What follows belongs to an exercise in optimizing a design on an open flow for small area, a short achievable clock period and few clock cycles per item; a production flow would make more cautious choices.
Function was checked by simulation only, so behaviour that the tests miss may differ from the original.
Not every run is shown, and edits may drop behaviour that the tests do not exercise.

run_1/pins.png
The bar under the picture is 100 microns long. Pins as bars across the die edge, other pins in grey.
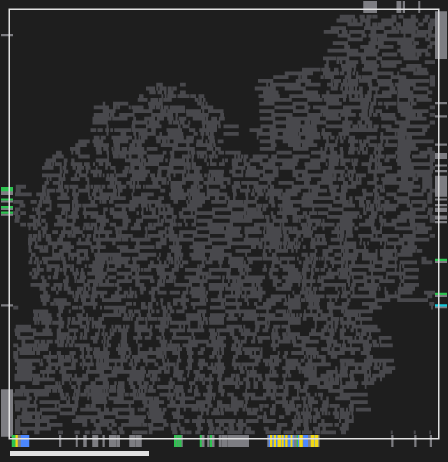
run_1/final_congestion.png
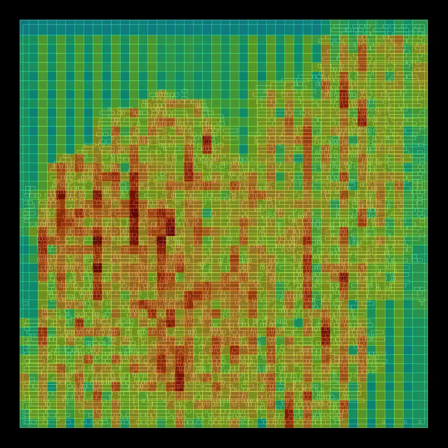
run_1/wire_density.png
31 x 31 tiles, from dark blue (low) to red (high), scaled to the fullest tile. Values are wire area over tile area, all layers added.
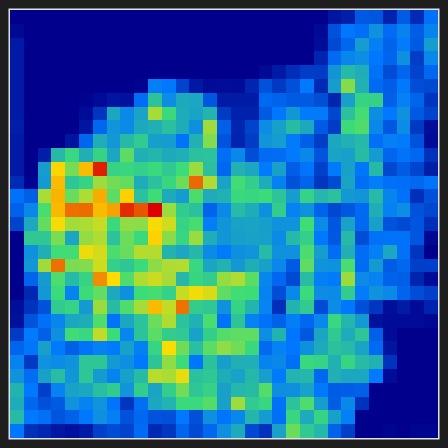
run_1/gate_families.png
The bar under the picture is 100 microns long.
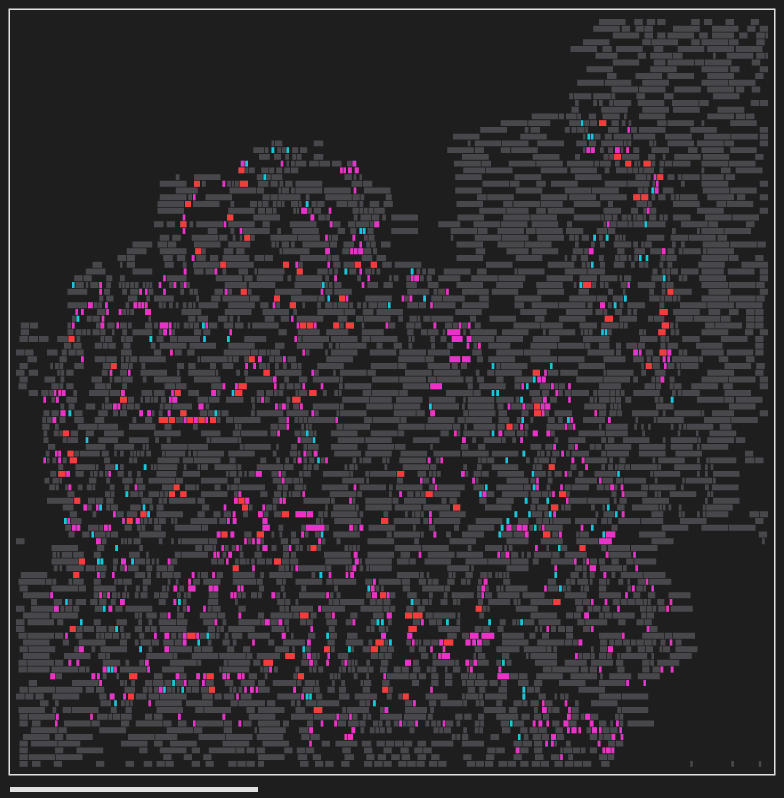
[flow/design.v]
module Polygon #(
    parameter HALF_EYE_ANGLE = 520
)
(
    input clk,
    input rst_n,
    output reg oReadReq,
    input iRAMBusy,
    output [19:0] oRAMAddr,
    input  [15:0] iRAMData,
    input [19:0] iRAMPointCount,
    output [13:0] oAddr,
    input signed [15:0] iMemData,
    input [13:0] iPointCount,
    input signed [15:0] iAlpha, iBeta, iGamma,
    input iUseRAM,
    input i3D,
    input iStart,
    output oFinish,
    input iLineDrawRead,
    output signed [15:0] oU1, oU2, oV1, oV2,
    output oPointValid,
    output oIsRed
);
localparam PH_RDX = 2'd0, PH_LOAD = 2'd1, PH_ITER = 2'd2, PH_IDLE = 2'd3;
localparam T_A = 2'd0, T_B = 2'd1, T_G = 2'd2;
reg run, fin;
reg mRAM, m3D;
reg [15:0] pA, pB, pG;
reg [13:0] lastPt;           
reg [12:0] rnd;              
reg [13:0] base;             
reg [13:0] ad;
assign oAddr = ad;
assign oRAMAddr = {6'd0, ad};
assign oFinish = fin;
reg [1:0] ph;
reg [2:0] pidx;
reg [3:0] cnt;
reg signed [16:0] x, y;
reg signed [15:0] ang;
reg [15:0] stage;
reg xs_ok;
reg pend;                    
reg [1:0] ptT; reg ptt;      
reg [15:0] s1 [0:1];         
reg [15:0] s2 [0:1];         
reg [15:0] s3 [0:1];         
function automatic [1:0] ptype(input [2:0] p);
    ptype = (p[2]) ? T_G : (p[1] ? T_B : T_A);
endfunction
function automatic pthread(input [2:0] p, input d3);
    pthread = (p[2] & d3) ? p[1] : p[0];
endfunction
wire [1:0] cT = ptype(pidx);
wire       ct = pthread(pidx, m3D);
wire       ce = m3D & pidx[0];           
wire       rEnd = m3D ? (pidx == 3'd7) : (pidx == 3'd5);
wire       lastRnd = (rnd == lastPt[13:1]);
wire [2:0] npidx = rEnd ? 3'd0 : pidx + 3'd1;
wire [1:0] nT = ptype(npidx);
wire       nt = pthread(npidx, m3D);
wire [13:0] nbase = rEnd ? base + 14'd6 : base;
wire [13:0] nXad = nbase + (nt ? 14'd3 : 14'd0);
wire [15:0] memw = mRAM ? iRAMData : iMemData;
wire memok = !mRAM || !iRAMBusy;
wire gacc;
wire [15:0] gAng = m3D ? (ce ? pG - HALF_EYE_ANGLE : pG + HALF_EYE_ANGLE) : pG;
wire [15:0] lAng = (cT == T_A) ? pA : (cT == T_B) ? pB : gAng;
wire [15:0] la = (cT == T_A) ? {stage[12:0], 3'b0} : s2[ct];
wire [15:0] lb = (cT == T_G) ? s1[ct] : {memw[12:0], 3'b0};
wire [15:0] nla = -la;
wire [15:0] nlb = -lb;
reg  [15:0] lx, ly;
always @(*) begin
    case (lAng[15:14])
        2'b00: begin lx = la;  ly = lb;  end
        2'b01: begin lx = nlb; ly = la;  end
        2'b10: begin lx = nla; ly = nlb; end
        default: begin lx = lb; ly = nla; end
    endcase
end
reg signed [15:0] atan;
always @(*) begin
    case (cnt)
        4'd0: atan = 16'sd8192;
        4'd1: atan = 16'sd4836;
        4'd2: atan = 16'sd2555;
        4'd3: atan = 16'sd1297;
        4'd4: atan = 16'sd651;
        4'd5: atan = 16'sd325;
        4'd6: atan = 16'sd162;
        4'd7: atan = 16'sd81;
        4'd8: atan = 16'sd40;
        4'd9: atan = 16'sd20;
        4'd10: atan = 16'sd10;
        4'd11: atan = 16'sd5;
        4'd12: atan = 16'sd2;
        4'd13: atan = 16'sd1;
        default: atan = 16'sd0;
    endcase
end
wire signed [16:0] shy = y >>> cnt;
wire signed [16:0] shx = x >>> cnt;
wire dpos = ~ang[15];
wire signed [16:0] nx = dpos ? x - shy : x + shy;
wire signed [16:0] ny = dpos ? y + shx : y - shx;
wire signed [15:0] nang = dpos ? ang - atan : ang + atan;
wire needMemLoad = (cT != T_G);
wire loadFire = (ph == PH_LOAD) && (!pend || gacc) && (!needMemLoad || memok);
wire iterEnd = (ph == PH_ITER) && (cnt == 4'd14);
wire pfWant = (ph == PH_ITER) && (nT == T_A) && !xs_ok;   
wire pfGot = pfWant && memok;
always @(posedge clk or negedge rst_n) begin
    if (!rst_n) begin
        ph <= PH_IDLE;
        pidx <= 3'd0;
        cnt <= 4'd0;
        xs_ok <= 1'b0;
        pend <= 1'b0;
        oReadReq <= 1'b0;
        rnd <= 13'd0;
        base <= 14'd0;
        ad <= 14'd0;
    end else if (!run) begin
        pend <= 1'b0;
        xs_ok <= 1'b0;
        pidx <= 3'd0;
        cnt <= 4'd0;
        rnd <= 13'd0;
        base <= 14'd0;
        ad <= 14'd0;
        if (iStart) begin
            ph <= PH_RDX;
            oReadReq <= iUseRAM;
        end else begin
            ph <= PH_IDLE;
            oReadReq <= 1'b0;
        end
    end else begin
        if (gacc) pend <= 1'b0;
        case (ph)
            PH_RDX: begin
                if (memok) begin
                    ph <= PH_LOAD;
                    ad <= ad + 14'd1;
                    oReadReq <= mRAM;
                end
            end
            PH_LOAD: begin
                if (loadFire) begin
                    ph <= PH_ITER;
                    cnt <= 4'd0;
                    xs_ok <= 1'b0;
                    if (nT == T_A) begin
                        ad <= nXad;
                        oReadReq <= mRAM;
                    end else begin
                        oReadReq <= 1'b0;
                    end
                end
            end
            PH_ITER: begin
                cnt <= cnt + 4'd1;
                if (pfGot) begin
                    xs_ok <= 1'b1;
                    oReadReq <= 1'b0;
                end
                if (iterEnd) begin
                    pend <= 1'b1;
                    pidx <= npidx;
                    if (rEnd) begin
                        rnd <= rnd + 13'd1;
                        base <= nbase;
                    end
                    if (rEnd && lastRnd) begin
                        ph <= PH_IDLE;
                        oReadReq <= 1'b0;
                    end else if (nT == T_A) begin
                        if (xs_ok || pfGot) begin
                            ph <= PH_LOAD;
                            ad <= nXad + 14'd1;
                        end else begin
                            ph <= PH_RDX;
                        end
                        oReadReq <= mRAM;
                    end else if (nT == T_B) begin
                        ph <= PH_LOAD;
                        ad <= nXad + 14'd2;
                        oReadReq <= mRAM;
                    end else begin
                        ph <= PH_LOAD;
                        oReadReq <= 1'b0;
                    end
                end
            end
            default: ;
        endcase
    end
end
always @(posedge clk) begin
    if (iterEnd) begin
        ptT <= cT;
        ptt <= ct;
    end
    if ((ph == PH_RDX && memok) || pfGot) stage <= memw;
    if (loadFire) begin
        x <= {lx[15], lx};
        y <= {ly[15], ly};
        ang <= {2'b00, lAng[13:0]};
    end else if (ph == PH_ITER) begin
        x <= nx;
        y <= ny;
        ang <= nang;
    end
end
reg gbusy;
reg [3:0] gc;                
reg [1:0] gT; reg gt;
reg signed [17:0] acc;
reg signed [16:0] gv, gv2;
wire [15:0] gres = acc[16:1];
wire gw1 = gbusy && (gc == 4'd5);
wire gw2 = gbusy && (gc == 4'd11);
wire dfree;                  
wire gHold = gw1 && (gT == T_G) && !dfree;
assign gacc = pend && (!gbusy || gw2);
reg [2:0] gstep;
always @(*) begin
    gstep = (gc < 4'd5) ? gc[2:0] : (gc - 4'd6);
end
wire gsub = (gstep < 3'd3);
wire signed [17:0] gsh = (gstep == 3'd0 || gstep == 3'd4) ? (acc >>> 2) : (acc >>> 3);
wire signed [17:0] gvx = {gv[16], gv};
wire signed [17:0] gnext = gsub ? gsh - gvx : gsh + gvx;
always @(posedge clk or negedge rst_n) begin
    if (!rst_n) begin
        gbusy <= 1'b0;
        gc <= 4'd0;
    end else if (!run) begin
        gbusy <= 1'b0;
        gc <= 4'd0;
    end else begin
        if (gacc) begin
            gbusy <= 1'b1;
            gc <= 4'd0;
        end else if (gw2) begin
            gbusy <= 1'b0;
        end else if (gbusy && !gHold) begin
            gc <= gc + 4'd1;
        end
    end
end
always @(posedge clk) begin
    if (gacc) begin
        gv  <= (ptT == T_G) ? x : y;
        gv2 <= (ptT == T_G) ? y : x;
        acc <= (ptT == T_G) ? {x[16], x} : {y[16], y};
        gT <= ptT;
        gt <= ptt;
    end else if (gw1) begin
        if (!gHold) begin
            gv <= gv2;
            acc <= {gv2[16], gv2};
        end
    end else if (gbusy && !gw2) begin
        acc <= gnext;
    end
    if (gw1 && !gHold) begin
        if (gT == T_A) s2[gt] <= gres;       
        if (gT == T_B) s2[gt] <= gres;       
    end
    if (gw2) begin
        if (gT == T_A) s1[gt] <= gres;       
        if (gT == T_B) s3[gt] <= gres;       
    end
end
reg dbusy;
reg [4:0] dc;
reg dxok;
reg [15:0] dR, dd, dq;
reg [15:0] dX, dY;
wire dStart = gw1 && (gT == T_G) && dfree;
assign dfree = !dbusy || dHand;
wire [15:0] dRs = {dR[14:0], 1'b0};
wire dge = (dRs >= dd);
wire dDone = dbusy && (dc == 5'd16) && dxok;
wire mfree;
wire dHand = dDone && mfree;
always @(posedge clk or negedge rst_n) begin
    if (!rst_n) begin
        dbusy <= 1'b0;
        dc <= 5'd0;
        dxok <= 1'b0;
    end else if (!run) begin
        dbusy <= 1'b0;
        dc <= 5'd0;
        dxok <= 1'b0;
    end else begin
        if (dStart) begin
            dbusy <= 1'b1;
            dc <= 5'd0;
            dxok <= 1'b0;
        end else begin
            if (dbusy && dc != 5'd16) dc <= dc + 5'd1;
            if (gw2 && gT == T_G) dxok <= 1'b1;
            if (dHand) dbusy <= 1'b0;
        end
    end
end
always @(posedge clk) begin
    if (dStart) begin
        dR <= 16'd8960;
        dd <= 16'd11360 - gres;
    end else if (dbusy && dc != 5'd16) begin
        dR <= dge ? dRs - dd : dRs;
        dq <= {dq[14:0], dge};
    end
    if (gw2 && gT == T_G) begin
        dX <= gres;
        dY <= s3[gt];
    end
end
reg mbusy;
reg [3:0] mc;
reg [14:0] ms;
reg signed [15:0] mX, mY, aU, aV;
wire mDone = mbusy && (mc == 4'd15);
wire aTake;                  
assign mfree = !mbusy || aTake;
wire signed [16:0] sU = {aU[15], aU} + (ms[0] ? {mX[15], mX} : 17'sd0);
wire signed [16:0] sV = {aV[15], aV} + (ms[0] ? {mY[15], mY} : 17'sd0);
always @(posedge clk or negedge rst_n) begin
    if (!rst_n) begin
        mbusy <= 1'b0;
        mc <= 4'd0;
    end else if (!run) begin
        mbusy <= 1'b0;
        mc <= 4'd0;
    end else begin
        if (dHand) begin
            mbusy <= 1'b1;
            mc <= 4'd0;
        end else begin
            if (mbusy && !mDone) mc <= mc + 4'd1;
            if (aTake) mbusy <= 1'b0;
        end
    end
end
always @(posedge clk) begin
    if (dHand) begin
        ms <= dq[15:1];
        mX <= dX;
        mY <= dY;
        aU <= 16'sd0;
        aV <= 16'sd0;
    end else if (mbusy && !mDone) begin
        aU <= sU[16:1];
        aV <= sV[16:1];
        ms <= ms >> 1;
    end
end
reg [13:0] rJ;               
reg rEye;                    
reg ended;                   
reg [25:0] Lp, Lm;           
reg oValid, oRed, oLast;
reg [12:0] oU1r, oV1r, oU2r, oV2r;
wire [25:0] res = {aU[15:3], aV[15:3]};
wire aEmit = (mRAM ? (rJ != 14'd0) : rJ[0]) && !ended;
wire oFree = !oValid || iLineDrawRead;
assign aTake = mDone && (!aEmit || oFree);
wire isLast = (rJ == lastPt) && (rEye || !m3D);
wire lineRead = oValid && iLineDrawRead;
assign oPointValid = oValid;
assign oIsRed = oRed;
assign oU1 = {{3{oU1r[12]}}, oU1r};
assign oV1 = {{3{oV1r[12]}}, oV1r};
assign oU2 = {{3{oU2r[12]}}, oU2r};
assign oV2 = {{3{oV2r[12]}}, oV2r};
always @(posedge clk or negedge rst_n) begin
    if (!rst_n) begin
        run <= 1'b0;
        fin <= 1'b1;
        oValid <= 1'b0;
        oLast <= 1'b0;
        ended <= 1'b0;
        rJ <= 14'd0;
        rEye <= 1'b0;
    end else if (!run) begin
        oValid <= 1'b0;
        oLast <= 1'b0;
        ended <= 1'b0;
        rJ <= 14'd0;
        rEye <= 1'b0;
        if (iStart) begin
            run <= 1'b1;
            fin <= 1'b0;
        end
    end else begin
        if (lineRead) begin
            oValid <= 1'b0;
            if (oLast) begin
                run <= 1'b0;
                fin <= 1'b1;
            end
        end
        if (aTake && !ended) begin
            if (aEmit) begin
                oValid <= 1'b1;
                oLast <= isLast;
                if (isLast) ended <= 1'b1;
            end
            if (m3D && !rEye) begin
                rEye <= 1'b1;
            end else begin
                rEye <= 1'b0;
                rJ <= rJ + 14'd1;
            end
        end
    end
end
always @(posedge clk) begin
    if (!run && iStart) begin
        mRAM <= iUseRAM;
        m3D <= i3D;
        pA <= iAlpha;
        pB <= iBeta;
        pG <= iGamma;
        lastPt <= iUseRAM ? iRAMPointCount[13:0] - 14'd1 : {iPointCount[12:0] - 13'd1, 1'b1};
    end
    if (run && aTake && !ended) begin
        if (aEmit) begin
            {oU1r, oV1r} <= rEye ? Lm : Lp;
            {oU2r, oV2r} <= res;
            oRed <= rEye;
        end
        if (rEye) Lm <= res; else Lp <= res;
    end
end
endmodule
[flow/run.sh]
#!/bin/bash
# synth_recipe.tcl (not shown) runs the flow's synth.tcl, then flattens the netlist and writes it again
# the make line also repeats each setting of config.mk as NAME=value (left out here)
make -C /OpenROAD-flow-scripts/flow DESIGN_CONFIG=/design/flow/config.mk WORK_HOME=/design/flow/orfs CLKGATE_MAP_FILE= SYNTH_SCRIPT=/design/flow/synth_recipe.tcl finish
[flow/config.mk]
export PLATFORM = sky130hd
export DESIGN_NAME = Polygon
export DESIGN_NICKNAME = Polygon
export VERILOG_FILES = /design/flow/design.v
export SDC_FILE = /design/flow/constraint.sdc
export NUM_CORES = 4
export LEC_CHECK = 0
export CAP_MARGIN = 20
export CORE_MARGIN = 2
export CORE_UTILIZATION = 40
export SLEW_MARGIN = 20
[flow/constraint.sdc]
create_clock -name core_clock -period 12.0 [get_ports {clk}]
set_input_delay 2.4000 -clock core_clock [delete_from_list [all_inputs] [get_ports {clk}]]
set_output_delay 2.4000 -clock core_clock [all_outputs]
set_load 0.01 [all_outputs]
==> flow_summary.ini, run 1 <==
[status]
outcome = finished clean

[yosys]
synth-xor-area-share = 0.0708
netlist_area_sq_um = 37000
synth_async_sr_flop_share = 0.141
synth_cell_types = 101
yosysTopAreaCell = edfxtp_1
synth_area_per_cell_sq_um = 10.5
synth_simple_gate_area_share = 0.145
synth_top_cells_by_area = edfxtp_1, dfrtp_1, ha_1, xnor2_1, nand2_1
synth_edf_count = 494
synth_top_family_by_area = simple AND/OR/NAND/NOR gates
muxShareOfSynthArea = 0.0706
synth_common_cells = edfxtp_1, nand2_1, nor2_1
yosysWarnings = 1
synthAdderAreaFrac = 0.0573
synth.most_common_cell = edfxtp_1
synth-seq-cells = 632
synthFlopType = edfxtp_1
synth_compound_area_frac = 0.133
seq_area_frac_synth = 0.488
synth_top_area_share = 0.401
syn_inst = 3523

[finish]
fin_nets = 3952
buffer_area_frac = 0.0559
multi_input_cells = 2586
seq_area_frac = 0.424
final_util = 0.465
final_cells = 4909
fillers = 8410
seq_cell_count = 632
multi_input_area_sq_um = 17700
num-clock-buffers = 89
clock_cell_area_share = 0.0588
num-nonclk-inverters = 124
area_growth_syn_to_layout_pct = 15.1
finalInstanceArea_sq_um = 42600
largestClassByArea = sequential cells
diodes = 0
drive_gt1_frac = 0.0951
buffers = 250
ff_latch_area_sq_um = 18100
multi_input_area_share = 0.416

[timing]
maxSlewHeadroom = 0.295
fin_ws_ns = 5.97
final-max-slew-violation-count = 0
hold_slack_ns = 0.416
fmax_mhz = 166
worst_slew_pin_slew_ns = 1.05
fin_crit_ns = 6.03
tns_ns = 0
final_hold_viol_count = 0
setup_violations = 0
finalCritPeriodShare = 0.503
skew_ns = 0.0420
rsz0062_at_grt = false

[cts]
path_clk_slew_ns = 0.06
cts_root_buf = clkbuf_16
cts_tree = done
cts_made_buffers = 73
cts-hold-fix-buffers = 0
cts_max_path_buffers = 3
htreeDepth = 3
clock_sinks = 632
cts_setup_buffers = 0
clkLatencyLatePin_ns = 0.64
ctsResizeCount = 0

[grt]
grt.met1_usage = 0.270
grt-ovfl-total = 0
antenna_found_initial = 1
grt_pass1_vias = 25600
grt_max_degree = 62
grt_pass1_wl_microns = 144000
grt_usage = 0.193

[worst_setup_path]
crit_top_cell = a21oi_1
crit_chain = buf_4 -> mux4_2 -> mux2i_1 -> nor2_1 -> a21oi_1 -> ha_1 -> inv_1 -> mux2i_1 -> fa_1 -> a21o_1 -> a21oi_1 -> o21a_1 -> nor3_1 -> a2111oi_0 -> o21bai_1 -> a21oi_1 -> o21ai_0 -> a31oi_1 -> xnor2_1 -> o221ai_1
critPathMaxStageDelay_ns = 0.68
end_kind = flop
critPathKind = reg2reg
crit_arrival_ns = 6.38
worstSetupStartpointType = flop
crit_required_ns = 12.34
critPathSlowestCell = mux4_2
crit_buf_inv = 2
path_max_fanout = 42
path_delay_family = compound AO/OA/AOI/OAI gates

[route]
drc = 0
wirelength_microns = 91800
met1_length_microns = 42400
drtAntennaViolNets = 0
dr_total_vias = 27000
wl_met2_microns = 41900
routed_via_density = 5.50
first_pass_iters = 5
dr.first_iter.drc_count = 1863
wl_met3_microns = 4860
routed.top_layer = met4

[floorplan]
taps = 1186
core.rowCount = 111
io_pins = 223
dieArea_sq_um = 94900
initial_core_util = 0.404
core_sq_um = 91700

[place]
dpl-instance-area_sq_um = 40100
hpwl_microns = 65200
dp.cells = 4778
place_worst_setup_slack_ns = 6.00
place.gp.congestion = 0.894

[worst_hold_path]
worstHoldPathType = reg2reg

[flow_run]
maxCapViolations = 0
Testbench counts for the RTL of run 1, summed over its fixed seeds: cycles 220,019, lines 3,390.
## Picture notes: pins.png
colour	port	pins	direction	edge
cyan	oIsRed	1	output	right
yellow	iPointCount	14	input	bottom
green	iMemData	16	input	9 bottom, 5 left, 2 right
blue	iRAMPointCount	20	input	bottom
Port Buffers: 203
Die Span Y: 308 microns
Die X-Extent: 308 microns

## Picture notes: final_congestion.png
GRT met2 Usage: 0.307
GR peak layer: met2
global-route met3 utilization: 0.0281
routed len/inst: 18.7 microns

## Picture notes: wire_density.png
emptiest ninth of the die	top left
densest ninth of the die	left middle
fullest tile	0.56

## Picture notes: gate_families.png
colour	family	cells	most used
red	AND-OR and OR-AND gates	108	a21o_1
magenta	NOR gates	493	nor2_1
cyan	inverters	124	inv_1

run 1: flip-flops by register name, indices dropped and copies added, names as in the netlist, 17 cells and up:
| name | flops |
|---|---|
| s1 | 32 |
| gv | 17 |
| gv2 | 17 |
| Lm | 26 |
| y | 17 |
| x | 17 |
| s3 | 32 |
| s2 | 32 |
| acc | 17 |
| Lp | 26 |
run 1: path summary, 6_finish.rpt:
kind | from | to | slack [ns] | depth (start not counted)
worst max-delay path | cnt[0] | x[16] | 5.97 | 20
worst min-delay path | dX[7] | mX[7] | 0.42 | 0
worst max register to register | cnt[0] | x[16] | 5.97 | 20
worst min register to register | dX[7] | mX[7] | 0.42 | 0
max in group asynchronous | rst_n | gbusy | 9.08 | 2
min in group asynchronous | rst_n | oReadReq | 1.72 | 1
run 1: placed cells by master, fill, tap and decap left out, types with 42 or more instances in the layout:
cell,n
clkbuf_16,73
mux2i_1,85
o21ai_0,199
dfrtp_1,82
nand2_1,336
xor2_1,139
nor2_1,327
nor3_1,94
xnor2_1,157
buf_4,48
inv_1,119
and2_1,50
a21oi_1,215
nand3_1,91
edfxtp_1,494
and3_1,42
ha_1,155
dfxtp_1,49
clkdlybuf4s50_1,202
mux2_2,101
==> run 2: a larger rewrite; changed files in full <==
removed: flow/run.sh
==> flow/design.v <==
module Polygon #(
    parameter HALF_EYE_ANGLE = 520
)
(
    input clk,
    input rst_n,
    output reg oReadReq,
    input iRAMBusy,
    output [19:0] oRAMAddr,
    input  [15:0] iRAMData,
    input [19:0] iRAMPointCount,
    output [13:0] oAddr,
    input signed [15:0] iMemData,
    input [13:0] iPointCount,
    input signed [15:0] iAlpha, iBeta, iGamma,
    input iUseRAM,
    input i3D,
    input iStart,
    output oFinish,
    input iLineDrawRead,
    output signed [15:0] oU1, oU2, oV1, oV2,
    output oPointValid,
    output oIsRed
);
localparam T_A = 2'd0, T_B = 2'd1, T_G = 2'd2;
reg run, fin;
reg mRAM, m3D;
reg [15:0] pA, pB, pG;
reg [13:0] NP;               
assign oFinish = fin;
always @(posedge clk) begin
    if (!run) begin
        mRAM <= iUseRAM;
        m3D <= i3D;
        pA <= iAlpha;
        pB <= iBeta;
        pG <= iGamma;
        NP <= iUseRAM ? iRAMPointCount[13:0] : {iPointCount[12:0], 1'b0};
    end
end
function automatic [1:0] ptype(input [2:0] p);
    ptype = (p[2]) ? T_G : (p[1] ? T_B : T_A);
endfunction
function automatic pthread(input [2:0] p, input d3);
    pthread = (p[2] & d3) ? p[1] : p[0];
endfunction
reg [2:0] up;                
reg upV;                     
reg [13:0] pn2;              
wire [1:0] uT = ptype(up);
wire       ut = pthread(up, m3D);
wire       ue = m3D & up[0];             
wire       rEnd = m3D ? (up == 3'd7) : (up == 3'd5);
wire       lastRnd = (pn2 >= NP);
wire [2:0] nu = rEnd ? 3'd0 : up + 3'd1;
wire [1:0] nuT = ptype(nu);
wire       nut = pthread(nu, m3D);
wire       nuV = !(rEnd && lastRnd);
wire [1:0] needN = !nuV ? 2'd0 : (nuT == T_A) ? 2'd2 : (nuT == T_B) ? 2'd1 : 2'd0;
wire [13:0] adDelta = (nuT == T_A) ? (nut ? 14'd1 : 14'd0) :
                      (nut ? 14'd2 : 14'h3ffd);
reg [13:0] ad;
reg [1:0] need;              
reg [15:0] SX, SY;
assign oAddr = ad;
assign oRAMAddr = {6'd0, ad};
wire [15:0] memw = mRAM ? iRAMData : iMemData;
wire fetch = (need != 2'd0) && (!mRAM || !iRAMBusy);
always @(posedge clk) begin
    if (fetch) begin
        if (need == 2'd2) SX <= memw; else SY <= memw;
    end
end
reg [15:0] s1 [0:1];         
reg [15:0] s2 [0:1];         
reg [15:0] s3 [0:1];         
wire [15:0] gAng = m3D ? (ue ? pG - HALF_EYE_ANGLE : pG + HALF_EYE_ANGLE) : pG;
wire [15:0] uAng = (uT == T_A) ? pA : (uT == T_B) ? pB : gAng;
wire [15:0] la = (uT == T_A) ? {SX[12:0], 3'b0} : s2[ut];
wire [15:0] lb = (uT == T_G) ? s1[ut] : {SY[12:0], 3'b0};
wire [15:0] nla = -la;
wire [15:0] nlb = -lb;
reg  [15:0] lx, ly;
always @(*) begin
    case (uAng[15:14])
        2'b00: begin lx = la;  ly = lb;  end
        2'b01: begin lx = nlb; ly = la;  end
        2'b10: begin lx = nla; ly = nlb; end
        default: begin lx = lb; ly = nla; end
    endcase
end
reg signed [15:0] L1x, L1y;
reg signed [16:0] P2x, P2y;
always @(posedge clk) begin
    L1x <= lx;
    L1y <= ly;
    P2x <= {L1x[15], L1x} - {L1y[15], L1y};
    P2y <= {L1y[15], L1y} + {L1x[15], L1x};
end
reg running;
reg [14:1] oh;               
reg signed [16:0] x, y;
reg signed [15:0] ang;
reg [1:0] curT; reg curt;    
reg r1, r2;                  
reg signed [15:0] atan;
reg signed [16:0] shx, shy;
integer k;
always @(*) begin
    atan = 16'sd0;
    shx = 17'sd0;
    shy = 17'sd0;
    for (k = 1; k < 15; k = k + 1) begin
        if (oh[k]) begin
            shx = shx | (x >>> k);
            shy = shy | (y >>> k);
        end
    end
    case (1'b1)
        oh[1]: atan = 16'sd4836;
        oh[2]: atan = 16'sd2555;
        oh[3]: atan = 16'sd1297;
        oh[4]: atan = 16'sd651;
        oh[5]: atan = 16'sd325;
        oh[6]: atan = 16'sd162;
        oh[7]: atan = 16'sd81;
        oh[8]: atan = 16'sd40;
        oh[9]: atan = 16'sd20;
        oh[10]: atan = 16'sd10;
        oh[11]: atan = 16'sd5;
        oh[12]: atan = 16'sd2;
        oh[13]: atan = 16'sd1;
        default: atan = 16'sd0;
    endcase
end
wire dpos = ~ang[15];
wire signed [16:0] nx = dpos ? x - shy : x + shy;
wire signed [16:0] ny = dpos ? y + shx : y - shx;
wire signed [15:0] nang = dpos ? ang - atan : ang + atan;
wire gfree;
wire gacc = running && oh[14] && gfree;          
wire canStart = upV && r2;
wire startFire = canStart && (!running || gacc);
wire inFinal;
always @(posedge clk or negedge rst_n) begin
    if (!rst_n) begin
        running <= 1'b0;
        up <= 3'd0;
        upV <= 1'b0;
        pn2 <= 14'd2;
        need <= 2'd0;
        ad <= 14'd0;
        oReadReq <= 1'b0;
        r1 <= 1'b0;
        r2 <= 1'b0;
    end else if (!run) begin
        running <= 1'b0;
        up <= 3'd0;
        upV <= 1'b1;
        pn2 <= 14'd2;
        need <= 2'd2;
        ad <= 14'd0;
        oReadReq <= iUseRAM;
        r1 <= 1'b0;
        r2 <= 1'b0;
    end else begin
        r1 <= inFinal;
        r2 <= r1;
        if (fetch) begin
            need <= need - 2'd1;
            ad <= ad + 14'd1;
            if (need == 2'd1) oReadReq <= 1'b0;
        end
        if (gacc) running <= 1'b0;
        if (startFire) begin
            running <= 1'b1;
            up <= nu;
            upV <= nuV;
            if (rEnd) pn2 <= pn2 + 14'd2;
            need <= needN;
            if (needN != 2'd0) ad <= ad + adDelta;
            oReadReq <= mRAM && (needN != 2'd0);
            r1 <= 1'b0;
            r2 <= 1'b0;
        end
    end
end
always @(posedge clk) begin
    if (startFire) begin
        x <= P2x;
        y <= P2y;
        ang <= {{3{~uAng[13]}}, uAng[12:0]};     
        oh <= 14'd1;
        curT <= uT;
        curt <= ut;
    end else if (running && !oh[14]) begin
        x <= nx;
        y <= ny;
        ang <= nang;
        oh <= {oh[13:1], 1'b0};
    end
end
reg gbusy;
reg [3:0] gc;                
reg [1:0] gT; reg gt;
reg signed [17:0] acc;
reg signed [16:0] gv, gv2;
wire [15:0] gres = acc[16:1];
wire gw1 = gbusy && (gc == 4'd5);
wire gw2 = gbusy && (gc == 4'd10);
assign gfree = !gbusy || gw2;
wire dfree;                  
wire gHold = gw1 && (gT == T_G) && !dfree;
assign inFinal = (need == 2'd0) && !(gbusy && (gc <= 4'd5) && (gT != T_G));
wire [2:0] gstep = gw1 ? 3'd0 : (gc < 4'd5) ? gc[2:0] : (gc[2:0] - 3'd5);
wire signed [17:0] gAin = gw1 ? {gv2[16], gv2} : acc;
wire signed [17:0] gVin = gw1 ? {gv2[16], gv2} : {gv[16], gv};
wire gsub = (gstep < 3'd3);
wire signed [17:0] gsh = (gstep == 3'd0 || gstep == 3'd4) ? (gAin >>> 2) : (gAin >>> 3);
wire signed [17:0] gnext = gsub ? gsh - gVin : gsh + gVin;
always @(posedge clk or negedge rst_n) begin
    if (!rst_n) begin
        gbusy <= 1'b0;
        gc <= 4'd0;
    end else if (!run) begin
        gbusy <= 1'b0;
        gc <= 4'd0;
    end else begin
        if (gacc) begin
            gbusy <= 1'b1;
            gc <= 4'd0;
        end else if (gw2) begin
            gbusy <= 1'b0;
        end else if (gbusy && !gHold) begin
            gc <= gc + 4'd1;
        end
    end
end
always @(posedge clk) begin
    if (gacc) begin
        gv  <= (curT == T_G) ? nx : ny;
        gv2 <= (curT == T_G) ? ny : nx;
        acc <= (curT == T_G) ? {nx[16], nx} : {ny[16], ny};
        gT <= curT;
        gt <= curt;
    end else if (gbusy && !gw2 && !gHold) begin
        acc <= gnext;
        if (gw1) gv <= gv2;
    end
    if (gw1 && !gHold && gT != T_G) s2[gt] <= gres;      
    if (gw2) begin
        if (gT == T_A) s1[gt] <= gres;                   
        if (gT == T_B) s3[gt] <= gres;                   
    end
end
reg dbusy;
reg [4:0] dc;
reg dxok;
reg [15:0] dR, dd, dq;
reg [15:0] dX, dY;
wire dStart = gw1 && (gT == T_G) && dfree;
wire [15:0] dRs = {dR[14:0], 1'b0};
wire dge = (dRs >= dd);
wire dDone = dbusy && (dc == 5'd16) && dxok;
wire mfree;
wire dHand = dDone && mfree;
assign dfree = !dbusy || dHand;
always @(posedge clk or negedge rst_n) begin
    if (!rst_n) begin
        dbusy <= 1'b0;
        dc <= 5'd0;
        dxok <= 1'b0;
    end else if (!run) begin
        dbusy <= 1'b0;
        dc <= 5'd0;
        dxok <= 1'b0;
    end else begin
        if (dStart) begin
            dbusy <= 1'b1;
            dc <= 5'd0;
            dxok <= 1'b0;
        end else begin
            if (dbusy && dc != 5'd16) dc <= dc + 5'd1;
            if (gw2 && gT == T_G) dxok <= 1'b1;
            if (dHand) dbusy <= 1'b0;
        end
    end
end
always @(posedge clk) begin
    if (dStart) begin
        dR <= 16'd8960;
        dd <= 16'd11360 - gres;
    end else if (dbusy && dc != 5'd16) begin
        dR <= dge ? dRs - dd : dRs;
        dq <= {dq[14:0], dge};
    end
    if (gw2 && gT == T_G) begin
        dX <= gres;
        dY <= s3[gt];
    end
end
reg mbusy;
reg [3:0] mc;
reg [14:0] ms;
reg signed [15:0] mX, mY, aU, aV;
wire mDone = mbusy && (mc == 4'd15);
wire aTake;                  
assign mfree = !mbusy || aTake;
wire signed [16:0] sU = {aU[15], aU} + (ms[0] ? {mX[15], mX} : 17'sd0);
wire signed [16:0] sV = {aV[15], aV} + (ms[0] ? {mY[15], mY} : 17'sd0);
always @(posedge clk or negedge rst_n) begin
    if (!rst_n) begin
        mbusy <= 1'b0;
        mc <= 4'd0;
    end else if (!run) begin
        mbusy <= 1'b0;
        mc <= 4'd0;
    end else begin
        if (dHand) begin
            mbusy <= 1'b1;
            mc <= 4'd0;
        end else begin
            if (mbusy && !mDone) mc <= mc + 4'd1;
            if (aTake) mbusy <= 1'b0;
        end
    end
end
always @(posedge clk) begin
    if (dHand) begin
        ms <= dq[15:1];
        mX <= dX;
        mY <= dY;
        aU <= 16'sd0;
        aV <= 16'sd0;
    end else if (mbusy && !mDone) begin
        aU <= sU[16:1];
        aV <= sV[16:1];
        ms <= ms >> 1;
    end
end
reg [13:0] rJ1;              
reg rEye;                    
reg ended;                   
reg [25:0] Lp, Lm;           
reg oValid, oRed, oLast;
reg [12:0] oU1r, oV1r, oU2r, oV2r;
wire [25:0] res = {aU[15:3], aV[15:3]};
wire aEmit = (mRAM ? (rJ1 != 14'd1) : !rJ1[0]) && !ended;
assign aTake = mDone && (!aEmit || !oValid);
wire isLast = (rJ1 == NP) && (rEye || !m3D);
wire lineRead = oValid && iLineDrawRead;
assign oPointValid = oValid;
assign oIsRed = oRed;
assign oU1 = {{3{oU1r[12]}}, oU1r};
assign oV1 = {{3{oV1r[12]}}, oV1r};
assign oU2 = {{3{oU2r[12]}}, oU2r};
assign oV2 = {{3{oV2r[12]}}, oV2r};
always @(posedge clk or negedge rst_n) begin
    if (!rst_n) begin
        run <= 1'b0;
        fin <= 1'b1;
        oValid <= 1'b0;
        oLast <= 1'b0;
        ended <= 1'b0;
        rJ1 <= 14'd1;
        rEye <= 1'b0;
    end else if (!run) begin
        oValid <= 1'b0;
        oLast <= 1'b0;
        ended <= 1'b0;
        rJ1 <= 14'd1;
        rEye <= 1'b0;
        if (iStart) begin
            run <= 1'b1;
            fin <= 1'b0;
        end
    end else begin
        if (lineRead) begin
            oValid <= 1'b0;
            if (oLast) begin
                run <= 1'b0;
                fin <= 1'b1;
            end
        end
        if (aTake && !ended) begin
            if (aEmit) begin
                oValid <= 1'b1;
                oLast <= isLast;
                if (isLast) ended <= 1'b1;
            end
            if (m3D && !rEye) begin
                rEye <= 1'b1;
            end else begin
                rEye <= 1'b0;
                rJ1 <= rJ1 + 14'd1;
            end
        end
    end
end
always @(posedge clk) begin
    if (run && aTake && !ended) begin
        if (aEmit) begin
            {oU1r, oV1r} <= rEye ? Lm : Lp;
            {oU2r, oV2r} <= res;
            oRed <= rEye;
        end
        if (rEye) Lm <= res; else Lp <= res;
    end
end
endmodule
==> flow/flow/run.sh <==
#!/bin/bash
set -euo pipefail
bash standard.sh SETUP_SLACK_MARGIN=8 finish > standard_flow.log 2>&1
==> flow/standard.sh <==
#!/bin/bash
# synth_recipe.tcl (not shown) runs the flow's synth.tcl, then flattens the netlist and writes it again
# the make line also repeats each setting of config.mk as NAME=value (left out here)
make -C /OpenROAD-flow-scripts/flow DESIGN_CONFIG=/design/flow/config.mk WORK_HOME=/design/flow/orfs CLKGATE_MAP_FILE= SYNTH_SCRIPT=/design/flow/synth_recipe.tcl "${@:-finish}"
==> run 2 against run 1 <==
Against the previous run:
- worst hold slack worse by 0.0056 ns
- first-iteration DRC count up 55%
- cell area up 15%
- global-route usage up 0.39 points
- register-to-register slack better by 1.5 ns
- non-clock buffer count up 235
- wire length up 14%
- largest cell class is now multi-input gates
- highest routed layer unchanged
==> flow_summary.ini, run 2 <==
[yosys]
seq_area_frac_synth = 0.497
synth_compound_area_frac = 0.151
synth.most_common_cell = edfxtp_1
synth_edf_count = 509
synthAdderAreaFrac = 0.0695
muxShareOfSynthArea = 0.0439
synth_cell_types = 95
synth_top_area_share = 0.387
synth_top_family_by_area = compound AO/OA/AOI/OAI gates
synth-xor-area-share = 0.0572
syn_inst = 3849
synth_simple_gate_area_share = 0.139
yosysWarnings = 1

[worst_setup_path]
reg2reg_from = oh[11]
worstSetupStartpointType = flop
crit_start = oh[11]
r2r-end = acc[16]
crit_chain = buf_4 -> a22o_1 -> a221oi_2 -> nand3_1 -> nor2_2 -> ha_2 -> buf_4 -> buf_4 -> nor2_1 -> xnor2_1 -> ha_1 -> a21o_1 -> a21oi_2 -> o21bai_1 -> a21oi_2 -> o21bai_4 -> a21o_1 -> a2111oi_4 -> nor3_2 -> xnor2_1 -> buf_4 -> mux2_4 -> mux2i_1
worstRegToRegCells = 23
critPathSlowestCell = dfxtp_4
r2r_slack_ns = 7.51
crit_arrival_ns = 4.97
endpoint = acc[16]
crit_required_ns = 12.49
end_kind = flop
critPathMaxStageDelay_ns = 0.38
path_max_fanout = 6
path_delay_family = compound AO/OA/AOI/OAI gates

[route]
dr.first_iter.drc_count = 2886
first_pass_iters = 8
wl_per_cell_microns = 18.9
wl_met3_microns = 6540
met1_length_microns = 45200
drc = 0
wl_met2_microns = 49400
drtAntennaViolNets = 0
routed.top_layer = met4

[timing]
final_hold_viol_count = 0
finalCritPeriodShare = 0.374
setup_violations = 0
fin_crit_ns = 4.49
maxSlewHeadroom = 0.321
final-max-slew-violation-count = 0
worst_slew_pin_slew_ns = 1.02
skew_ns = 0.0182
rsz0062_at_grt = true
fmax_mhz = 223
tns_ns = 0

[grt]
grt.met1_usage = 0.257
grt-ovfl-total = 0
grt_pass1_wl_microns = 160000
grt_usage = 0.197
grt_pass1_vias = 29200
busiest_layer = met2
grt_max_degree = 80
grt_util_met3 = 0.0344

[cts]
ctsResizeCount = 294
cts_tree = done
cts_max_path_buffers = 3
cts_root_buf = clkbuf_16
cts_made_buffers = 77
path_clk_slew_ns = 0.06
clkLatencyLatePin_ns = 0.64
cts-hold-fix-buffers = 0

[floorplan]
core.rowCount = 115
initial_core_util = 0.403
die_height_microns = 318
die_width_microns = 318
io_pins = 223

[finish]
area_growth_syn_to_layout_pct = 24.3
fin_nets = 4534
finalInstanceArea_sq_um = 49100
fillers = 8864
mostFrequentLayoutCell = edfxtp_1
diodes = 0
reg_top3 = s1: 32 flops, s2: 32 flops, s3: 32 flops
drive_gt1_frac = 0.190
final_cell_mix = edfxtp_1, nand2_1, nor2_1

[worst_hold_path]
holdPathStages = 0
worstHoldPathType = reg2reg
hold_end = mY[1]

[status]
outcome = finished clean

[place]
place.gp.congestion = 0.870
numPortBuffers = 203
hpwl_microns = 68100

[flow_run]
maxCapViolations = 0
Testbench counts for the RTL of run 2, summed over its fixed seeds: cycles 198,205, lines 3,390.
-- run 2: cell types whose count changed after synthesis, moves of 22 or more --
cell	delta
a22oi_1	+86
dfxtp_1	+77
nand2_1	+56
inv_1	+51
ha_1	+47
clkbuf_1	+43
a21oi_1	+36
nand3_1	+30
mux4_2	-27
nor2_1	-26
xor2_1	-26
nor2b_1	+23
mux2_2	-22
-- run 2: cell type report --
class | instances | area [sq um] | share of cell area
Clock buffer | 105 | 2260 | 0.0460
Clock inverter | 37 | 364 | 0.00741
Inverter | 174 | 676 | 0.0137
Multi-Input combinational cell | 2752 | 20000 | 0.406
Sequential cell | 709 | 19700 | 0.402
Tap cell | 1287 | 1610 | 0.0328
Timing Repair Buffer | 485 | 4520 | 0.0920
Timing Repair inverter | 1 | 7.51 | 0.000153
-- run 2: through the flow --
step / worst slack (ns) / cells / utilization
2_1_floorplan: 7.79 / 3854 / -
5_1_grt: 7.36 / 5550 / 0.501
3_3_place_gp: 6.38 / 5176 / 0.437
6_report: 7.51 / 5550 / 0.501
4_1_cts: 7.66 / 5477 / 0.487
3_5_place_dp: 6.32 / 5176 / 0.437
run_2/met2.png
The bar under the picture is 100 microns long.
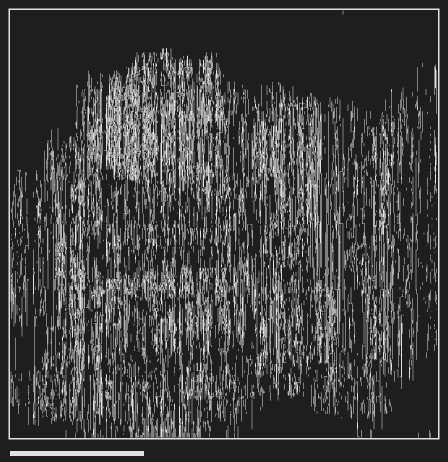
wire length on this layer	49.4 mm
main direction	vertical
share of all routed wire	47%
longest straight run	108 microns
nets with wire on the layer	3737
GRT met2 Usage: 0.326
DR vias: 30600
drt total wl: 105000 microns

run_2/wire_density.png
32 x 32 tiles, from dark blue (low) to red (high), scaled to the fullest tile. Values are wire area over tile area, all layers added.
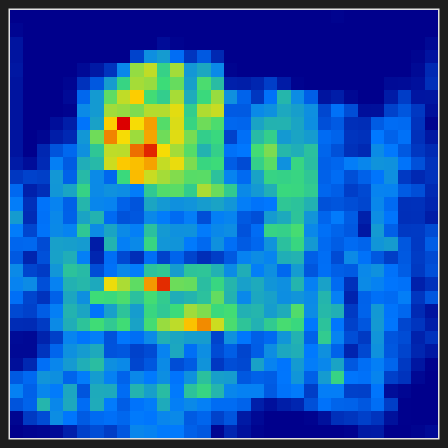
tiles over half the peak	8.8%
fullest tile	0.72
densest ninth of the die	middle

==> inputs of run 3 (changes only) <==
==> flow/run.sh (new file) <==
#!/bin/bash
# synth_recipe.tcl (not shown) runs the flow's synth.tcl, then flattens the netlist and writes it again
# the make line also repeats each setting of config.mk as NAME=value (left out here)
make -C /OpenROAD-flow-scripts/flow DESIGN_CONFIG=/design/flow/config.mk WORK_HOME=/design/flow/orfs CLKGATE_MAP_FILE= SYNTH_SCRIPT=/design/flow/synth_recipe.tcl finish
removed: flow/flow/run.sh
removed: flow/standard.sh
run_3/final_congestion.png
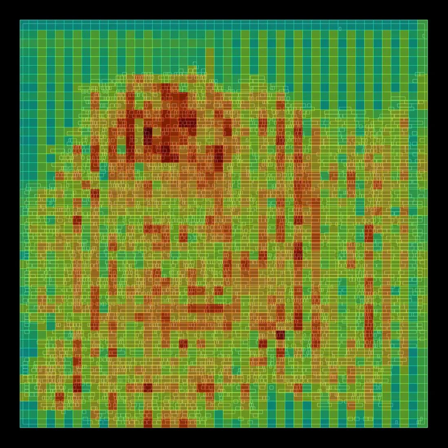
met1 Track Usage GR: 0.245
routed len/inst: 18.1 microns
GRT met2 Usage: 0.316

==> run 3 against run 2 <==
Against the previous run:
- synthesized cell count unchanged
- non-clock buffer count decreased by 225
- clock skew increased by 0.0064 ns
- synthesized area unchanged
- still clean on timing, DRC and antenna
==> flow_summary.ini, run 3 <==
[grt]
grt_pass1_wl_microns = 153000
grt_max_degree = 78
grt-ovfl-total = 0
grt_usage = 0.186
antenna_found_initial = 2
grt_pass1_vias = 27900

[cts]
ctsResizeCount = 0
htreeDepth = 3
cts_setup_buffers = 0
cts_root_buf = clkbuf_16
cts_max_path_buffers = 3
path_clk_slew_ns = 0.06
cts_made_buffers = 75
cts_tree = done
clkLatencyLatePin_ns = 0.64
clock_sinks = 709
cts-hold-fix-buffers = 0

[flow_run]
maxCapViolations = 0

[timing]
maxSlewHeadroom = 0.280
hold_slack_ns = 0.415
worst_slew_pin_slew_ns = 1.08
fmax_mhz = 183
finalCritPeriodShare = 0.455
setup_violations = 0
fin_crit_ns = 5.46
rsz0062_at_grt = false
fin_ws_ns = 6.54
skew_ns = 0.0246
tns_ns = 0
final_hold_viol_count = 0
final-max-slew-violation-count = 0

[yosys]
synth_edf_count = 509
synth_cell_types = 95
netlist_area_sq_um = 39500
seq_area_frac_synth = 0.497
yosysTopAreaCell = edfxtp_1
synthFlopType = edfxtp_1
synth_top_area_share = 0.387
synth_common_cells = edfxtp_1, nand2_1, nor2_1
synth.most_common_cell = edfxtp_1
syn_inst = 3849
synth-seq-cells = 709
synth_top_cells_by_area = edfxtp_1, ha_1, dfxtp_1, dfrtp_1, nand2_1
synth_async_sr_flop_share = 0.104
yosysWarnings = 1
synth_area_per_cell_sq_um = 10.3

[floorplan]
die_width_microns = 318
die_height_microns = 318
core.rowCount = 115
core_sq_um = 98100
io_pins = 223
dieArea_sq_um = 101000
initial_core_util = 0.403

[place]
place_worst_setup_slack_ns = 6.58
hpwl_microns = 67400
numPortBuffers = 203
dpl-instance-area_sq_um = 42700
place.gp.congestion = 0.847

[worst_setup_path]
endpoint = acc[15]
crit_buf_inv = 2
crit_chain = ha_1 -> nand4b_1 -> buf_4 -> mux2i_1 -> ha_1 -> inv_1 -> or2_2 -> nor2_1 -> nor2_1 -> xnor2_1 -> ha_1 -> a21o_1 -> a21o_1 -> a21oi_1 -> o22ai_1 -> a2111oi_0 -> or2_2 -> nand2b_1 -> a21oi_1 -> xor2_1 -> a21boi_0
reg2reg_from = gc[0]
r2r-end = acc[15]
crit_required_ns = 12.35
worstRegToRegCells = 21
critPathMaxStageDelay_ns = 0.57
crit_top_cell = ha_1
path_delay_family = compound AO/OA/AOI/OAI gates
crit_arrival_ns = 5.81
r2r_slack_ns = 6.54
crit_cells = 21
end_kind = flop
critPathKind = reg2reg
crit_start = gc[0]
critPathSlowestCell = a2111oi_0
worstSetupStartpointType = flop
path_max_fanout = 28

[route]
drtAntennaViolNets = 0
first_pass_iters = 7
dr_total_vias = 28900
drc = 0
wirelength_microns = 96100
routed_via_density = 5.45
dr.first_iter.drc_count = 2361

[finish]
area_growth_syn_to_layout_pct = 14.5
drive_gt1_frac = 0.0770
finalInstanceArea_sq_um = 45300
fin_nets = 4300
reg_top3 = s1: 32 flops, s2: 32 flops, s3: 32 flops
final_cell_mix = edfxtp_1, nand2_1, nor2_1

[worst_hold_path]
worstHoldPathType = reg2reg
min_from = dX[2]
holdPathStages = 0
hold_end = mX[2]

[status]
outcome = finished clean
run_3/gate_families.png
The bar under the picture is 100 microns long.
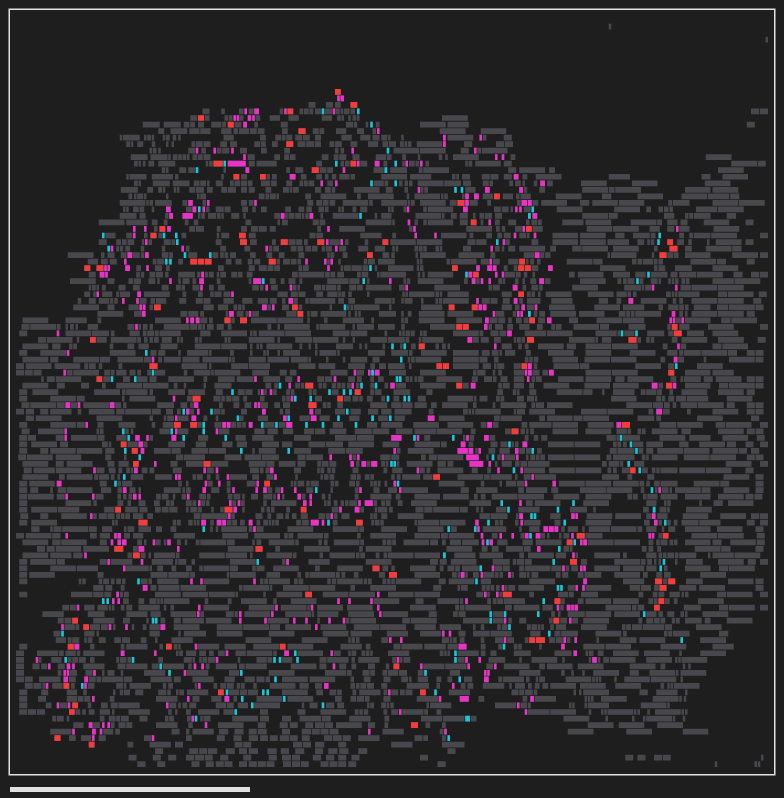
colour	family	cells	most used
red	AND-OR and OR-AND gates	118	a21o_1
magenta	NOR gates	459	nor2_1
cyan	inverters	174	inv_1
Non-Filler Instances: 5315
most common cell after layout, fill and taps aside: edfxtp_1
multi-input combinational area share: 0.404

## run 3: cell counts after synthesis
No cell type changed its count.
## run 3: kinds of logic after synthesis
family	Yosys count	synth area share
buffers and inverters	399	0.0419
xor gates and xnor gates	258	0.0572
other	1	0.0000949
and+or+nand+nor	1179	0.139
muxes	163	0.0439
DFF	709	0.497
AOI/OAI and AO/OA	927	0.151
adders and majority gates	213	0.0695
## run 3: final cells by class
| cell class | count | area, sq um |
|---|---|---|
| fill | 9160 | 52900 |
| clock inverter | 40 | 558 |
| antenna | 1 | 2.50 |
| clock buffer | 98 | 2000 |
| sequential | 709 | 19700 |
| inverter | 174 | 656 |
| multi-input combinational | 2746 | 18300 |
| tap | 1287 | 1610 |
| timing repair buffer | 260 | 2480 |
## run 3: stage by stage
step,std cells,util
final,5315,0.461
after global routing,5314,0.461
after CTS,5313,0.461
after detailed placement,5175,0.435
after global placement,5175,0.435
after floorplan,3854,-
## run 3: routing by layer
| metal | share of wire | track usage |
|---|---|---|
| met1 | 0.44 | 0.245 |
| met2 | 0.48 | 0.316 |
| met3 | 0.052 | 0.0286 |
| met4 | 0.026 | 0.0592 |
| met5 | 0 | 0 |
==> inputs of run 4 (changes only) <==
--- a/flow/design.v
+++ b/flow/design.v
@@ -78,15 +78,22 @@
 wire [15:0] uAng = (uT == T_A) ? pA : (uT == T_B) ? pB : gAng;
 wire [15:0] la = (uT == T_A) ? {SX[12:0], 3'b0} : s2[ut];
 wire [15:0] lb = (uT == T_G) ? s1[ut] : {SY[12:0], 3'b0};
-wire [15:0] nla = -la;
-wire [15:0] nlb = -lb;
+reg [15:0] L0a, L0b;
+reg [1:0] L0q;
+always @(posedge clk) begin
+    L0a <= la;
+    L0b <= lb;
+    L0q <= uAng[15:14];
+end
+wire [15:0] nla = -L0a;
+wire [15:0] nlb = -L0b;
 reg  [15:0] lx, ly;
 always @(*) begin
-    case (uAng[15:14])
-        2'b00: begin lx = la;  ly = lb;  end
-        2'b01: begin lx = nlb; ly = la;  end
+    case (L0q)
+        2'b00: begin lx = L0a; ly = L0b; end
+        2'b01: begin lx = nlb; ly = L0a; end
         2'b10: begin lx = nla; ly = nlb; end
-        default: begin lx = lb; ly = nla; end
+        default: begin lx = L0b; ly = nla; end
     endcase
 end
 reg signed [15:0] L1x, L1y;
@@ -102,7 +109,7 @@
 reg signed [16:0] x, y;
 reg signed [15:0] ang;
 reg [1:0] curT; reg curt;    
-reg r1, r2;                  
+reg r1, r2, r3;              
 reg signed [15:0] atan;
 reg signed [16:0] shx, shy;
 integer k;
@@ -116,22 +123,13 @@
             shy = shy | (y >>> k);
         end
     end
-    case (1'b1)
-        oh[1]: atan = 16'sd4836;
-        oh[2]: atan = 16'sd2555;
-        oh[3]: atan = 16'sd1297;
-        oh[4]: atan = 16'sd651;
-        oh[5]: atan = 16'sd325;
-        oh[6]: atan = 16'sd162;
-        oh[7]: atan = 16'sd81;
-        oh[8]: atan = 16'sd40;
-        oh[9]: atan = 16'sd20;
-        oh[10]: atan = 16'sd10;
-        oh[11]: atan = 16'sd5;
-        oh[12]: atan = 16'sd2;
-        oh[13]: atan = 16'sd1;
-        default: atan = 16'sd0;
-    endcase
+    atan = ({16{oh[1]}} & 16'sd4836) | ({16{oh[2]}} & 16'sd2555) |
+           ({16{oh[3]}} & 16'sd1297) | ({16{oh[4]}} & 16'sd651) |
+           ({16{oh[5]}} & 16'sd325) | ({16{oh[6]}} & 16'sd162) |
+           ({16{oh[7]}} & 16'sd81) | ({16{oh[8]}} & 16'sd40) |
+           ({16{oh[9]}} & 16'sd20) | ({16{oh[10]}} & 16'sd10) |
+           ({16{oh[11]}} & 16'sd5) | ({16{oh[12]}} & 16'sd2) |
+           ({16{oh[13]}} & 16'sd1);
 end
 wire dpos = ~ang[15];
 wire signed [16:0] nx = dpos ? x - shy : x + shy;
@@ -139,7 +137,7 @@
 wire signed [15:0] nang = dpos ? ang - atan : ang + atan;
 wire gfree;
 wire gacc = running && oh[14] && gfree;          
-wire canStart = upV && r2;
+wire canStart = upV && r3;
 wire startFire = canStart && (!running || gacc);
 wire inFinal;
 always @(posedge clk or negedge rst_n) begin
@@ -153,6 +151,7 @@
         oReadReq <= 1'b0;
         r1 <= 1'b0;
         r2 <= 1'b0;
+        r3 <= 1'b0;
     end else if (!run) begin
         running <= 1'b0;
         up <= 3'd0;
@@ -163,9 +162,11 @@
         oReadReq <= iUseRAM;
         r1 <= 1'b0;
         r2 <= 1'b0;
+        r3 <= 1'b0;
     end else begin
         r1 <= inFinal;
         r2 <= r1;
+        r3 <= r2;
         if (fetch) begin
             need <= need - 2'd1;
             ad <= ad + 14'd1;
@@ -182,6 +183,7 @@
             oReadReq <= mRAM && (needN != 2'd0);
             r1 <= 1'b0;
             r2 <= 1'b0;
+            r3 <= 1'b0;
         end
     end
 end
@@ -201,38 +203,39 @@
     end
 end
 reg gbusy;
-reg [3:0] gc;                
+reg [10:0] gh;               
 reg [1:0] gT; reg gt;
 reg signed [17:0] acc;
 reg signed [16:0] gv, gv2;
 wire [15:0] gres = acc[16:1];
-wire gw1 = gbusy && (gc == 4'd5);
-wire gw2 = gbusy && (gc == 4'd10);
+wire gw1 = gh[5];
+wire gw2 = gh[10];
 assign gfree = !gbusy || gw2;
 wire dfree;                  
 wire gHold = gw1 && (gT == T_G) && !dfree;
-assign inFinal = (need == 2'd0) && !(gbusy && (gc <= 4'd5) && (gT != T_G));
-wire [2:0] gstep = gw1 ? 3'd0 : (gc < 4'd5) ? gc[2:0] : (gc[2:0] - 3'd5);
+assign inFinal = (need == 2'd0) && !((|gh[5:0]) && (gT != T_G));
 wire signed [17:0] gAin = gw1 ? {gv2[16], gv2} : acc;
 wire signed [17:0] gVin = gw1 ? {gv2[16], gv2} : {gv[16], gv};
-wire gsub = (gstep < 3'd3);
-wire signed [17:0] gsh = (gstep == 3'd0 || gstep == 3'd4) ? (gAin >>> 2) : (gAin >>> 3);
+wire gsub = gh[0] | gh[1] | gh[2] | gh[5] | gh[6] | gh[7];
+wire gsh2 = gh[0] | gh[4] | gh[5] | gh[9];
+wire signed [17:0] gsh = gsh2 ? (gAin >>> 2) : (gAin >>> 3);
 wire signed [17:0] gnext = gsub ? gsh - gVin : gsh + gVin;
 always @(posedge clk or negedge rst_n) begin
     if (!rst_n) begin
         gbusy <= 1'b0;
-        gc <= 4'd0;
+        gh <= 11'd0;
     end else if (!run) begin
         gbusy <= 1'b0;
-        gc <= 4'd0;
+        gh <= 11'd0;
     end else begin
         if (gacc) begin
             gbusy <= 1'b1;
-            gc <= 4'd0;
+            gh <= 11'd1;
         end else if (gw2) begin
             gbusy <= 1'b0;
-        end else if (gbusy && !gHold) begin
-            gc <= gc + 4'd1;
+            gh <= 11'd0;
+        end else if (!gHold) begin
+            gh <= {gh[9:0], 1'b0};
         end
     end
 end
==> run 4 against run 3 <==
Against the previous run:
- final cell count is 0.21% higher
- global-route usage is 0.32 points lower
- synthesized cell count is 0.39% lower
- die area is 1.6% higher
- non-clock buffer count is 1 lower
- highest routed layer unchanged
==> flow_summary.ini, run 4 <==
[route]
drtAntennaViolNets = 0
wl_per_cell_microns = 17.9
routed_via_density = 5.41
dr.first_iter.drc_count = 2315
routed.top_layer = met4
wl_met2_microns = 45300
wl_met3_microns = 4280
met1_length_microns = 43700

[floorplan]
core.rowCount = 116
core_sq_um = 99900
dieArea_sq_um = 103000
die_width_microns = 321

[worst_setup_path]
path_max_fanout = 15
path_delay_family = compound AO/OA/AOI/OAI gates
crit_cells = 16
crit_start = x[14]
critPathSlowestCell = o41ai_1
critPathKind = reg2reg
worstSetupStartpointType = flop
crit_required_ns = 12.39
crit_buf_inv = 1

[status]
outcome = finished clean

[timing]
rsz0062_at_grt = false
final_hold_viol_count = 0
tns_ns = 0
setup_violations = 0
worst_slew_pin_slew_ns = 1.01
fin_ws_ns = 6.22
maxSlewHeadroom = 0.325

[finish]
final_cell_mix = edfxtp_1, nand2_1, nor2_1
final_cells = 5326
ff_latch_area_sq_um = 20500
multi_input_area_share = 0.395
seq_area_frac = 0.446
multi_input_area_sq_um = 18200
diodes = 0
reg_top3 = s1: 32 flops, s2: 32 flops, s3: 32 flops

[cts]
cts_tree = done
cts_root_buf = clkbuf_16
cts_setup_buffers = 0
ctsResizeCount = 0
htreeDepth = 3

[yosys]
synth-xor-area-share = 0.0541
synthFlopType = edfxtp_1
yosysTopAreaCell = edfxtp_1
seq_area_frac_synth = 0.512
synth_async_sr_flop_share = 0.109
yosysWarnings = 1
synth_area_per_cell_sq_um = 10.5
synth_top_family_by_area = compound AO/OA/AOI/OAI gates
synth_top_area_share = 0.381
synth_simple_gate_area_share = 0.138

[grt]
grt_max_degree = 82
grt_util_met3 = 0.0247

[place]
hpwl_microns = 66300
dp.cells = 5180

[worst_hold_path]
worstHoldPathType = reg2reg
Testbench counts for the RTL of run 4, summed over its fixed seeds: cycles 198,397, lines 3,390.
==> run 4: cell types whose count changed after synthesis, sizes merged, moves of 17 or more <==
cell | previous run | this run
a21oi | 251 | 227
dfxtp | 126 | 160
o21ai | 222 | 201
or3 | 27 | 48
o31ai | 11 | 28
inv | 173 | 154
a211oi | 49 | 73
==> run 4: cells by family after synthesis <==
| kind of cell | after synthesis |
|---|---|
| AO/OA/AOI/OAI | 903 |
| other | 1 |
| XOR/XNOR | 248 |
| buffers and inverters | 372 |
| flip-flops | 751 |
| adder cells (fa/ha/maj) | 209 |
| AND/OR/NAND/NOR | 1182 |
| multiplexers | 168 |
==> run 4: worst paths after layout <==
check | slack (ns) | to
setup / recovery | 6.22 | gv[13]
hold / removal | 0.42 | mX[2]
setup reg to reg | 6.22 | gv[13]
hold reg to reg | 0.42 | mX[2]
max in group asynchronous | 9.23 | up[2]
min in group asynchronous | 1.76 | oValid
run_4/final_congestion.png
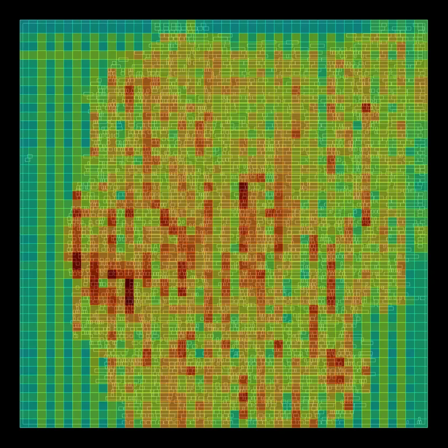
total track usage: 0.183
met1 Track Usage GR: 0.248

run_4/met2.png
The bar under the picture is 100 microns long.
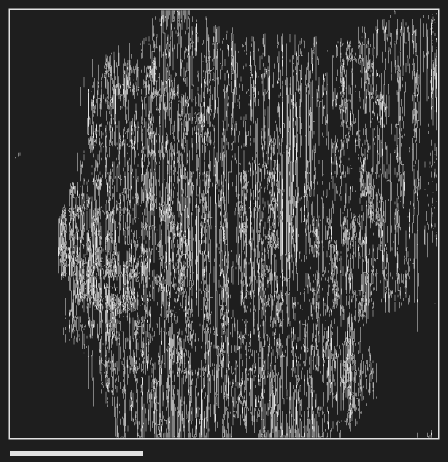
longest straight run	110 microns
nets with wire on the layer	3421
main direction	vertical
DR vias: 28800
GRT met2 Usage: 0.309
drt total wl: 95100 microns

run_4/wire_density.png
32 x 32 tiles, from dark blue (low) to red (high), scaled to the fullest tile. Values are wire area over tile area, all layers added.
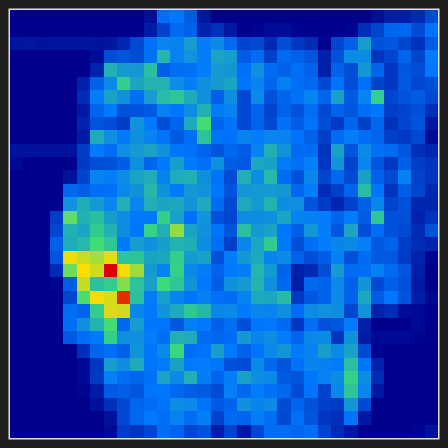

==> inputs of run 5 (changes only) <==
--- a/flow/design.v
+++ b/flow/design.v
@@ -109,6 +109,7 @@
 reg signed [16:0] x, y;
 reg signed [15:0] ang;
 reg [1:0] curT; reg curt;    
+reg curL;                    
 reg r1, r2, r3;              
 reg signed [15:0] atan;
 reg signed [16:0] shx, shy;
@@ -195,6 +196,7 @@
         oh <= 14'd1;
         curT <= uT;
         curt <= ut;
+        curL <= lastRnd;
     end else if (running && !oh[14]) begin
         x <= nx;
         y <= ny;
@@ -204,9 +206,10 @@
 end
 reg gbusy;
 reg [10:0] gh;               
-reg [1:0] gT; reg gt;
+reg gord;                    
+reg [1:0] gT; reg gt, gL;
 reg signed [17:0] acc;
-reg signed [16:0] gv, gv2;
+reg signed [16:0] gx, gy;
 wire [15:0] gres = acc[16:1];
 wire gw1 = gh[5];
 wire gw2 = gh[10];
@@ -214,8 +217,10 @@
 wire dfree;                  
 wire gHold = gw1 && (gT == T_G) && !dfree;
 assign inFinal = (need == 2'd0) && !((|gh[5:0]) && (gT != T_G));
-wire signed [17:0] gAin = gw1 ? {gv2[16], gv2} : acc;
-wire signed [17:0] gVin = gw1 ? {gv2[16], gv2} : {gv[16], gv};
+wire gsecond = |gh[10:5];
+wire signed [16:0] gV = (gord ^ gsecond) ? gx : gy;
+wire signed [17:0] gVin = {gV[16], gV};
+wire signed [17:0] gAin = (gh[0] | gh[5]) ? gVin : acc;
 wire gsub = gh[0] | gh[1] | gh[2] | gh[5] | gh[6] | gh[7];
 wire gsh2 = gh[0] | gh[4] | gh[5] | gh[9];
 wire signed [17:0] gsh = gsh2 ? (gAin >>> 2) : (gAin >>> 3);
@@ -241,15 +246,14 @@
 end
 always @(posedge clk) begin
     if (gacc) begin
-        gv  <= (curT == T_G) ? nx : ny;
-        gv2 <= (curT == T_G) ? ny : nx;
-        acc <= (curT == T_G) ? {nx[16], nx} : {ny[16], ny};
+        gx <= nx;
+        gy <= ny;
+        gord <= (curT == T_G);
         gT <= curT;
         gt <= curt;
-    end else if (gbusy && !gw2 && !gHold) begin
-        acc <= gnext;
-        if (gw1) gv <= gv2;
+        gL <= curL;
     end
+    if (gbusy && !gw2 && !gHold) acc <= gnext;
     if (gw1 && !gHold && gT != T_G) s2[gt] <= gres;      
     if (gw2) begin
         if (gT == T_A) s1[gt] <= gres;                   
@@ -261,6 +265,7 @@
 reg dxok;
 reg [15:0] dR, dd, dq;
 reg [15:0] dX, dY;
+reg dt, dL;
 wire dStart = gw1 && (gT == T_G) && dfree;
 wire [15:0] dRs = {dR[14:0], 1'b0};
 wire dge = (dRs >= dd);
@@ -300,12 +305,15 @@
     if (gw2 && gT == T_G) begin
         dX <= gres;
         dY <= s3[gt];
+        dt <= gt;
+        dL <= gL;
     end
 end
 reg mbusy;
 reg [3:0] mc;
 reg [14:0] ms;
 reg signed [15:0] mX, mY, aU, aV;
+reg mt, mL;
 wire mDone = mbusy && (mc == 4'd15);
 wire aTake;                  
 assign mfree = !mbusy || aTake;
@@ -333,6 +341,8 @@
         ms <= dq[15:1];
         mX <= dX;
         mY <= dY;
+        mt <= dt;
+        mL <= dL;
         aU <= 16'sd0;
         aV <= 16'sd0;
     end else if (mbusy && !mDone) begin
@@ -341,23 +351,23 @@
         ms <= ms >> 1;
     end
 end
-reg [13:0] rJ1;              
 reg rEye;                    
+reg gotFirst;                
 reg ended;                   
-reg [25:0] Lp, Lm;           
 reg oValid, oRed, oLast;
-reg [12:0] oU1r, oV1r, oU2r, oV2r;
+reg [25:0] O1, O2, Xs;       
 wire [25:0] res = {aU[15:3], aV[15:3]};
-wire aEmit = (mRAM ? (rJ1 != 14'd1) : !rJ1[0]) && !ended;
-assign aTake = mDone && (!aEmit || !oValid);
-wire isLast = (rJ1 == NP) && (rEye || !m3D);
+wire aEmit = (mRAM ? gotFirst : mt) && !ended;
+assign aTake = mDone && !oValid;
+wire isLast = mL && (mt ^ NP[0]) && (rEye || !m3D);
 wire lineRead = oValid && iLineDrawRead;
+wire aUpd = run && aTake && !ended;
 assign oPointValid = oValid;
 assign oIsRed = oRed;
-assign oU1 = {{3{oU1r[12]}}, oU1r};
-assign oV1 = {{3{oV1r[12]}}, oV1r};
-assign oU2 = {{3{oU2r[12]}}, oU2r};
-assign oV2 = {{3{oV2r[12]}}, oV2r};
+assign oU1 = {{3{O1[25]}}, O1[25:13]};
+assign oV1 = {{3{O1[12]}}, O1[12:0]};
+assign oU2 = {{3{O2[25]}}, O2[25:13]};
+assign oV2 = {{3{O2[12]}}, O2[12:0]};
 always @(posedge clk or negedge rst_n) begin
     if (!rst_n) begin
         run <= 1'b0;
@@ -365,13 +375,13 @@
         oValid <= 1'b0;
         oLast <= 1'b0;
         ended <= 1'b0;
-        rJ1 <= 14'd1;
+        gotFirst <= 1'b0;
         rEye <= 1'b0;
     end else if (!run) begin
         oValid <= 1'b0;
         oLast <= 1'b0;
         ended <= 1'b0;
-        rJ1 <= 14'd1;
+        gotFirst <= 1'b0;
         rEye <= 1'b0;
         if (iStart) begin
             run <= 1'b1;
@@ -391,23 +401,29 @@
                 oLast <= isLast;
                 if (isLast) ended <= 1'b1;
             end
-            if (m3D && !rEye) begin
-                rEye <= 1'b1;
-            end else begin
-                rEye <= 1'b0;
-                rJ1 <= rJ1 + 14'd1;
-            end
+            if (m3D) rEye <= !rEye;
+            if (!m3D || rEye) gotFirst <= 1'b1;
         end
     end
 end
 always @(posedge clk) begin
-    if (run && aTake && !ended) begin
-        if (aEmit) begin
-            {oU1r, oV1r} <= rEye ? Lm : Lp;
-            {oU2r, oV2r} <= res;
-            oRed <= rEye;
+    if (aUpd) begin
+        oRed <= rEye;
+        if (mRAM) begin
+            if (gotFirst) O1 <= m3D ? Xs : O2;
+            if (gotFirst || !m3D || rEye) O2 <= res;
+            if (m3D) begin
+                if (gotFirst) Xs <= O2;
+                else if (!rEye) Xs <= res;
+            end
+        end else begin
+            if (!mt) begin
+                if (!rEye) O1 <= res; else Xs <= res;
+            end else begin
+                O2 <= res;
+                if (rEye) O1 <= Xs;
+            end
         end
-        if (rEye) Lm <= res; else Lp <= res;
     end
 end
 endmodule
==> flow/flow/run.sh (new file) <==
#!/bin/bash
set -euo pipefail
bash standard.sh SETUP_SLACK_MARGIN=9 finish > standard_flow.log 2>&1
==> flow/standard.sh (new file) <==
#!/bin/bash
# synth_recipe.tcl (not shown) runs the flow's synth.tcl, then flattens the netlist and writes it again
# the make line also repeats each setting of config.mk as NAME=value (left out here)
make -C /OpenROAD-flow-scripts/flow DESIGN_CONFIG=/design/flow/config.mk WORK_HOME=/design/flow/orfs CLKGATE_MAP_FILE= SYNTH_SCRIPT=/design/flow/synth_recipe.tcl "${@:-finish}"
removed: flow/run.sh
run_5/wire_density.png
31 x 31 tiles, from dark blue (low) to red (high), scaled to the fullest tile. Values are wire area over tile area, all layers added.
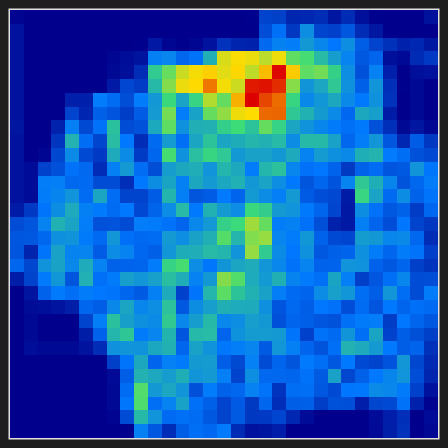
fullest tile	0.77
emptiest ninth of the die	top left
nearly empty tiles	18%
mean over tiles	0.17
total track usage: 0.202
routed len/inst: 19.2 microns
DR vias: 29500
drt total wl: 105000 microns

run_5/pins.png
The bar under the picture is 100 microns long. Pins as bars across the die edge, other pins in grey.
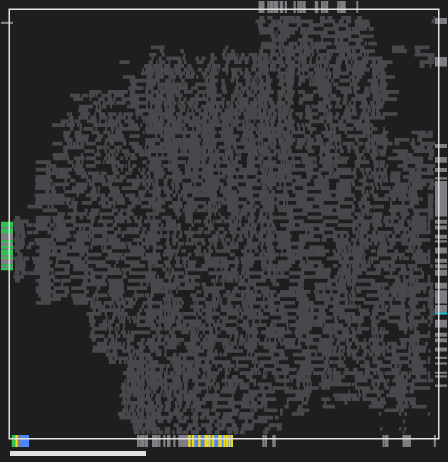
colour	port	pins	direction	edge
cyan	oIsRed	1	output	right
green	iMemData	16	input	13 left, 3 bottom
yellow	iPointCount	14	input	bottom
blue	iRAMPointCount	20	input	bottom
Die X-Extent: 314 microns
Die Span Y: 314 microns

==> run 5 against run 4 <==
Against the previous run:
- synthesized cell count decreased by 4.8%
- flip-flop and latch count decreased by 32
- via count increased by 2.4%
- clock skew increased by 0.0093 ns
- global-route usage increased by 1.8 points
- critical path type unchanged
- largest cell class is now multi-input gates
==> flow_summary.ini, run 5 <==
[timing]
rsz0062_at_grt = true
final-max-slew-violation-count = 0
final_hold_viol_count = 0
fmax_mhz = 234
fin_crit_ns = 4.27

[yosys]
yosysTopAreaCell = edfxtp_1
synth-seq-cells = 719
muxShareOfSynthArea = 0.0521
synthFlopType = edfxtp_1
synth_simple_gate_area_share = 0.135
synth_top_area_share = 0.382
synthAdderAreaFrac = 0.0693
synth.most_common_cell = edfxtp_1
seq_area_frac_synth = 0.510
syn_inst = 3650
netlist_area_sq_um = 38500
synth_top_family_by_area = simple AND/OR/NAND/NOR gates
synth_area_per_cell_sq_um = 10.6
synth_compound_area_frac = 0.133

[floorplan]
io_pins = 223
core.rowCount = 113
dieArea_sq_um = 98800

[finish]
final_cells = 5460
mostFrequentLayoutCell = edfxtp_1
diodes = 0
drive_gt1_frac = 0.275
finalInstanceArea_sq_um = 50300

[route]
wl_met2_microns = 49500
drtAntennaViolNets = 0

[worst_setup_path]
crit_cells = 17
crit_buf_inv = 0
critPathMaxStageDelay_ns = 0.56
end_kind = flop
endpoint = acc[16]
critPathSlowestCell = or4_4
path_max_fanout = 5
worstSetupStartpointType = flop
critPathKind = reg2reg
path_delay_family = compound AO/OA/AOI/OAI gates

[status]
outcome = finished clean

[cts]
clkLatencyLatePin_ns = 0.65
cts_root_buf = clkbuf_16
clock_sinks = 719
htreeDepth = 3
cts_max_path_buffers = 3
path_clk_slew_ns = 0.07

[grt]
busiest_layer = met2
grt.met1_usage = 0.271
antenna_found_initial = 3
grt-ovfl-total = 0
grt_pass1_vias = 28200
grt_util_met3 = 0.0312

[flow_run]
maxCapViolations = 0

[place]
place.gp.congestion = 0.876
numPortBuffers = 203
dpl-instance-area_sq_um = 42000

[worst_hold_path]
worstHoldPathType = reg2reg
Testbench counts for the RTL of run 5, summed over its fixed seeds: cycles 198,397, lines 3,390.
==> run 5: cell count changes after synthesis, moves of 13 or more <==
cell      previous run  this run
nor3_1              89        74
edfxtp_1           509       490
nor2_1             297       257
xor2_1             105       118
nor2b_1             35        65
nand3_1            119        92
and2_1              54        39
xnor2_1            143       158
o21ai_0            200       166
o21a_1              28        14
==> run 5: final cells by class <==
class | instances | area (sq um)
Clock buffer | 105 | 2250
Clock inverter | 42 | 619
Fill cell | 8181 | 45000
Inverter | 152 | 593
Multi-Input combinational cell | 2580 | 20000
Sequential cell | 719 | 19700
Tap cell | 1265 | 1580
Timing Repair Buffer | 596 | 5470
Timing Repair inverter | 1 | 7.51
==> run 5: timing repair <==
action | in CTS | in global routing
pin swaps | 187 | 188
cloned | 7 | 7
setup buffers | 257 | 91
endpoints found under the setup margin | 322 | 475
hold buffers | 0 | 0
gates resized for setup | 705 | 298
==> run 5: worst min-delay path by stage <==
stage	startpoint	end	slack (ns)	depth (start not counted)
floorplan	gL	dL	0.40	0
global route	dX[4]	mX[4]	0.42	0
finish	dY[7]	mY[7]	0.41	0
CTS	dY[7]	mY[7]	0.41	0
detailed placement	dX[2]	mX[2]	0.40	0
global placement	dY[0]	mY[0]	0.40	0
==> inputs of run 6 (changes only) <==
==> flow/flow/run.sh (replaced) <==
#!/bin/bash
set -euo pipefail
bash standard.sh SETUP_SLACK_MARGIN=8 finish > standard_flow.log 2>&1
==> run 6 against run 5 <==
Against the previous run:
- sequential share of layout area rose by 2.0 points
- clock skew shrank 0.0075 ns
- non-clock buffer count shrank 109
- critical path depth did not move
- register-to-register slack barely moved
- final cell count down 2.1%
- critical endpoint is now x[16]
==> flow_summary.ini, run 6 <==
[finish]
seq_cell_count = 719
num-clock-buffers = 117
buffer_area_frac = 0.0933
reg_top3 = s1: 32 flops, s2: 32 flops, s3: 32 flops
diodes = 1
mostFrequentLayoutCell = edfxtp_1
ff_latch_area_sq_um = 19700
multi_input_cells = 2576
final_cell_mix = edfxtp_1, nand2_1, buf_4
multi_input_area_sq_um = 18800
buffers = 487
drive_gt1_frac = 0.191
area_growth_syn_to_layout_pct = 24.1
finalInstanceArea_sq_um = 47800
largestClassByArea = sequential cells
fillers = 8493
seq_area_frac = 0.412
fin_nets = 4343
final_util = 0.502
clock_cell_area_share = 0.0572
num-nonclk-inverters = 152

[status]
outcome = finished clean

[floorplan]
io_pins = 223
core.rowCount = 113
dieArea_sq_um = 98800
taps = 1265
core_sq_um = 95300
die_width_microns = 314
die_height_microns = 314
initial_core_util = 0.404

[worst_setup_path]
critPathKind = reg2reg
critPathMaxStageDelay_ns = 0.60
crit_start = y[5]
worstSetupStartpointType = flop
end_kind = flop
crit_required_ns = 12.35
crit_arrival_ns = 4.61
crit_buf_inv = 2
path_max_fanout = 6
worstRegToRegCells = 17
r2r-end = x[16]
crit_top_cell = nand3_2
r2r_slack_ns = 7.74
reg2reg_from = y[5]
crit_chain = a222oi_1 -> nand2_1 -> nor2_4 -> nand3_2 -> or4_4 -> nor3_4 -> and3_4 -> buf_6 -> a41oi_2 -> xnor2_1 -> ha_2 -> nand3_2 -> nor3_2 -> o31ai_2 -> buf_4 -> a21oi_4 -> o31ai_1
path_delay_family = simple AND/OR/NAND/NOR gates
critPathSlowestCell = or4_4

[route]
drc = 0
routed_via_density = 5.40
wl_per_cell_microns = 18.9
wl_met3_microns = 6770
met1_length_microns = 45600
routed.top_layer = met4
wirelength_microns = 101000
first_pass_iters = 10
dr_total_vias = 28900
drtAntennaViolNets = 0
wl_met2_microns = 46200
dr.first_iter.drc_count = 2783

[place]
numPortBuffers = 203
place_worst_setup_slack_ns = 6.82
dpl-instance-area_sq_um = 41700
dp.cells = 4953
hpwl_microns = 64400
place.gp.congestion = 0.891

[grt]
grt_util_met3 = 0.0281
antenna_found_initial = 2
grt.met1_usage = 0.275
grtUsageMet2 = 0.317
grt_usage = 0.197
grt_pass1_vias = 27400
busiest_layer = met2
grt_max_degree = 74
grt-ovfl-total = 0
grt_pass1_wl_microns = 155000

[timing]
skew_ns = 0.0330
tns_ns = 0
fin_crit_ns = 4.26
fin_ws_ns = 7.74
rsz0062_at_grt = true
fmax_mhz = 235
final-max-slew-violation-count = 0
hold_slack_ns = 0.395
maxSlewHeadroom = 0.294
worst_slew_pin_slew_ns = 1.06
final_hold_viol_count = 0
setup_violations = 0
finalCritPeriodShare = 0.355

[cts]
cts-hold-fix-buffers = 0
path_clk_slew_ns = 0.06
clock_sinks = 719
htreeDepth = 3
cts_max_path_buffers = 3
cts_tree = done
cts_made_buffers = 79
clkLatencyLatePin_ns = 0.66
cts_root_buf = clkbuf_16

[yosys]
synth_area_per_cell_sq_um = 10.6
muxShareOfSynthArea = 0.0521
seq_area_frac_synth = 0.510
synth_simple_gate_area_share = 0.135
synth_edf_count = 490
synth.most_common_cell = edfxtp_1
synth_common_cells = edfxtp_1, nand2_1, nor2_1
synth_top_family_by_area = simple AND/OR/NAND/NOR gates
synth_top_area_share = 0.382
synth-seq-cells = 719
synth_compound_area_frac = 0.133
syn_inst = 3650
netlist_area_sq_um = 38500
synthFlopType = edfxtp_1
synthAdderAreaFrac = 0.0693
yosysTopAreaCell = edfxtp_1
yosysWarnings = 1
synth-xor-area-share = 0.0627
synth_top_cells_by_area = edfxtp_1, dfxtp_1, ha_1, dfrtp_1, nand2_1
synth_cell_types = 80
synth_async_sr_flop_share = 0.0960

[flow_run]
maxCapViolations = 0

[worst_hold_path]
holdPathStages = 0
hold_end = mX[0]
min_from = dX[0]
worstHoldPathType = reg2reg
[run 6: cell counts after synthesis]
No cell type changed its count.
[run 6: worst max-delay path by stage]
stage               to  slack [ns]  cells past startpoint
4_1_cts        acc[16]        7.78                     17
6_report         x[16]        7.74                     17
5_1_grt          x[16]        7.59                     17
3_3_place_gp   ang[15]        6.82                     14
3_5_place_dp   ang[15]        6.82                     14
2_1_floorplan  acc[16]        7.47                     21
[run 6: logic make-up (layout without fill, tap and decap cells)]
group,count (synthesis),after routing
and+or+nand+nor,1101,1102
AOI/OAI and AO/OA,797,797
DFF,719,719
buffers and inverters,362,787
xor gates and xnor gates,276,277
adders and majority gates,207,207
muxes,187,187
other,1,7
[run 6: repair_timing]
item | in CTS | in global routing
pin swaps | 124 | 105
resized for setup | 281 | 136
endpoints found under the setup margin | 144 | 69
gates cloned | 4 | 4
setup buffers | 184 | 54
run_6/pins.png
The bar under the picture is 100 microns long. Pins as bars across the die edge, other pins in grey.
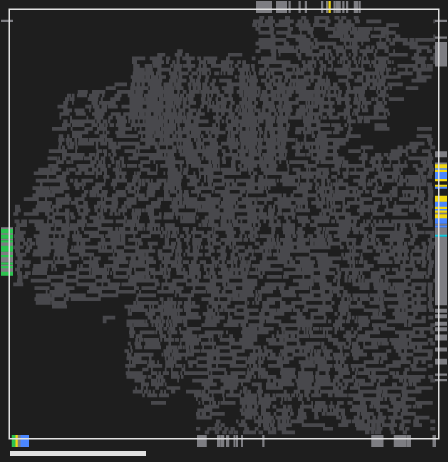
colour	port	pins	direction	edge
blue	iRAMPointCount	20	input	14 right, 6 bottom
yellow	iPointCount	14	input	12 right, 1 top, 1 bottom
green	iMemData	16	input	13 left, 3 bottom
cyan	oIsRed	1	output	right
all pins by edge	107 right, 53 bottom, 36 top, 27 left

run_6/gate_families.png
The bar under the picture is 100 microns long.
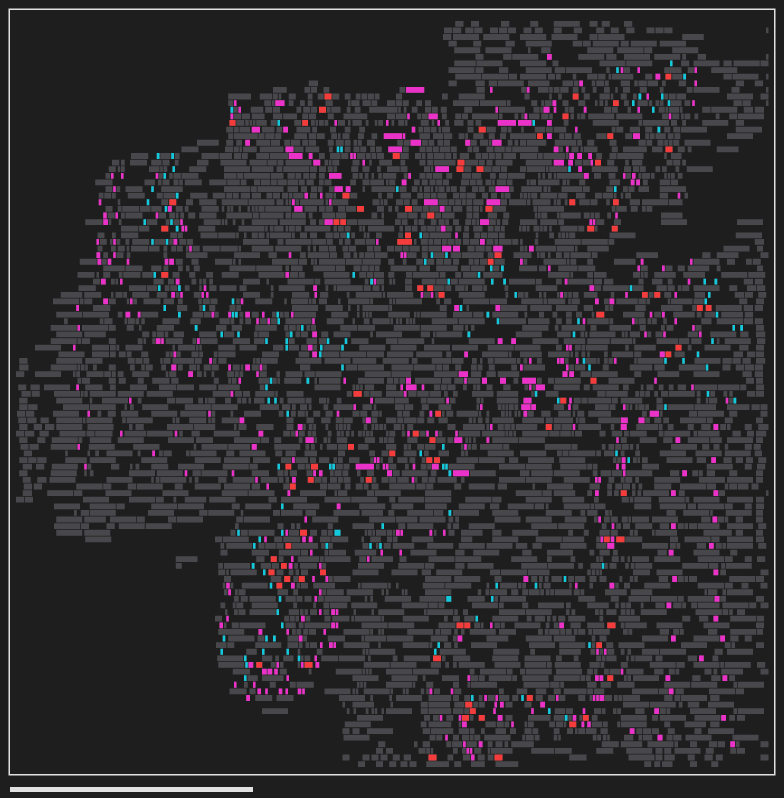
colour	family	cells	most used
magenta	NOR gates	421	nor2_1
red	AND-OR and OR-AND gates	90	a21o_1
cyan	inverters	152	inv_1
Non-Filler Instances: 5348
multi-input combinational area share: 0.392

run_6/met2.png
The bar under the picture is 100 microns long.
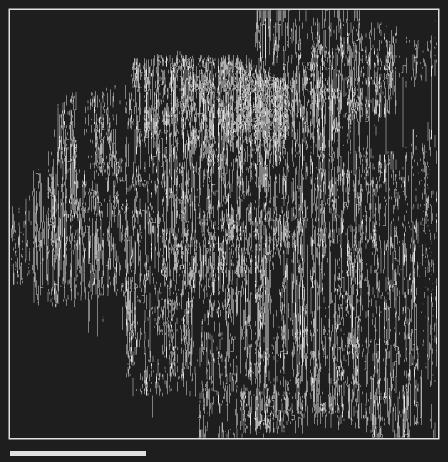

==> inputs of run 7 (changes only) <==
--- a/flow/design.v
+++ b/flow/design.v
@@ -105,7 +105,7 @@
     P2y <= {L1y[15], L1y} + {L1x[15], L1x};
 end
 reg running;
-reg [14:1] oh;               
+reg [13:1] oh;               
 reg signed [16:0] x, y;
 reg signed [15:0] ang;
 reg [1:0] curT; reg curt;    
@@ -118,7 +118,7 @@
     atan = 16'sd0;
     shx = 17'sd0;
     shy = 17'sd0;
-    for (k = 1; k < 15; k = k + 1) begin
+    for (k = 1; k < 14; k = k + 1) begin
         if (oh[k]) begin
             shx = shx | (x >>> k);
             shy = shy | (y >>> k);
@@ -136,10 +136,20 @@
 wire signed [16:0] nx = dpos ? x - shy : x + shy;
 wire signed [16:0] ny = dpos ? y + shx : y - shx;
 wire signed [15:0] nang = dpos ? ang - atan : ang + atan;
-wire gfree;
-wire gacc = running && oh[14] && gfree;          
+reg qv;
+reg signed [16:0] qx, qy;
+reg qd;
+reg [1:0] qT; reg qt, qL;
+wire gfree;                  
+wire gacc = qv && gfree;
+wire qfree = !qv || gacc;
+wire hand = running && oh[13] && qfree;          
 wire canStart = upV && r3;
-wire startFire = canStart && (!running || gacc);
+wire startFire = canStart && (!running || hand);
+wire signed [16:0] qshy = qy >>> 14;
+wire signed [16:0] qshx = qx >>> 14;
+wire signed [16:0] fx = qd ? qx - qshy : qx + qshy;
+wire signed [16:0] fy = qd ? qy + qshx : qy - qshx;
 wire inFinal;
 always @(posedge clk or negedge rst_n) begin
     if (!rst_n) begin
@@ -173,7 +183,7 @@
             ad <= ad + 14'd1;
             if (need == 2'd1) oReadReq <= 1'b0;
         end
-        if (gacc) running <= 1'b0;
+        if (hand) running <= 1'b0;
         if (startFire) begin
             running <= 1'b1;
             up <= nu;
@@ -197,13 +207,29 @@
         curT <= uT;
         curt <= ut;
         curL <= lastRnd;
-    end else if (running && !oh[14]) begin
+    end else if (running && !oh[13]) begin
         x <= nx;
         y <= ny;
         ang <= nang;
         oh <= {oh[13:1], 1'b0};
     end
 end
+always @(posedge clk or negedge rst_n) begin
+    if (!rst_n) qv <= 1'b0;
+    else if (!run) qv <= 1'b0;
+    else if (hand) qv <= 1'b1;
+    else if (gacc) qv <= 1'b0;
+end
+always @(posedge clk) begin
+    if (hand) begin
+        qx <= nx;
+        qy <= ny;
+        qd <= ~nang[15];
+        qT <= curT;
+        qt <= curt;
+        qL <= curL;
+    end
+end
 reg gbusy;
 reg [10:0] gh;               
 reg gord;                    
@@ -216,15 +242,30 @@
 assign gfree = !gbusy || gw2;
 wire dfree;                  
 wire gHold = gw1 && (gT == T_G) && !dfree;
-assign inFinal = (need == 2'd0) && !((|gh[5:0]) && (gT != T_G));
-wire gsecond = |gh[10:5];
-wire signed [16:0] gV = (gord ^ gsecond) ? gx : gy;
+reg [1:0] pw;
+assign inFinal = (need == 2'd0) && !((uT != T_A) && pw[ut]);
+always @(posedge clk or negedge rst_n) begin
+    if (!rst_n) pw <= 2'b00;
+    else if (!run) pw <= 2'b00;
+    else begin
+        if (gw1 && !gHold && gT != T_G) pw[gt] <= 1'b0;
+        if (hand && curT != T_G) pw[curt] <= 1'b1;
+    end
+end
+wire [10:0] ghN = gacc ? 11'd1 : gw2 ? 11'd0 : gHold ? gh : {gh[9:0], 1'b0};
+wire gordN = gacc ? (qT == T_G) : gord;
+reg cInit, cSh2, cSub, cUseX;
+always @(posedge clk) begin
+    cInit <= ghN[0] | ghN[5];
+    cSh2 <= ghN[0] | ghN[4] | ghN[5] | ghN[9];
+    cSub <= ghN[0] | ghN[1] | ghN[2] | ghN[5] | ghN[6] | ghN[7];
+    cUseX <= gordN ^ (|ghN[10:5]);
+end
+wire signed [16:0] gV = cUseX ? gx : gy;
 wire signed [17:0] gVin = {gV[16], gV};
-wire signed [17:0] gAin = (gh[0] | gh[5]) ? gVin : acc;
-wire gsub = gh[0] | gh[1] | gh[2] | gh[5] | gh[6] | gh[7];
-wire gsh2 = gh[0] | gh[4] | gh[5] | gh[9];
-wire signed [17:0] gsh = gsh2 ? (gAin >>> 2) : (gAin >>> 3);
-wire signed [17:0] gnext = gsub ? gsh - gVin : gsh + gVin;
+wire signed [17:0] gAin = cInit ? gVin : acc;
+wire signed [17:0] gsh = cSh2 ? (gAin >>> 2) : (gAin >>> 3);
+wire signed [17:0] gnext = cSub ? gsh - gVin : gsh + gVin;
 always @(posedge clk or negedge rst_n) begin
     if (!rst_n) begin
         gbusy <= 1'b0;
@@ -246,12 +287,12 @@
 end
 always @(posedge clk) begin
     if (gacc) begin
-        gx <= nx;
-        gy <= ny;
-        gord <= (curT == T_G);
-        gT <= curT;
-        gt <= curt;
-        gL <= curL;
+        gx <= fx;
+        gy <= fy;
+        gord <= gordN;
+        gT <= qT;
+        gt <= qt;
+        gL <= qL;
     end
     if (gbusy && !gw2 && !gHold) acc <= gnext;
     if (gw1 && !gHold && gT != T_G) s2[gt] <= gres;      
--- a/flow/config.mk
+++ b/flow/config.mk
@@ -8,4 +8,6 @@
 export CAP_MARGIN = 20
 export CORE_MARGIN = 2
 export CORE_UTILIZATION = 40
+export CTS_BUF_LIST = sky130_fd_sc_hd__clkbuf_8
+export CTS_CLUSTER_SIZE = 30
 export SLEW_MARGIN = 20
run_7/met2.png
The bar under the picture is 100 microns long.
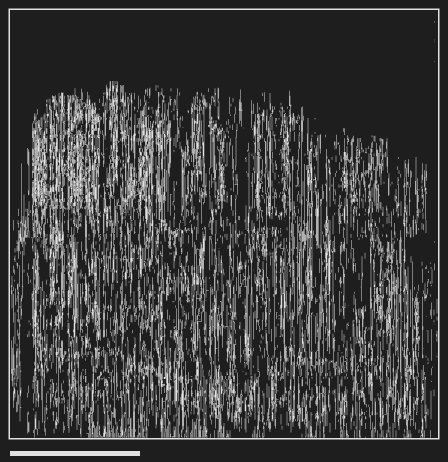
nets with wire on the layer	3750
longest straight run	152 microns
GRT met2 Usage: 0.311
DR vias: 30500
drt total wl: 104000 microns

==> run 7 against run 6 <==
Against the previous run:
- global-route usage is 0.77 points lower
- clock skew is 0.0020 ns higher
- final cell count is 6.8% higher
- first-iteration DRC count is 12% lower
- flip-flop and latch count is 45 higher
- die area is 8.9% higher
- cell area is 4.2% higher
- synthesized area is 9.0% higher
==> flow_summary.ini, run 7 <==
[status]
outcome = finished clean

[floorplan]
io_pins = 223
die_height_microns = 328
core.rowCount = 118
initial_core_util = 0.405
dieArea_sq_um = 108000
core_sq_um = 104000
die_width_microns = 328

[place]
place_worst_setup_slack_ns = 7.10
numPortBuffers = 203
place.gp.congestion = 0.847
dpl-instance-area_sq_um = 45300
hpwl_microns = 69500
dp.cells = 5340

[worst_setup_path]
path_max_fanout = 6
critPathKind = reg2reg
crit_start = y[12]
end_kind = flop
crit_arrival_ns = 4.65
r2r-end = x[12]
critPathSlowestCell = edfxtp_1
crit_buf_inv = 1
critPathMaxStageDelay_ns = 0.55
crit_chain = a222oi_1 -> nand3_1 -> nor2_2 -> ha_2 -> inv_2 -> nor3_4 -> a21oi_2 -> xnor2_2 -> ha_1 -> or3_1 -> o221a_4 -> o41ai_4 -> o21bai_1 -> a21oi_2 -> xnor2_2 -> mux2_4
crit_required_ns = 12.51
endpoint = x[12]
worstSetupStartpointType = flop
crit_cells = 16
reg2reg_from = y[12]
r2r_slack_ns = 7.86

[timing]
skew_ns = 0.0351
fin_crit_ns = 4.14
tns_ns = 0
maxSlewHeadroom = 0.317
final-max-slew-violation-count = 0
worst_slew_pin_slew_ns = 1.02
fin_ws_ns = 7.86
rsz0062_at_grt = true
setup_violations = 0
fmax_mhz = 242
final_hold_viol_count = 0
finalCritPeriodShare = 0.345
hold_slack_ns = 0.406

[route]
wl_met2_microns = 48700
first_pass_iters = 7
routed_via_density = 5.34
met1_length_microns = 47400
wl_met3_microns = 5220
routed.top_layer = met4
drtAntennaViolNets = 0
dr.first_iter.drc_count = 2451
drc = 0

[grt]
busiest_layer = met2
grt_pass1_wl_microns = 162000
grt_pass1_vias = 29500
grt_max_degree = 83
grt_util_met3 = 0.0292
grt-ovfl-total = 0
antenna_found_initial = 1

[cts]
htreeDepth = 3
cts_made_buffers = 121
clkLatencyLatePin_ns = 0.76
cts_max_path_buffers = 3
cts_tree = done
path_clk_slew_ns = 0.07
cts_root_buf = clkbuf_8
cts-hold-fix-buffers = 0

[yosys]
synth_top_cells_by_area = edfxtp_1, dfxtp_1, ha_1, dfrtp_1, xnor2_1
synth_common_cells = edfxtp_1, nand2_1, nor2_1
yosysWarnings = 1
synth-seq-cells = 764
synth_area_per_cell_sq_um = 10.7
yosysTopAreaCell = edfxtp_1
synth_top_area_share = 0.378
netlist_area_sq_um = 42000
syn_inst = 3926
synth_edf_count = 529
synth.most_common_cell = edfxtp_1
synth_async_sr_flop_share = 0.0942

[finish]
final_cells = 5711
reg_top3 = s1: 32 flops, s2: 32 flops, s3: 32 flops
final_util = 0.480
final_cell_mix = edfxtp_1, nand2_1, nor2_1
mostFrequentLayoutCell = edfxtp_1
area_growth_syn_to_layout_pct = 18.6
finalInstanceArea_sq_um = 49900
fillers = 9393
drive_gt1_frac = 0.158
fin_nets = 4589

[worst_hold_path]
worstHoldPathType = reg2reg
hold_end = mY[10]
min_from = dY[10]
holdPathStages = 0

[flow_run]
maxCapViolations = 0
Testbench counts for the RTL of run 7, summed over its fixed seeds: cycles 186,817, lines 3,390.
run_7/wire_density.png
33 x 33 tiles, from dark blue (low) to red (high), scaled to the fullest tile. Values are wire area over tile area, all layers added.
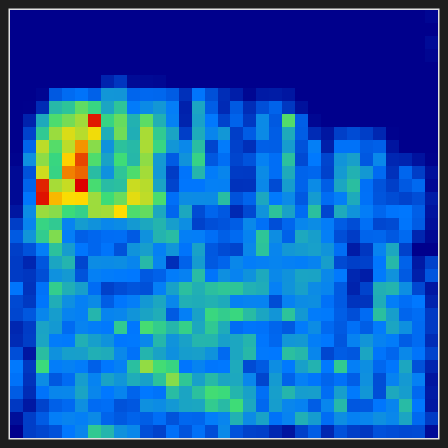
nearly empty tiles	23%
densest ninth of the die	left middle
mean over tiles	0.15
fullest tile	0.69
tiles over half the peak	5.6%
routed len/inst: 18.2 microns
total track usage: 0.189

run 7: timing repair:
action | CTS | global route
endpoints found under the setup margin | 146 | 56
pin swaps | 54 | 50
setup buffers | 93 | 41
gates cloned | 2 | 1
gates resized for setup | 224 | 104
run 7: cells by family after synthesis:
kind of cell | count (synthesis) | synth area share
mux | 223 | 0.0624
other cells | 1 | 0.0000892
flops | 764 | 0.499
xor+xnor | 302 | 0.0633
fa+ha+maj | 247 | 0.0759
buf+inv | 388 | 0.0376
simple gates | 1148 | 0.130
compound gates | 853 | 0.132
run 7: layout make-up:
class / instances / area (sq um) / share of cell area
well taps: 1380 / 1730 / 0.0346
clock buffers: 138 / 1900 / 0.0381
diodes: 1 / 2.50 / 0.0000502
inverters: 171 / 644 / 0.0129
multi-input cells: 2779 / 20300 / 0.408
flip-flops and latches: 764 / 21000 / 0.421
clock inverters: 94 / 743 / 0.0149
repair buffers: 384 / 3490 / 0.0701
run_7/final_congestion.png
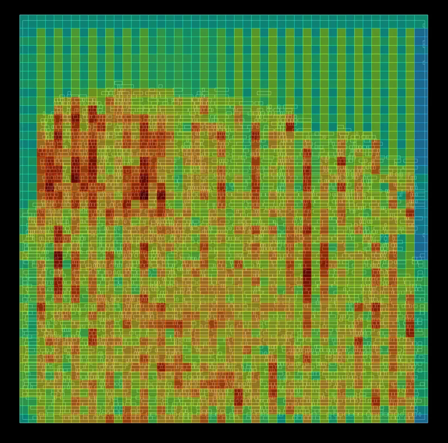

==> inputs of run 8 (changes only) <==
--- a/flow/config.mk
+++ b/flow/config.mk
@@ -8,6 +8,5 @@
 export CAP_MARGIN = 20
 export CORE_MARGIN = 2
 export CORE_UTILIZATION = 40
-export CTS_BUF_LIST = sky130_fd_sc_hd__clkbuf_8
-export CTS_CLUSTER_SIZE = 30
 export SLEW_MARGIN = 20
+export TNS_END_PERCENT = 5
run_8/final_congestion.png
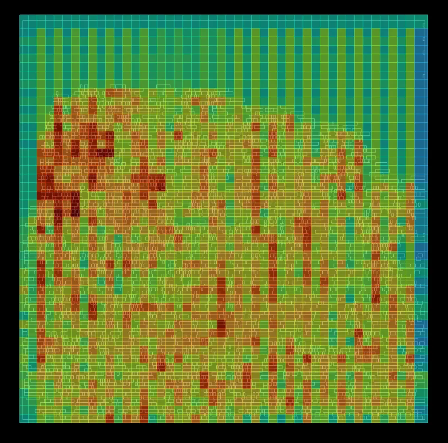
global-route met3 utilization: 0.0278
total track usage: 0.187
met1 Track Usage GR: 0.258

run_8/pins.png
The bar under the picture is 100 microns long. Pins as bars across the die edge, other pins in grey.
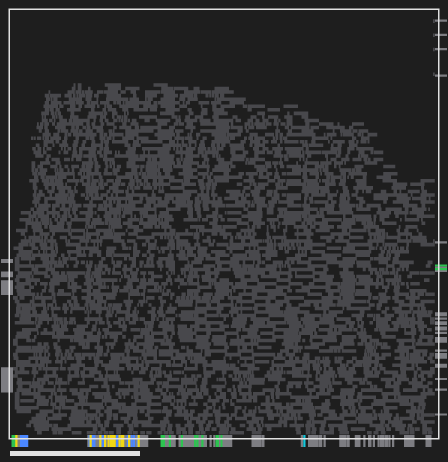
colour	port	pins	direction	edge
blue	iRAMPointCount	20	input	bottom
cyan	oIsRed	1	output	bottom
green	iMemData	16	input	14 bottom, 2 right
yellow	iPointCount	14	input	bottom

==> run 8 against run 7 <==
Against the previous run:
- still clean
- utilization decreased by 0.31 points
- worst hold slack got worse by 0.00094 ns
- maximum frequency decreased by 4.9%
- register-to-register slack got worse by 0.21 ns
- via count decreased by 0.59%
- flip-flop and latch count unchanged
- critical path type unchanged
- largest cell class unchanged
==> flow_summary.ini, run 8 <==
[status]
outcome = finished clean

[yosys]
synth_compound_area_frac = 0.132
synth_edf_count = 529
synth_top_family_by_area = compound AO/OA/AOI/OAI gates
synth_top_area_share = 0.378
synthAdderAreaFrac = 0.0759
netlist_area_sq_um = 42000
synth_simple_gate_area_share = 0.130
synth_async_sr_flop_share = 0.0942
synth_common_cells = edfxtp_1, nand2_1, nor2_1
synthFlopType = edfxtp_1
synth.most_common_cell = edfxtp_1
synth-xor-area-share = 0.0633
synth_area_per_cell_sq_um = 10.7
synth-seq-cells = 764
yosysTopAreaCell = edfxtp_1
syn_inst = 3926
synth_cell_types = 88
seq_area_frac_synth = 0.499
yosysWarnings = 1
muxShareOfSynthArea = 0.0624

[worst_setup_path]
end_kind = flop
reg2reg_from = x[13]
path_max_fanout = 4
critPathKind = reg2reg
r2r-end = y[15]
worstSetupStartpointType = flop
crit_arrival_ns = 4.74
r2r_slack_ns = 7.65
crit_required_ns = 12.39

[floorplan]
dieArea_sq_um = 108000
core_sq_um = 104000
core.rowCount = 118
die_height_microns = 328
io_pins = 223
initial_core_util = 0.405
die_width_microns = 328

[finish]
ff_latch_area_sq_um = 21000
final_cell_mix = edfxtp_1, nand2_1, nor2_1
area_growth_syn_to_layout_pct = 17.9
finalInstanceArea_sq_um = 49500
multi_input_area_sq_um = 20200
final_cells = 5586
fillers = 9435
reg_top3 = s1: 32 flops, s2: 32 flops, s3: 32 flops
drive_gt1_frac = 0.126
fin_nets = 4505
mostFrequentLayoutCell = edfxtp_1

[grt]
grt-ovfl-total = 0
busiest_layer = met2
grt_max_degree = 83
grt_pass1_wl_microns = 162000
antenna_found_initial = 0
grt_pass1_vias = 29200
grtUsageMet2 = 0.310

[timing]
tns_ns = 0
rsz0062_at_grt = true
final-max-slew-violation-count = 0
fmax_mhz = 230
finalCritPeriodShare = 0.363
maxSlewHeadroom = 0.262
final_hold_viol_count = 0
fin_crit_ns = 4.35
fin_ws_ns = 7.65
worst_slew_pin_slew_ns = 1.11
hold_slack_ns = 0.405
skew_ns = 0.0323
setup_violations = 0

[worst_hold_path]
worstHoldPathType = reg2reg
holdPathStages = 0
hold_end = mX[8]
min_from = dX[8]

[route]
routed.top_layer = met4
first_pass_iters = 9
met1_length_microns = 46700
drtAntennaViolNets = 0
wl_met3_microns = 4740
dr.first_iter.drc_count = 2729
drc = 0
wl_per_cell_microns = 18.4
dr_total_vias = 30300
wl_met2_microns = 49200
wirelength_microns = 103000
routed_via_density = 5.43

[place]
hpwl_microns = 70300
numPortBuffers = 203
place.gp.congestion = 0.868
place_worst_setup_slack_ns = 6.94
dpl-instance-area_sq_um = 45300
dp.cells = 5337

[cts]
htreeDepth = 3
cts_made_buffers = 80
cts_tree = done
path_clk_slew_ns = 0.06
cts_max_path_buffers = 3
cts_setup_buffers = 77
ctsResizeCount = 101
clkLatencyLatePin_ns = 0.65
cts-hold-fix-buffers = 0

[flow_run]
maxCapViolations = 0
[run 8: worst max-delay path by stage]
stage             start       to  cells past startpoint
2_1_floorplan     oh[1]    x[16]                     18
3_3_place_gp   iRAMBusy   ad[11]                      7
3_5_place_dp   iRAMBusy   ad[11]                      7
4_1_cts           cUseX  acc[15]                     13
5_1_grt           x[13]    y[16]                     16
6_report          x[13]    y[15]                     16
[run 8: final cells by class]
class,count,share of cell area
timing repair buffer,341,0.0648
multi-input combinational,2779,0.407
sequential,764,0.424
clock buffer,106,0.0453
inverter,171,0.0130
tap,1380,0.0349
antenna,1,0.0000505
clock inverter,44,0.0117
[run 8: worst max-delay path: stages (launching register included)]
cell and delay, ns:
edfxtp_1 0.53, buf_6 0.19, a222oi_1 0.39, nand3_1 0.23
nor4_4 0.30, buf_4 0.17, nand4_1 0.17, nor2_2 0.19
nor4b_4 0.28, buf_4 0.17, a41oi_2 0.09, xnor2_1 0.25
ha_1 0.32, a21o_1 0.21, a41oi_2 0.20, xnor2_2 0.13
mux2_4 0.27
==> inputs of run 9 (changes only) <==
--- a/flow/config.mk
+++ b/flow/config.mk
@@ -9,4 +9,3 @@
 export CORE_MARGIN = 2
 export CORE_UTILIZATION = 40
 export SLEW_MARGIN = 20
-export TNS_END_PERCENT = 5
run_9/gate_families.png
The bar under the picture is 100 microns long.
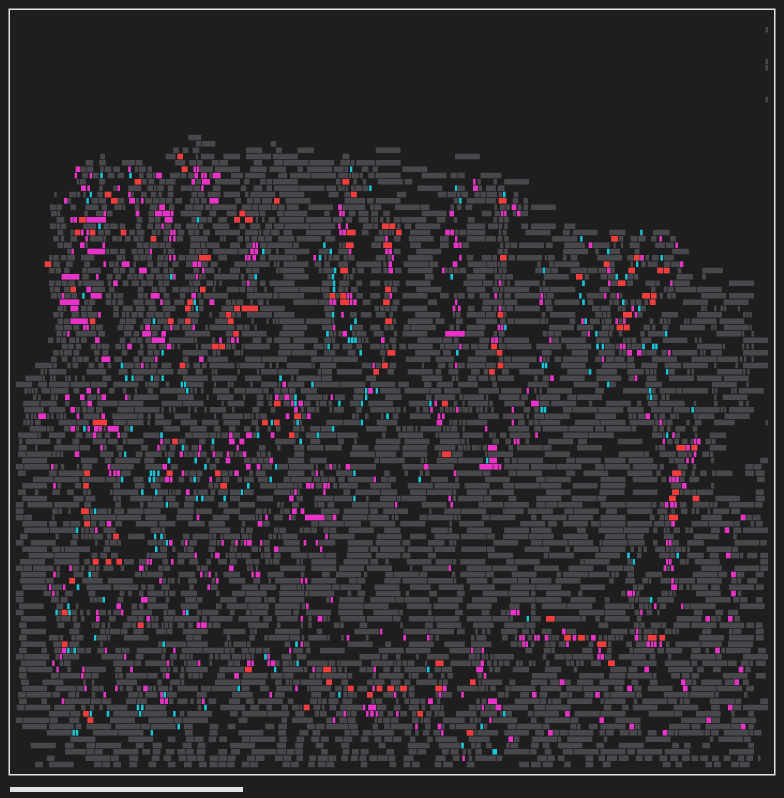
colour	family	cells	most used
cyan	inverters	171	inv_1
magenta	NOR gates	476	nor2_1
red	AND-OR and OR-AND gates	124	a21o_1

run_9/pins.png
The bar under the picture is 100 microns long. Pins as bars across the die edge, other pins in grey.
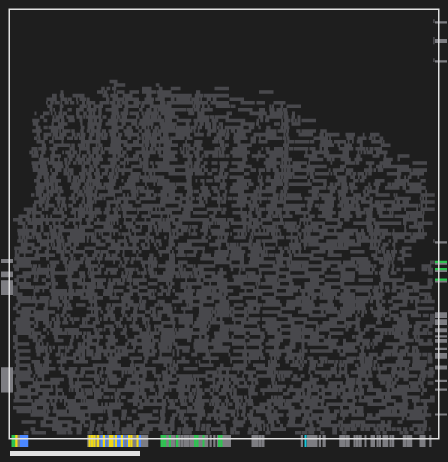
colour	port	pins	direction	edge
yellow	iPointCount	14	input	bottom
green	iMemData	16	input	13 bottom, 3 right
cyan	oIsRed	1	output	bottom
blue	iRAMPointCount	20	input	bottom

==> run 9 against run 8 <==
Against the previous run:
- still clean
- wire length grew 0.90%
- worst setup slack improved by 0.15 ns
- flip-flop and latch count is the same
- via count about the same
- maximum frequency is 3.6% higher
- highest routed layer unchanged
==> flow_summary.ini, run 9 <==
[status]
outcome = finished clean

[place]
hpwl_microns = 69500
place.gp.congestion = 0.847
dpl-instance-area_sq_um = 45300
place_worst_setup_slack_ns = 7.10
dp.cells = 5340

[cts]
clock_sinks = 764
cts_max_path_buffers = 3
htreeDepth = 3
cts_root_buf = clkbuf_16
cts_tree = done
ctsResizeCount = 159

[grt]
busiest_layer = met2
grt_pass1_vias = 29200
grt-ovfl-total = 0
grt_max_degree = 83
grt_util_met3 = 0.0267
grt_pass1_wl_microns = 162000

[worst_setup_path]
reg2reg_from = y[13]
r2r_slack_ns = 7.80
end_kind = flop
critPathKind = reg2reg
crit_required_ns = 12.37
worstRegToRegCells = 16
path_max_fanout = 4
endpoint = x[12]
worstSetupStartpointType = flop
r2r-end = x[12]

[timing]
finalCritPeriodShare = 0.350
final-max-slew-violation-count = 0
rsz0062_at_grt = true
hold_slack_ns = 0.412
skew_ns = 0.0212
tns_ns = 0
fmax_mhz = 238
fin_crit_ns = 4.20
maxSlewHeadroom = 0.260

[route]
met1_length_microns = 47200
wl_met2_microns = 49000
wl_met3_microns = 5050
first_pass_iters = 10
routed.top_layer = met4
drtAntennaViolNets = 0
dr.first_iter.drc_count = 2401
wirelength_microns = 104000

[yosys]
synth_cell_types = 88
netlist_area_sq_um = 42000
synth_top_cells_by_area = edfxtp_1, dfxtp_1, ha_1, dfrtp_1, xnor2_1
synthFlopType = edfxtp_1
synth.most_common_cell = edfxtp_1
syn_inst = 3926
yosysTopAreaCell = edfxtp_1
synth_top_area_share = 0.378
yosysWarnings = 1
synth_common_cells = edfxtp_1, nand2_1, nor2_1
synth_async_sr_flop_share = 0.0942
seq_area_frac_synth = 0.499

[worst_hold_path]
min_from = qt
holdPathStages = 0
worstHoldPathType = reg2reg

[finish]
final_util = 0.482
drive_gt1_frac = 0.148
finalInstanceArea_sq_um = 50100
final_cells = 5625
final_cell_mix = edfxtp_1, nand2_1, nor2_1
area_growth_syn_to_layout_pct = 19.2
diodes = 0
mostFrequentLayoutCell = edfxtp_1

[floorplan]
core.rowCount = 118
dieArea_sq_um = 108000
die_height_microns = 328
io_pins = 223
## run 9: critical path, cell delays in order, from the launching register on
cell and delay [ns]:
edfxtp_1 0.53, a222oi_1 0.34, nand3_1 0.13, nor2_2 0.16, ha_2 0.23, inv_2 0.05, nor3_4 0.22, a31oi_1 0.15
xnor2_1 0.28, ha_2 0.37, o21a_1 0.13, o221a_4 0.27, o41ai_4 0.30, o21bai_1 0.16, a21oi_2 0.22, xnor2_2 0.12
mux2_2 0.27
## run 9: cell type report
cell class / count / area (sq um) / share of cell area
flip-flops and latches: 764 / 21000 / 0.419
clock buffers: 106 / 2290 / 0.0458
inverters: 171 / 644 / 0.0129
repair buffers: 382 / 3570 / 0.0712
clock inverters: 43 / 500 / 0.00999
well taps: 1380 / 1730 / 0.0345
multi-input cells: 2779 / 20300 / 0.406
## run 9: kinds of logic (layout without fill, tap and decap cells)
logic type	after synthesis	count (layout)	share of synthesized area
other	1	6	0.0000892
AO/OA/AOI/OAI	853	853	0.132
flip-flops	764	764	0.499
AND/OR/NAND/NOR	1148	1148	0.130
buffers and inverters	388	702	0.0376
adder cells (fa/ha/maj)	247	247	0.0759
multiplexers	223	223	0.0624
XOR/XNOR	302	302	0.0633
==> run 10: too many edits to list; what changed since run 9 <==
flow/design.v: 470 -> 569 lines; modules unchanged: 0
  Polygon: edited, 470 -> 355 lines
  PolyLane: new, 214 lines
==> run 10 against run 9 <==
Against the previous run:
- still clean
- non-clock buffer count increased by 182
- flip-flop and latch count increased by 511
- sequential share of layout area increased by 0.12 points
- via count increased by 72%
- first-iteration DRC count increased by 110%
- wire length increased by 88%
- cell area increased by 66%
- register-to-register slack got worse by 0.07 ns
- synthesized area increased by 66%
- critical path type unchanged
- highest routed layer is now met5
==> flow_summary.ini, run 10 <==
[yosys]
synth.most_common_cell = edfxtp_1
seq_area_frac_synth = 0.498
synth_edf_count = 883
synth_top_cells_by_area = edfxtp_1, dfxtp_1, ha_1, nand2_1, xnor2_1
synth_area_per_cell_sq_um = 10.6
synth-xor-area-share = 0.0605
synthFlopType = edfxtp_1
synth-seq-cells = 1275
syn_inst = 6583
synth_top_area_share = 0.380
synth_compound_area_frac = 0.146
synth_simple_gate_area_share = 0.124
synth_common_cells = edfxtp_1, nand2_1, a21oi_1
synthAdderAreaFrac = 0.0800
muxShareOfSynthArea = 0.0539
synth_top_family_by_area = compound AO/OA/AOI/OAI gates
synth_async_sr_flop_share = 0.0667
yosysWarnings = 2
synth_cell_types = 88
netlist_area_sq_um = 69800
yosysTopAreaCell = edfxtp_1

[finish]
final_util = 0.477
area_growth_syn_to_layout_pct = 18.7
mostFrequentLayoutCell = edfxtp_1
finalInstanceArea_sq_um = 82900
drive_gt1_frac = 0.162
final_cells = 9393
fin_nets = 7492
multi_input_area_sq_um = 33900
fillers = 15800
ff_latch_area_sq_um = 34900
final_cell_mix = edfxtp_1, nand2_1, a21oi_1

[route]
first_pass_iters = 12
wl_per_cell_microns = 20.8
met1_length_microns = 80900
routed_via_density = 5.56
drtAntennaViolNets = 0
wl_met3_microns = 12000
dr.first_iter.drc_count = 5097
routed.top_layer = met5
drc = 0
wl_met2_microns = 93100

[place]
dp.cells = 8838
hpwl_microns = 131000
place_worst_setup_slack_ns = 6.84
numPortBuffers = 203
place.gp.congestion = 0.887
dpl-instance-area_sq_um = 74200

[worst_setup_path]
critPathSlowestCell = or4_4
worstRegToRegCells = 20
path_max_fanout = 5
worstSetupStartpointType = flop
end_kind = flop
crit_buf_inv = 1
path_delay_family = simple AND/OR/NAND/NOR gates
critPathKind = reg2reg
crit_arrival_ns = 4.81
crit_top_cell = a21o_1
crit_chain = buf_12 -> or4_4 -> nand2_2 -> and3_4 -> and3_4 -> nand2_4 -> nor2_1 -> nor2_1 -> xnor2_1 -> ha_1 -> a21o_1 -> a21o_1 -> nand2_1 -> nand2_1 -> a211o_1 -> a21o_1 -> a21oi_2 -> o21ai_2 -> xnor2_1 -> mux2_4
endpoint = lane0.y[16]
crit_cells = 20
critPathMaxStageDelay_ns = 0.61
r2r-end = lane0.y[16]
reg2reg_from = oh[11]
crit_start = oh[11]
crit_required_ns = 12.54
r2r_slack_ns = 7.73

[timing]
hold_slack_ns = 0.405
final-max-slew-violation-count = 0
skew_ns = 0.0596
tns_ns = 0
worst_slew_pin_slew_ns = 0.990
final_hold_viol_count = 0
fin_ws_ns = 7.73
maxSlewHeadroom = 0.339
rsz0062_at_grt = true
setup_violations = 0
finalCritPeriodShare = 0.356
fmax_mhz = 234
fin_crit_ns = 4.27

[cts]
cts-hold-fix-buffers = 0
clock_sinks = 1275
ctsResizeCount = 359
clkLatencyLatePin_ns = 0.81
cts_setup_buffers = 195
cts_made_buffers = 145
htreeDepth = 4
cts_root_buf = clkbuf_16
cts_max_path_buffers = 3
cts_tree = done
path_clk_slew_ns = 0.06

[floorplan]
dieArea_sq_um = 178000
die_width_microns = 422
initial_core_util = 0.402
core_sq_um = 174000
die_height_microns = 422
io_pins = 223
core.rowCount = 153

[grt]
grt-ovfl-total = 0
grt_max_degree = 93
grt_pass1_vias = 50800
grt.met1_usage = 0.266
grt_util_met3 = 0.0359
grt_usage = 0.211
grt_pass1_wl_microns = 295000
antenna_found_initial = 8
busiest_layer = met2

[worst_hold_path]
holdPathStages = 0
worstHoldPathType = reg2reg

[flow_run]
maxCapViolations = 0

[status]
outcome = finished clean
Testbench counts for the RTL of run 10, summed over its fixed seeds: cycles 108,063, lines 3,390.
==> run 10: final cells by class <==
type,count,area share
sequential,1275,0.421
multi-input combinational,4650,0.409
timing repair buffer,564,0.0628
clock buffer,192,0.0480
tap,2325,0.0351
inverter,303,0.0139
clock inverter,80,0.0102
antenna,4,0.000121
==> run 10: worst register-to-register path, stage by stage, from the launching register on <==
cell and delay [ns]:
dfxtp_4 0.39, buf_12 0.15, or4_4 0.61, nand2_2 0.10, and3_4 0.19, and3_4 0.20, nand2_4 0.06, nor2_1 0.11
nor2_1 0.06, xnor2_1 0.17, ha_1 0.35, a21o_1 0.17, a21o_1 0.17, nand2_1 0.07, nand2_1 0.05, a211o_1 0.27
a21o_1 0.23, a21oi_2 0.19, o21ai_2 0.08, xnor2_1 0.14, mux2_4 0.26
==> run 10: how the worst min path moves through the flow <==
stage	startpoint	to	slack, ns
finish	lane0.dX[3]	lane0.mX[3]	0.40
global route	lane1.dX[12]	lane1.mX[12]	0.42
CTS	lane0.dX[3]	lane0.mX[3]	0.40
detailed placement	lane0.dX[13]	lane0.mX[13]	0.40
global placement	lane1.dX[10]	lane1.mX[10]	0.40
floorplan	qL	gL	0.40
run_10/gate_families.png
The bar under the picture is 100 microns long.
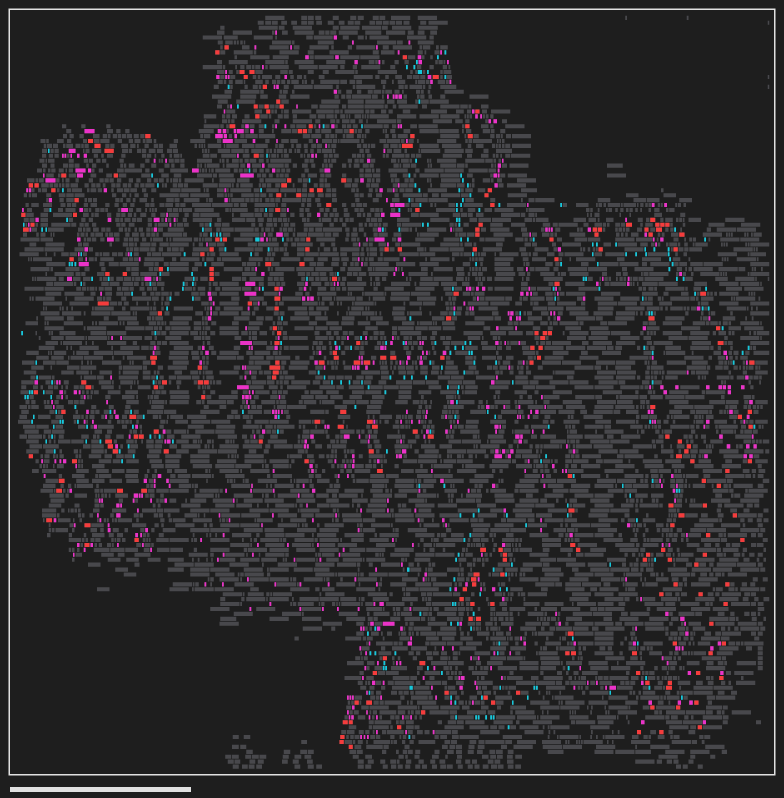
colour	family	cells	most used
cyan	inverters	303	inv_1
magenta	NOR gates	641	nor2_1
red	AND-OR and OR-AND gates	255	a21o_1

run_10/met2.png
The bar under the picture is 100 microns long.
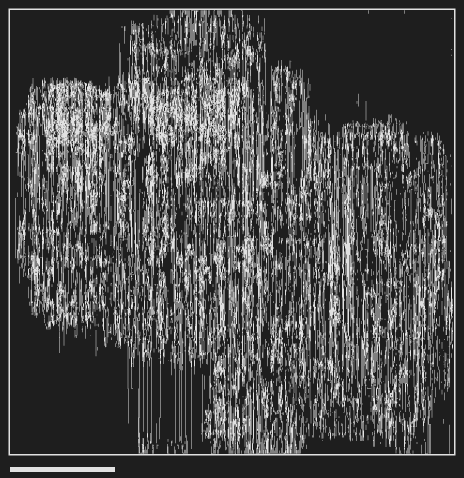
longest straight run	161 microns
nets with wire on the layer	6251
wire length on this layer	93.1 mm
main direction	vertical
share of all routed wire	48%
GRT met2 Usage: 0.354
drt total wl: 195000 microns
DR vias: 52200

run_10/final_congestion.png
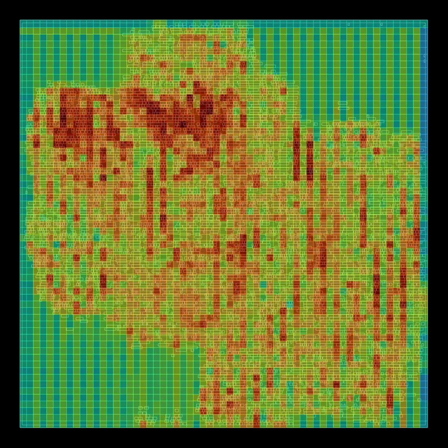

==> inputs of run 11 (changes only) <==
--- a/flow/design.v
+++ b/flow/design.v
@@ -275,12 +275,15 @@
 wire rDone = sel ? mDone1 : mDone0;
 wire rt = sel ? mt1 : mt0;
 wire rL = sel ? mL1 : mL0;
-wire aEmit = (mRAM ? gotFirst : sel) && !ended;
-wire take = rDone && !oValid && !ended;
-assign aTake0 = mDone0 && (ended || (!sel && !oValid));
-assign aTake1 = mDone1 && (ended || (sel && !oValid));
+wire aEmit = (mRAM ? gotFirst : 1'b1) && !ended;
+wire romTake = !mRAM && mDone0 && mDone1 && !oValid && !ended;
+wire ramTake = mRAM && rDone && !oValid && !ended;
+wire take = romTake || ramTake;
+assign aTake0 = mDone0 && (ended || romTake || (ramTake && !sel));
+assign aTake1 = mDone1 && (ended || romTake || (ramTake && sel));
 wire [1:0] lastIdx = NP[1:0] - 2'd1;
-wire isLast = rL && ({rt, sel} == lastIdx) && (rEye || !m3D);
+wire isLast = (mRAM ? (rL && ({rt, sel} == lastIdx)) : (mL1 && (mt1 == lastIdx[1]))) &&
+              (rEye || !m3D);
 wire lineRead = oValid && iLineDrawRead;
 wire aUpd = run && take;
 assign oPointValid = oValid;
@@ -327,7 +330,7 @@
             if (m3D) rEye <= !rEye;
             if (!m3D || rEye) begin
                 gotFirst <= 1'b1;
-                sel <= !sel;
+                if (mRAM) sel <= !sel;
             end
         end
     end
@@ -343,12 +346,8 @@
                 else if (!rEye) Xs <= res;
             end
         end else begin
-            if (!sel) begin
-                if (!rEye) O1 <= res; else Xs <= res;
-            end else begin
-                O2 <= res;
-                if (rEye) O1 <= Xs;
-            end
+            O1 <= res0;
+            O2 <= res1;
         end
     end
 end
--- a/flow/config.mk
+++ b/flow/config.mk
@@ -8,4 +8,6 @@
 export CAP_MARGIN = 20
 export CORE_MARGIN = 2
 export CORE_UTILIZATION = 40
+export CTS_BUF_LIST = sky130_fd_sc_hd__clkbuf_8
+export CTS_CLUSTER_SIZE = 30
 export SLEW_MARGIN = 20
run_11/final_congestion.png
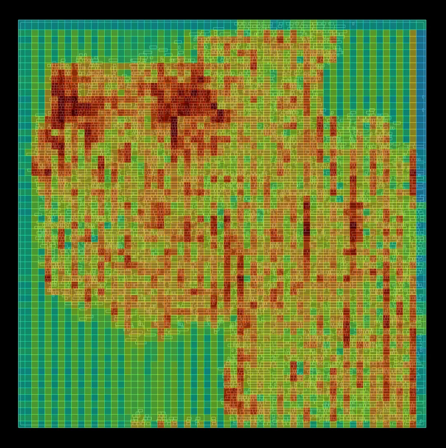
routed len/inst: 20.7 microns
global-route met3 utilization: 0.0360
total track usage: 0.216
GRT met2 Usage: 0.359

run_11/wire_density.png
21 x 21 tiles, from dark blue (low) to red (high), scaled to the fullest tile. Values are wire area over tile area, all layers added.
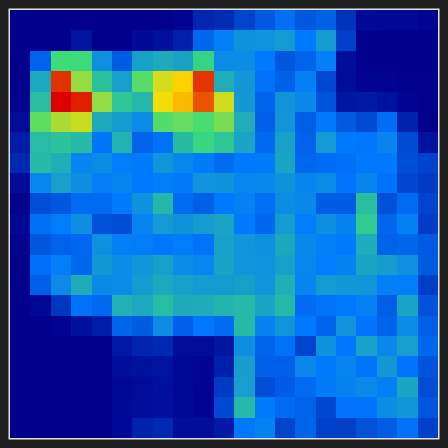
tiles over half the peak	4.8%
densest ninth of the die	top middle
emptiest ninth of the die	bottom left
mean over tiles	0.18
fullest tile	0.81

==> run 11 against run 10 <==
Against the previous run:
- wire length rose by 3.1%
- synthesized cell count rose by 2.3%
- register-to-register slack got worse by 0.13 ns
- count of clock-buffer cells in the layout rose by 30
- critical path depth fell by 3
- first-iteration DRC count rose by 5.7%
- critical path type unchanged
- largest cell class is now multi-input gates
==> flow_summary.ini, run 11 <==
[place]
place_worst_setup_slack_ns = 6.32
numPortBuffers = 203
dpl-instance-area_sq_um = 75000
hpwl_microns = 132000
dp.cells = 8995
place.gp.congestion = 0.876

[yosys]
synth_top_area_share = 0.376
synth_common_cells = edfxtp_1, nand2_1, nor2_1
synth.most_common_cell = edfxtp_1
netlist_area_sq_um = 70600
synth_async_sr_flop_share = 0.0667
synth_cell_types = 85
seq_area_frac_synth = 0.493
synth_edf_count = 883
synth_area_per_cell_sq_um = 10.5
yosysWarnings = 2
synth-seq-cells = 1275
yosysTopAreaCell = edfxtp_1
synthFlopType = edfxtp_1

[finish]
multi_input_area_share = 0.415
num-nonclk-inverters = 313
area_growth_syn_to_layout_pct = 19.4
num-clock-buffers = 222
seq_cell_count = 1275
clock_cell_area_share = 0.0530
largestClassByArea = multi-input gates
buffers = 626
seq_area_frac = 0.414
fillers = 15900
final_cells = 9745
drive_gt1_frac = 0.183
ff_latch_area_sq_um = 34900

[route]
drtAntennaViolNets = 0
wl_met3_microns = 13400
routed_via_density = 5.57
wirelength_microns = 202000
routed.top_layer = met5
drc = 0
dr_total_vias = 54300
dr.first_iter.drc_count = 5388
met1_length_microns = 84500

[timing]
tns_ns = 0
hold_slack_ns = 0.401
finalCritPeriodShare = 0.367
maxSlewHeadroom = 0.312
worst_slew_pin_slew_ns = 1.03
fin_crit_ns = 4.40
final-max-slew-violation-count = 0

[worst_setup_path]
crit_arrival_ns = 5.12
critPathKind = reg2reg
endpoint = lane0.x[15]
worstRegToRegCells = 17
path_max_fanout = 14
r2r_slack_ns = 7.60
r2r-end = lane0.x[15]
reg2reg_from = lane0.y[14]
crit_start = lane0.y[14]
crit_required_ns = 12.72
worstSetupStartpointType = flop
end_kind = flop

[worst_hold_path]
holdPathStages = 0
hold_end = qT[0]

[floorplan]
io_pins = 223
die_width_microns = 424
core_sq_um = 176000

[grt]
antenna_found_initial = 10
grt_pass1_vias = 52900
grt-ovfl-total = 0
grt_pass1_wl_microns = 304000

[cts]
htreeDepth = 4
cts_made_buffers = 209
clkLatencyLatePin_ns = 1.02
cts_root_buf = clkbuf_8
cts-hold-fix-buffers = 0
cts_max_path_buffers = 3

[status]
outcome = finished clean

[flow_run]
maxCapViolations = 0
Testbench counts for the RTL of run 11, summed over its fixed seeds: cycles 103,731, lines 3,390.
==> run 11: changes by cell type in the layout (fill, tap and decap cells not counted), sizes merged, moves of 31 or more <==
cell and change:
buf +141, nor2 +120, dlygate4sd2 -75, inv +71, a21o -64, nor3 +52, mux2i +47, nor2b -35
nand3 +34, clkbuf +31
==> run 11: layer usage <==
layer	up-vias	GRT usage
met5	-	0
met3	529	0.0360
met4	2	0.0858
li1	25600	-
met1	26300	0.280
met2	1862	0.359
==> run 11: critical path, stage by stage (launching register included) <==
cell      delay [ns]
edfxtp_1        0.62
a22oi_1         0.26
nand3_1         0.16
nor2_4          0.18
and2_4          0.16
and3_4          0.20
a21oi_2         0.08
xnor2_2         0.24
ha_4            0.24
a21o_1          0.15
a21o_1          0.19
or3_1           0.31
o311a_1         0.32
o21a_1          0.19
o21a_1          0.21
o41ai_4         0.24
xnor2_1         0.13
mux2_2          0.27
==> run 11: cells by family after synthesis <==
family,share of synthesized area
mux,0.0627
simple gates,0.135
buf+inv,0.0380
fa+ha+maj,0.0791
xor+xnor,0.0586
flops,0.493
other cells,0.0000531
compound gates,0.134

-- separate check: timing with driven ports --
In the flow no input, the clock included, has a driving cell. The finished layouts below were timed again as built, in two steps.
Step 1 assumes that a clkbuf_16 drives the clock port and a buf_2 every other input.
Step 2, shift: input delay + t, output delay - t, t = (earliest + latest rising clock arrival at the registers) / 2. This alone moves slack from input paths to output paths.
Three values: no drivers, after step 1, after step 2; two values: the first two.
| run | shift t [ns] | slack for setup (ns) | clock arrival spread, ns | cell pins on the clock port's net |
|---|---|---|---|---|
| run 1 | 0.690 | 5.965 / 5.965 / 5.965 | 0.045 / 0.046 | 1 |
| run 2 | 0.702 | 7.511 / 7.511 / 7.475 | 0.018 / 0.019 | 1 |
| run 3 | 0.695 | 6.539 / 6.539 / 6.539 | 0.028 / 0.027 | 1 |
| run 4 | 0.700 | 6.216 / 6.216 / 6.216 | 0.031 / 0.031 | 1 |
| run 5 | 0.690 | 7.727 / 7.727 / 7.727 | 0.044 / 0.044 | 1 |
| run 6 | 0.704 | 7.740 / 7.740 / 7.479 | 0.037 / 0.036 | 1 |
| run 7 | 0.825 | 7.861 / 7.861 / 7.472 | 0.039 / 0.039 | 1 |
| run 8 | 0.703 | 7.648 / 7.648 / 7.296 | 0.033 / 0.033 | 1 |
| run 9 | 0.690 | 7.799 / 7.799 / 7.444 | 0.025 / 0.025 | 1 |
| run 10 | 0.865 | 7.731 / 7.731 / 7.479 | 0.061 / 0.061 | 1 |
| run 11 | 1.048 | 7.601 / 7.601 / 7.418 | 0.101 / 0.101 | 1 |
After both steps setup and hold are still met in every run listed. The setup slack of run 7, which loses most, moves by 0.000 ns with the drivers and by -0.389 ns with both steps.
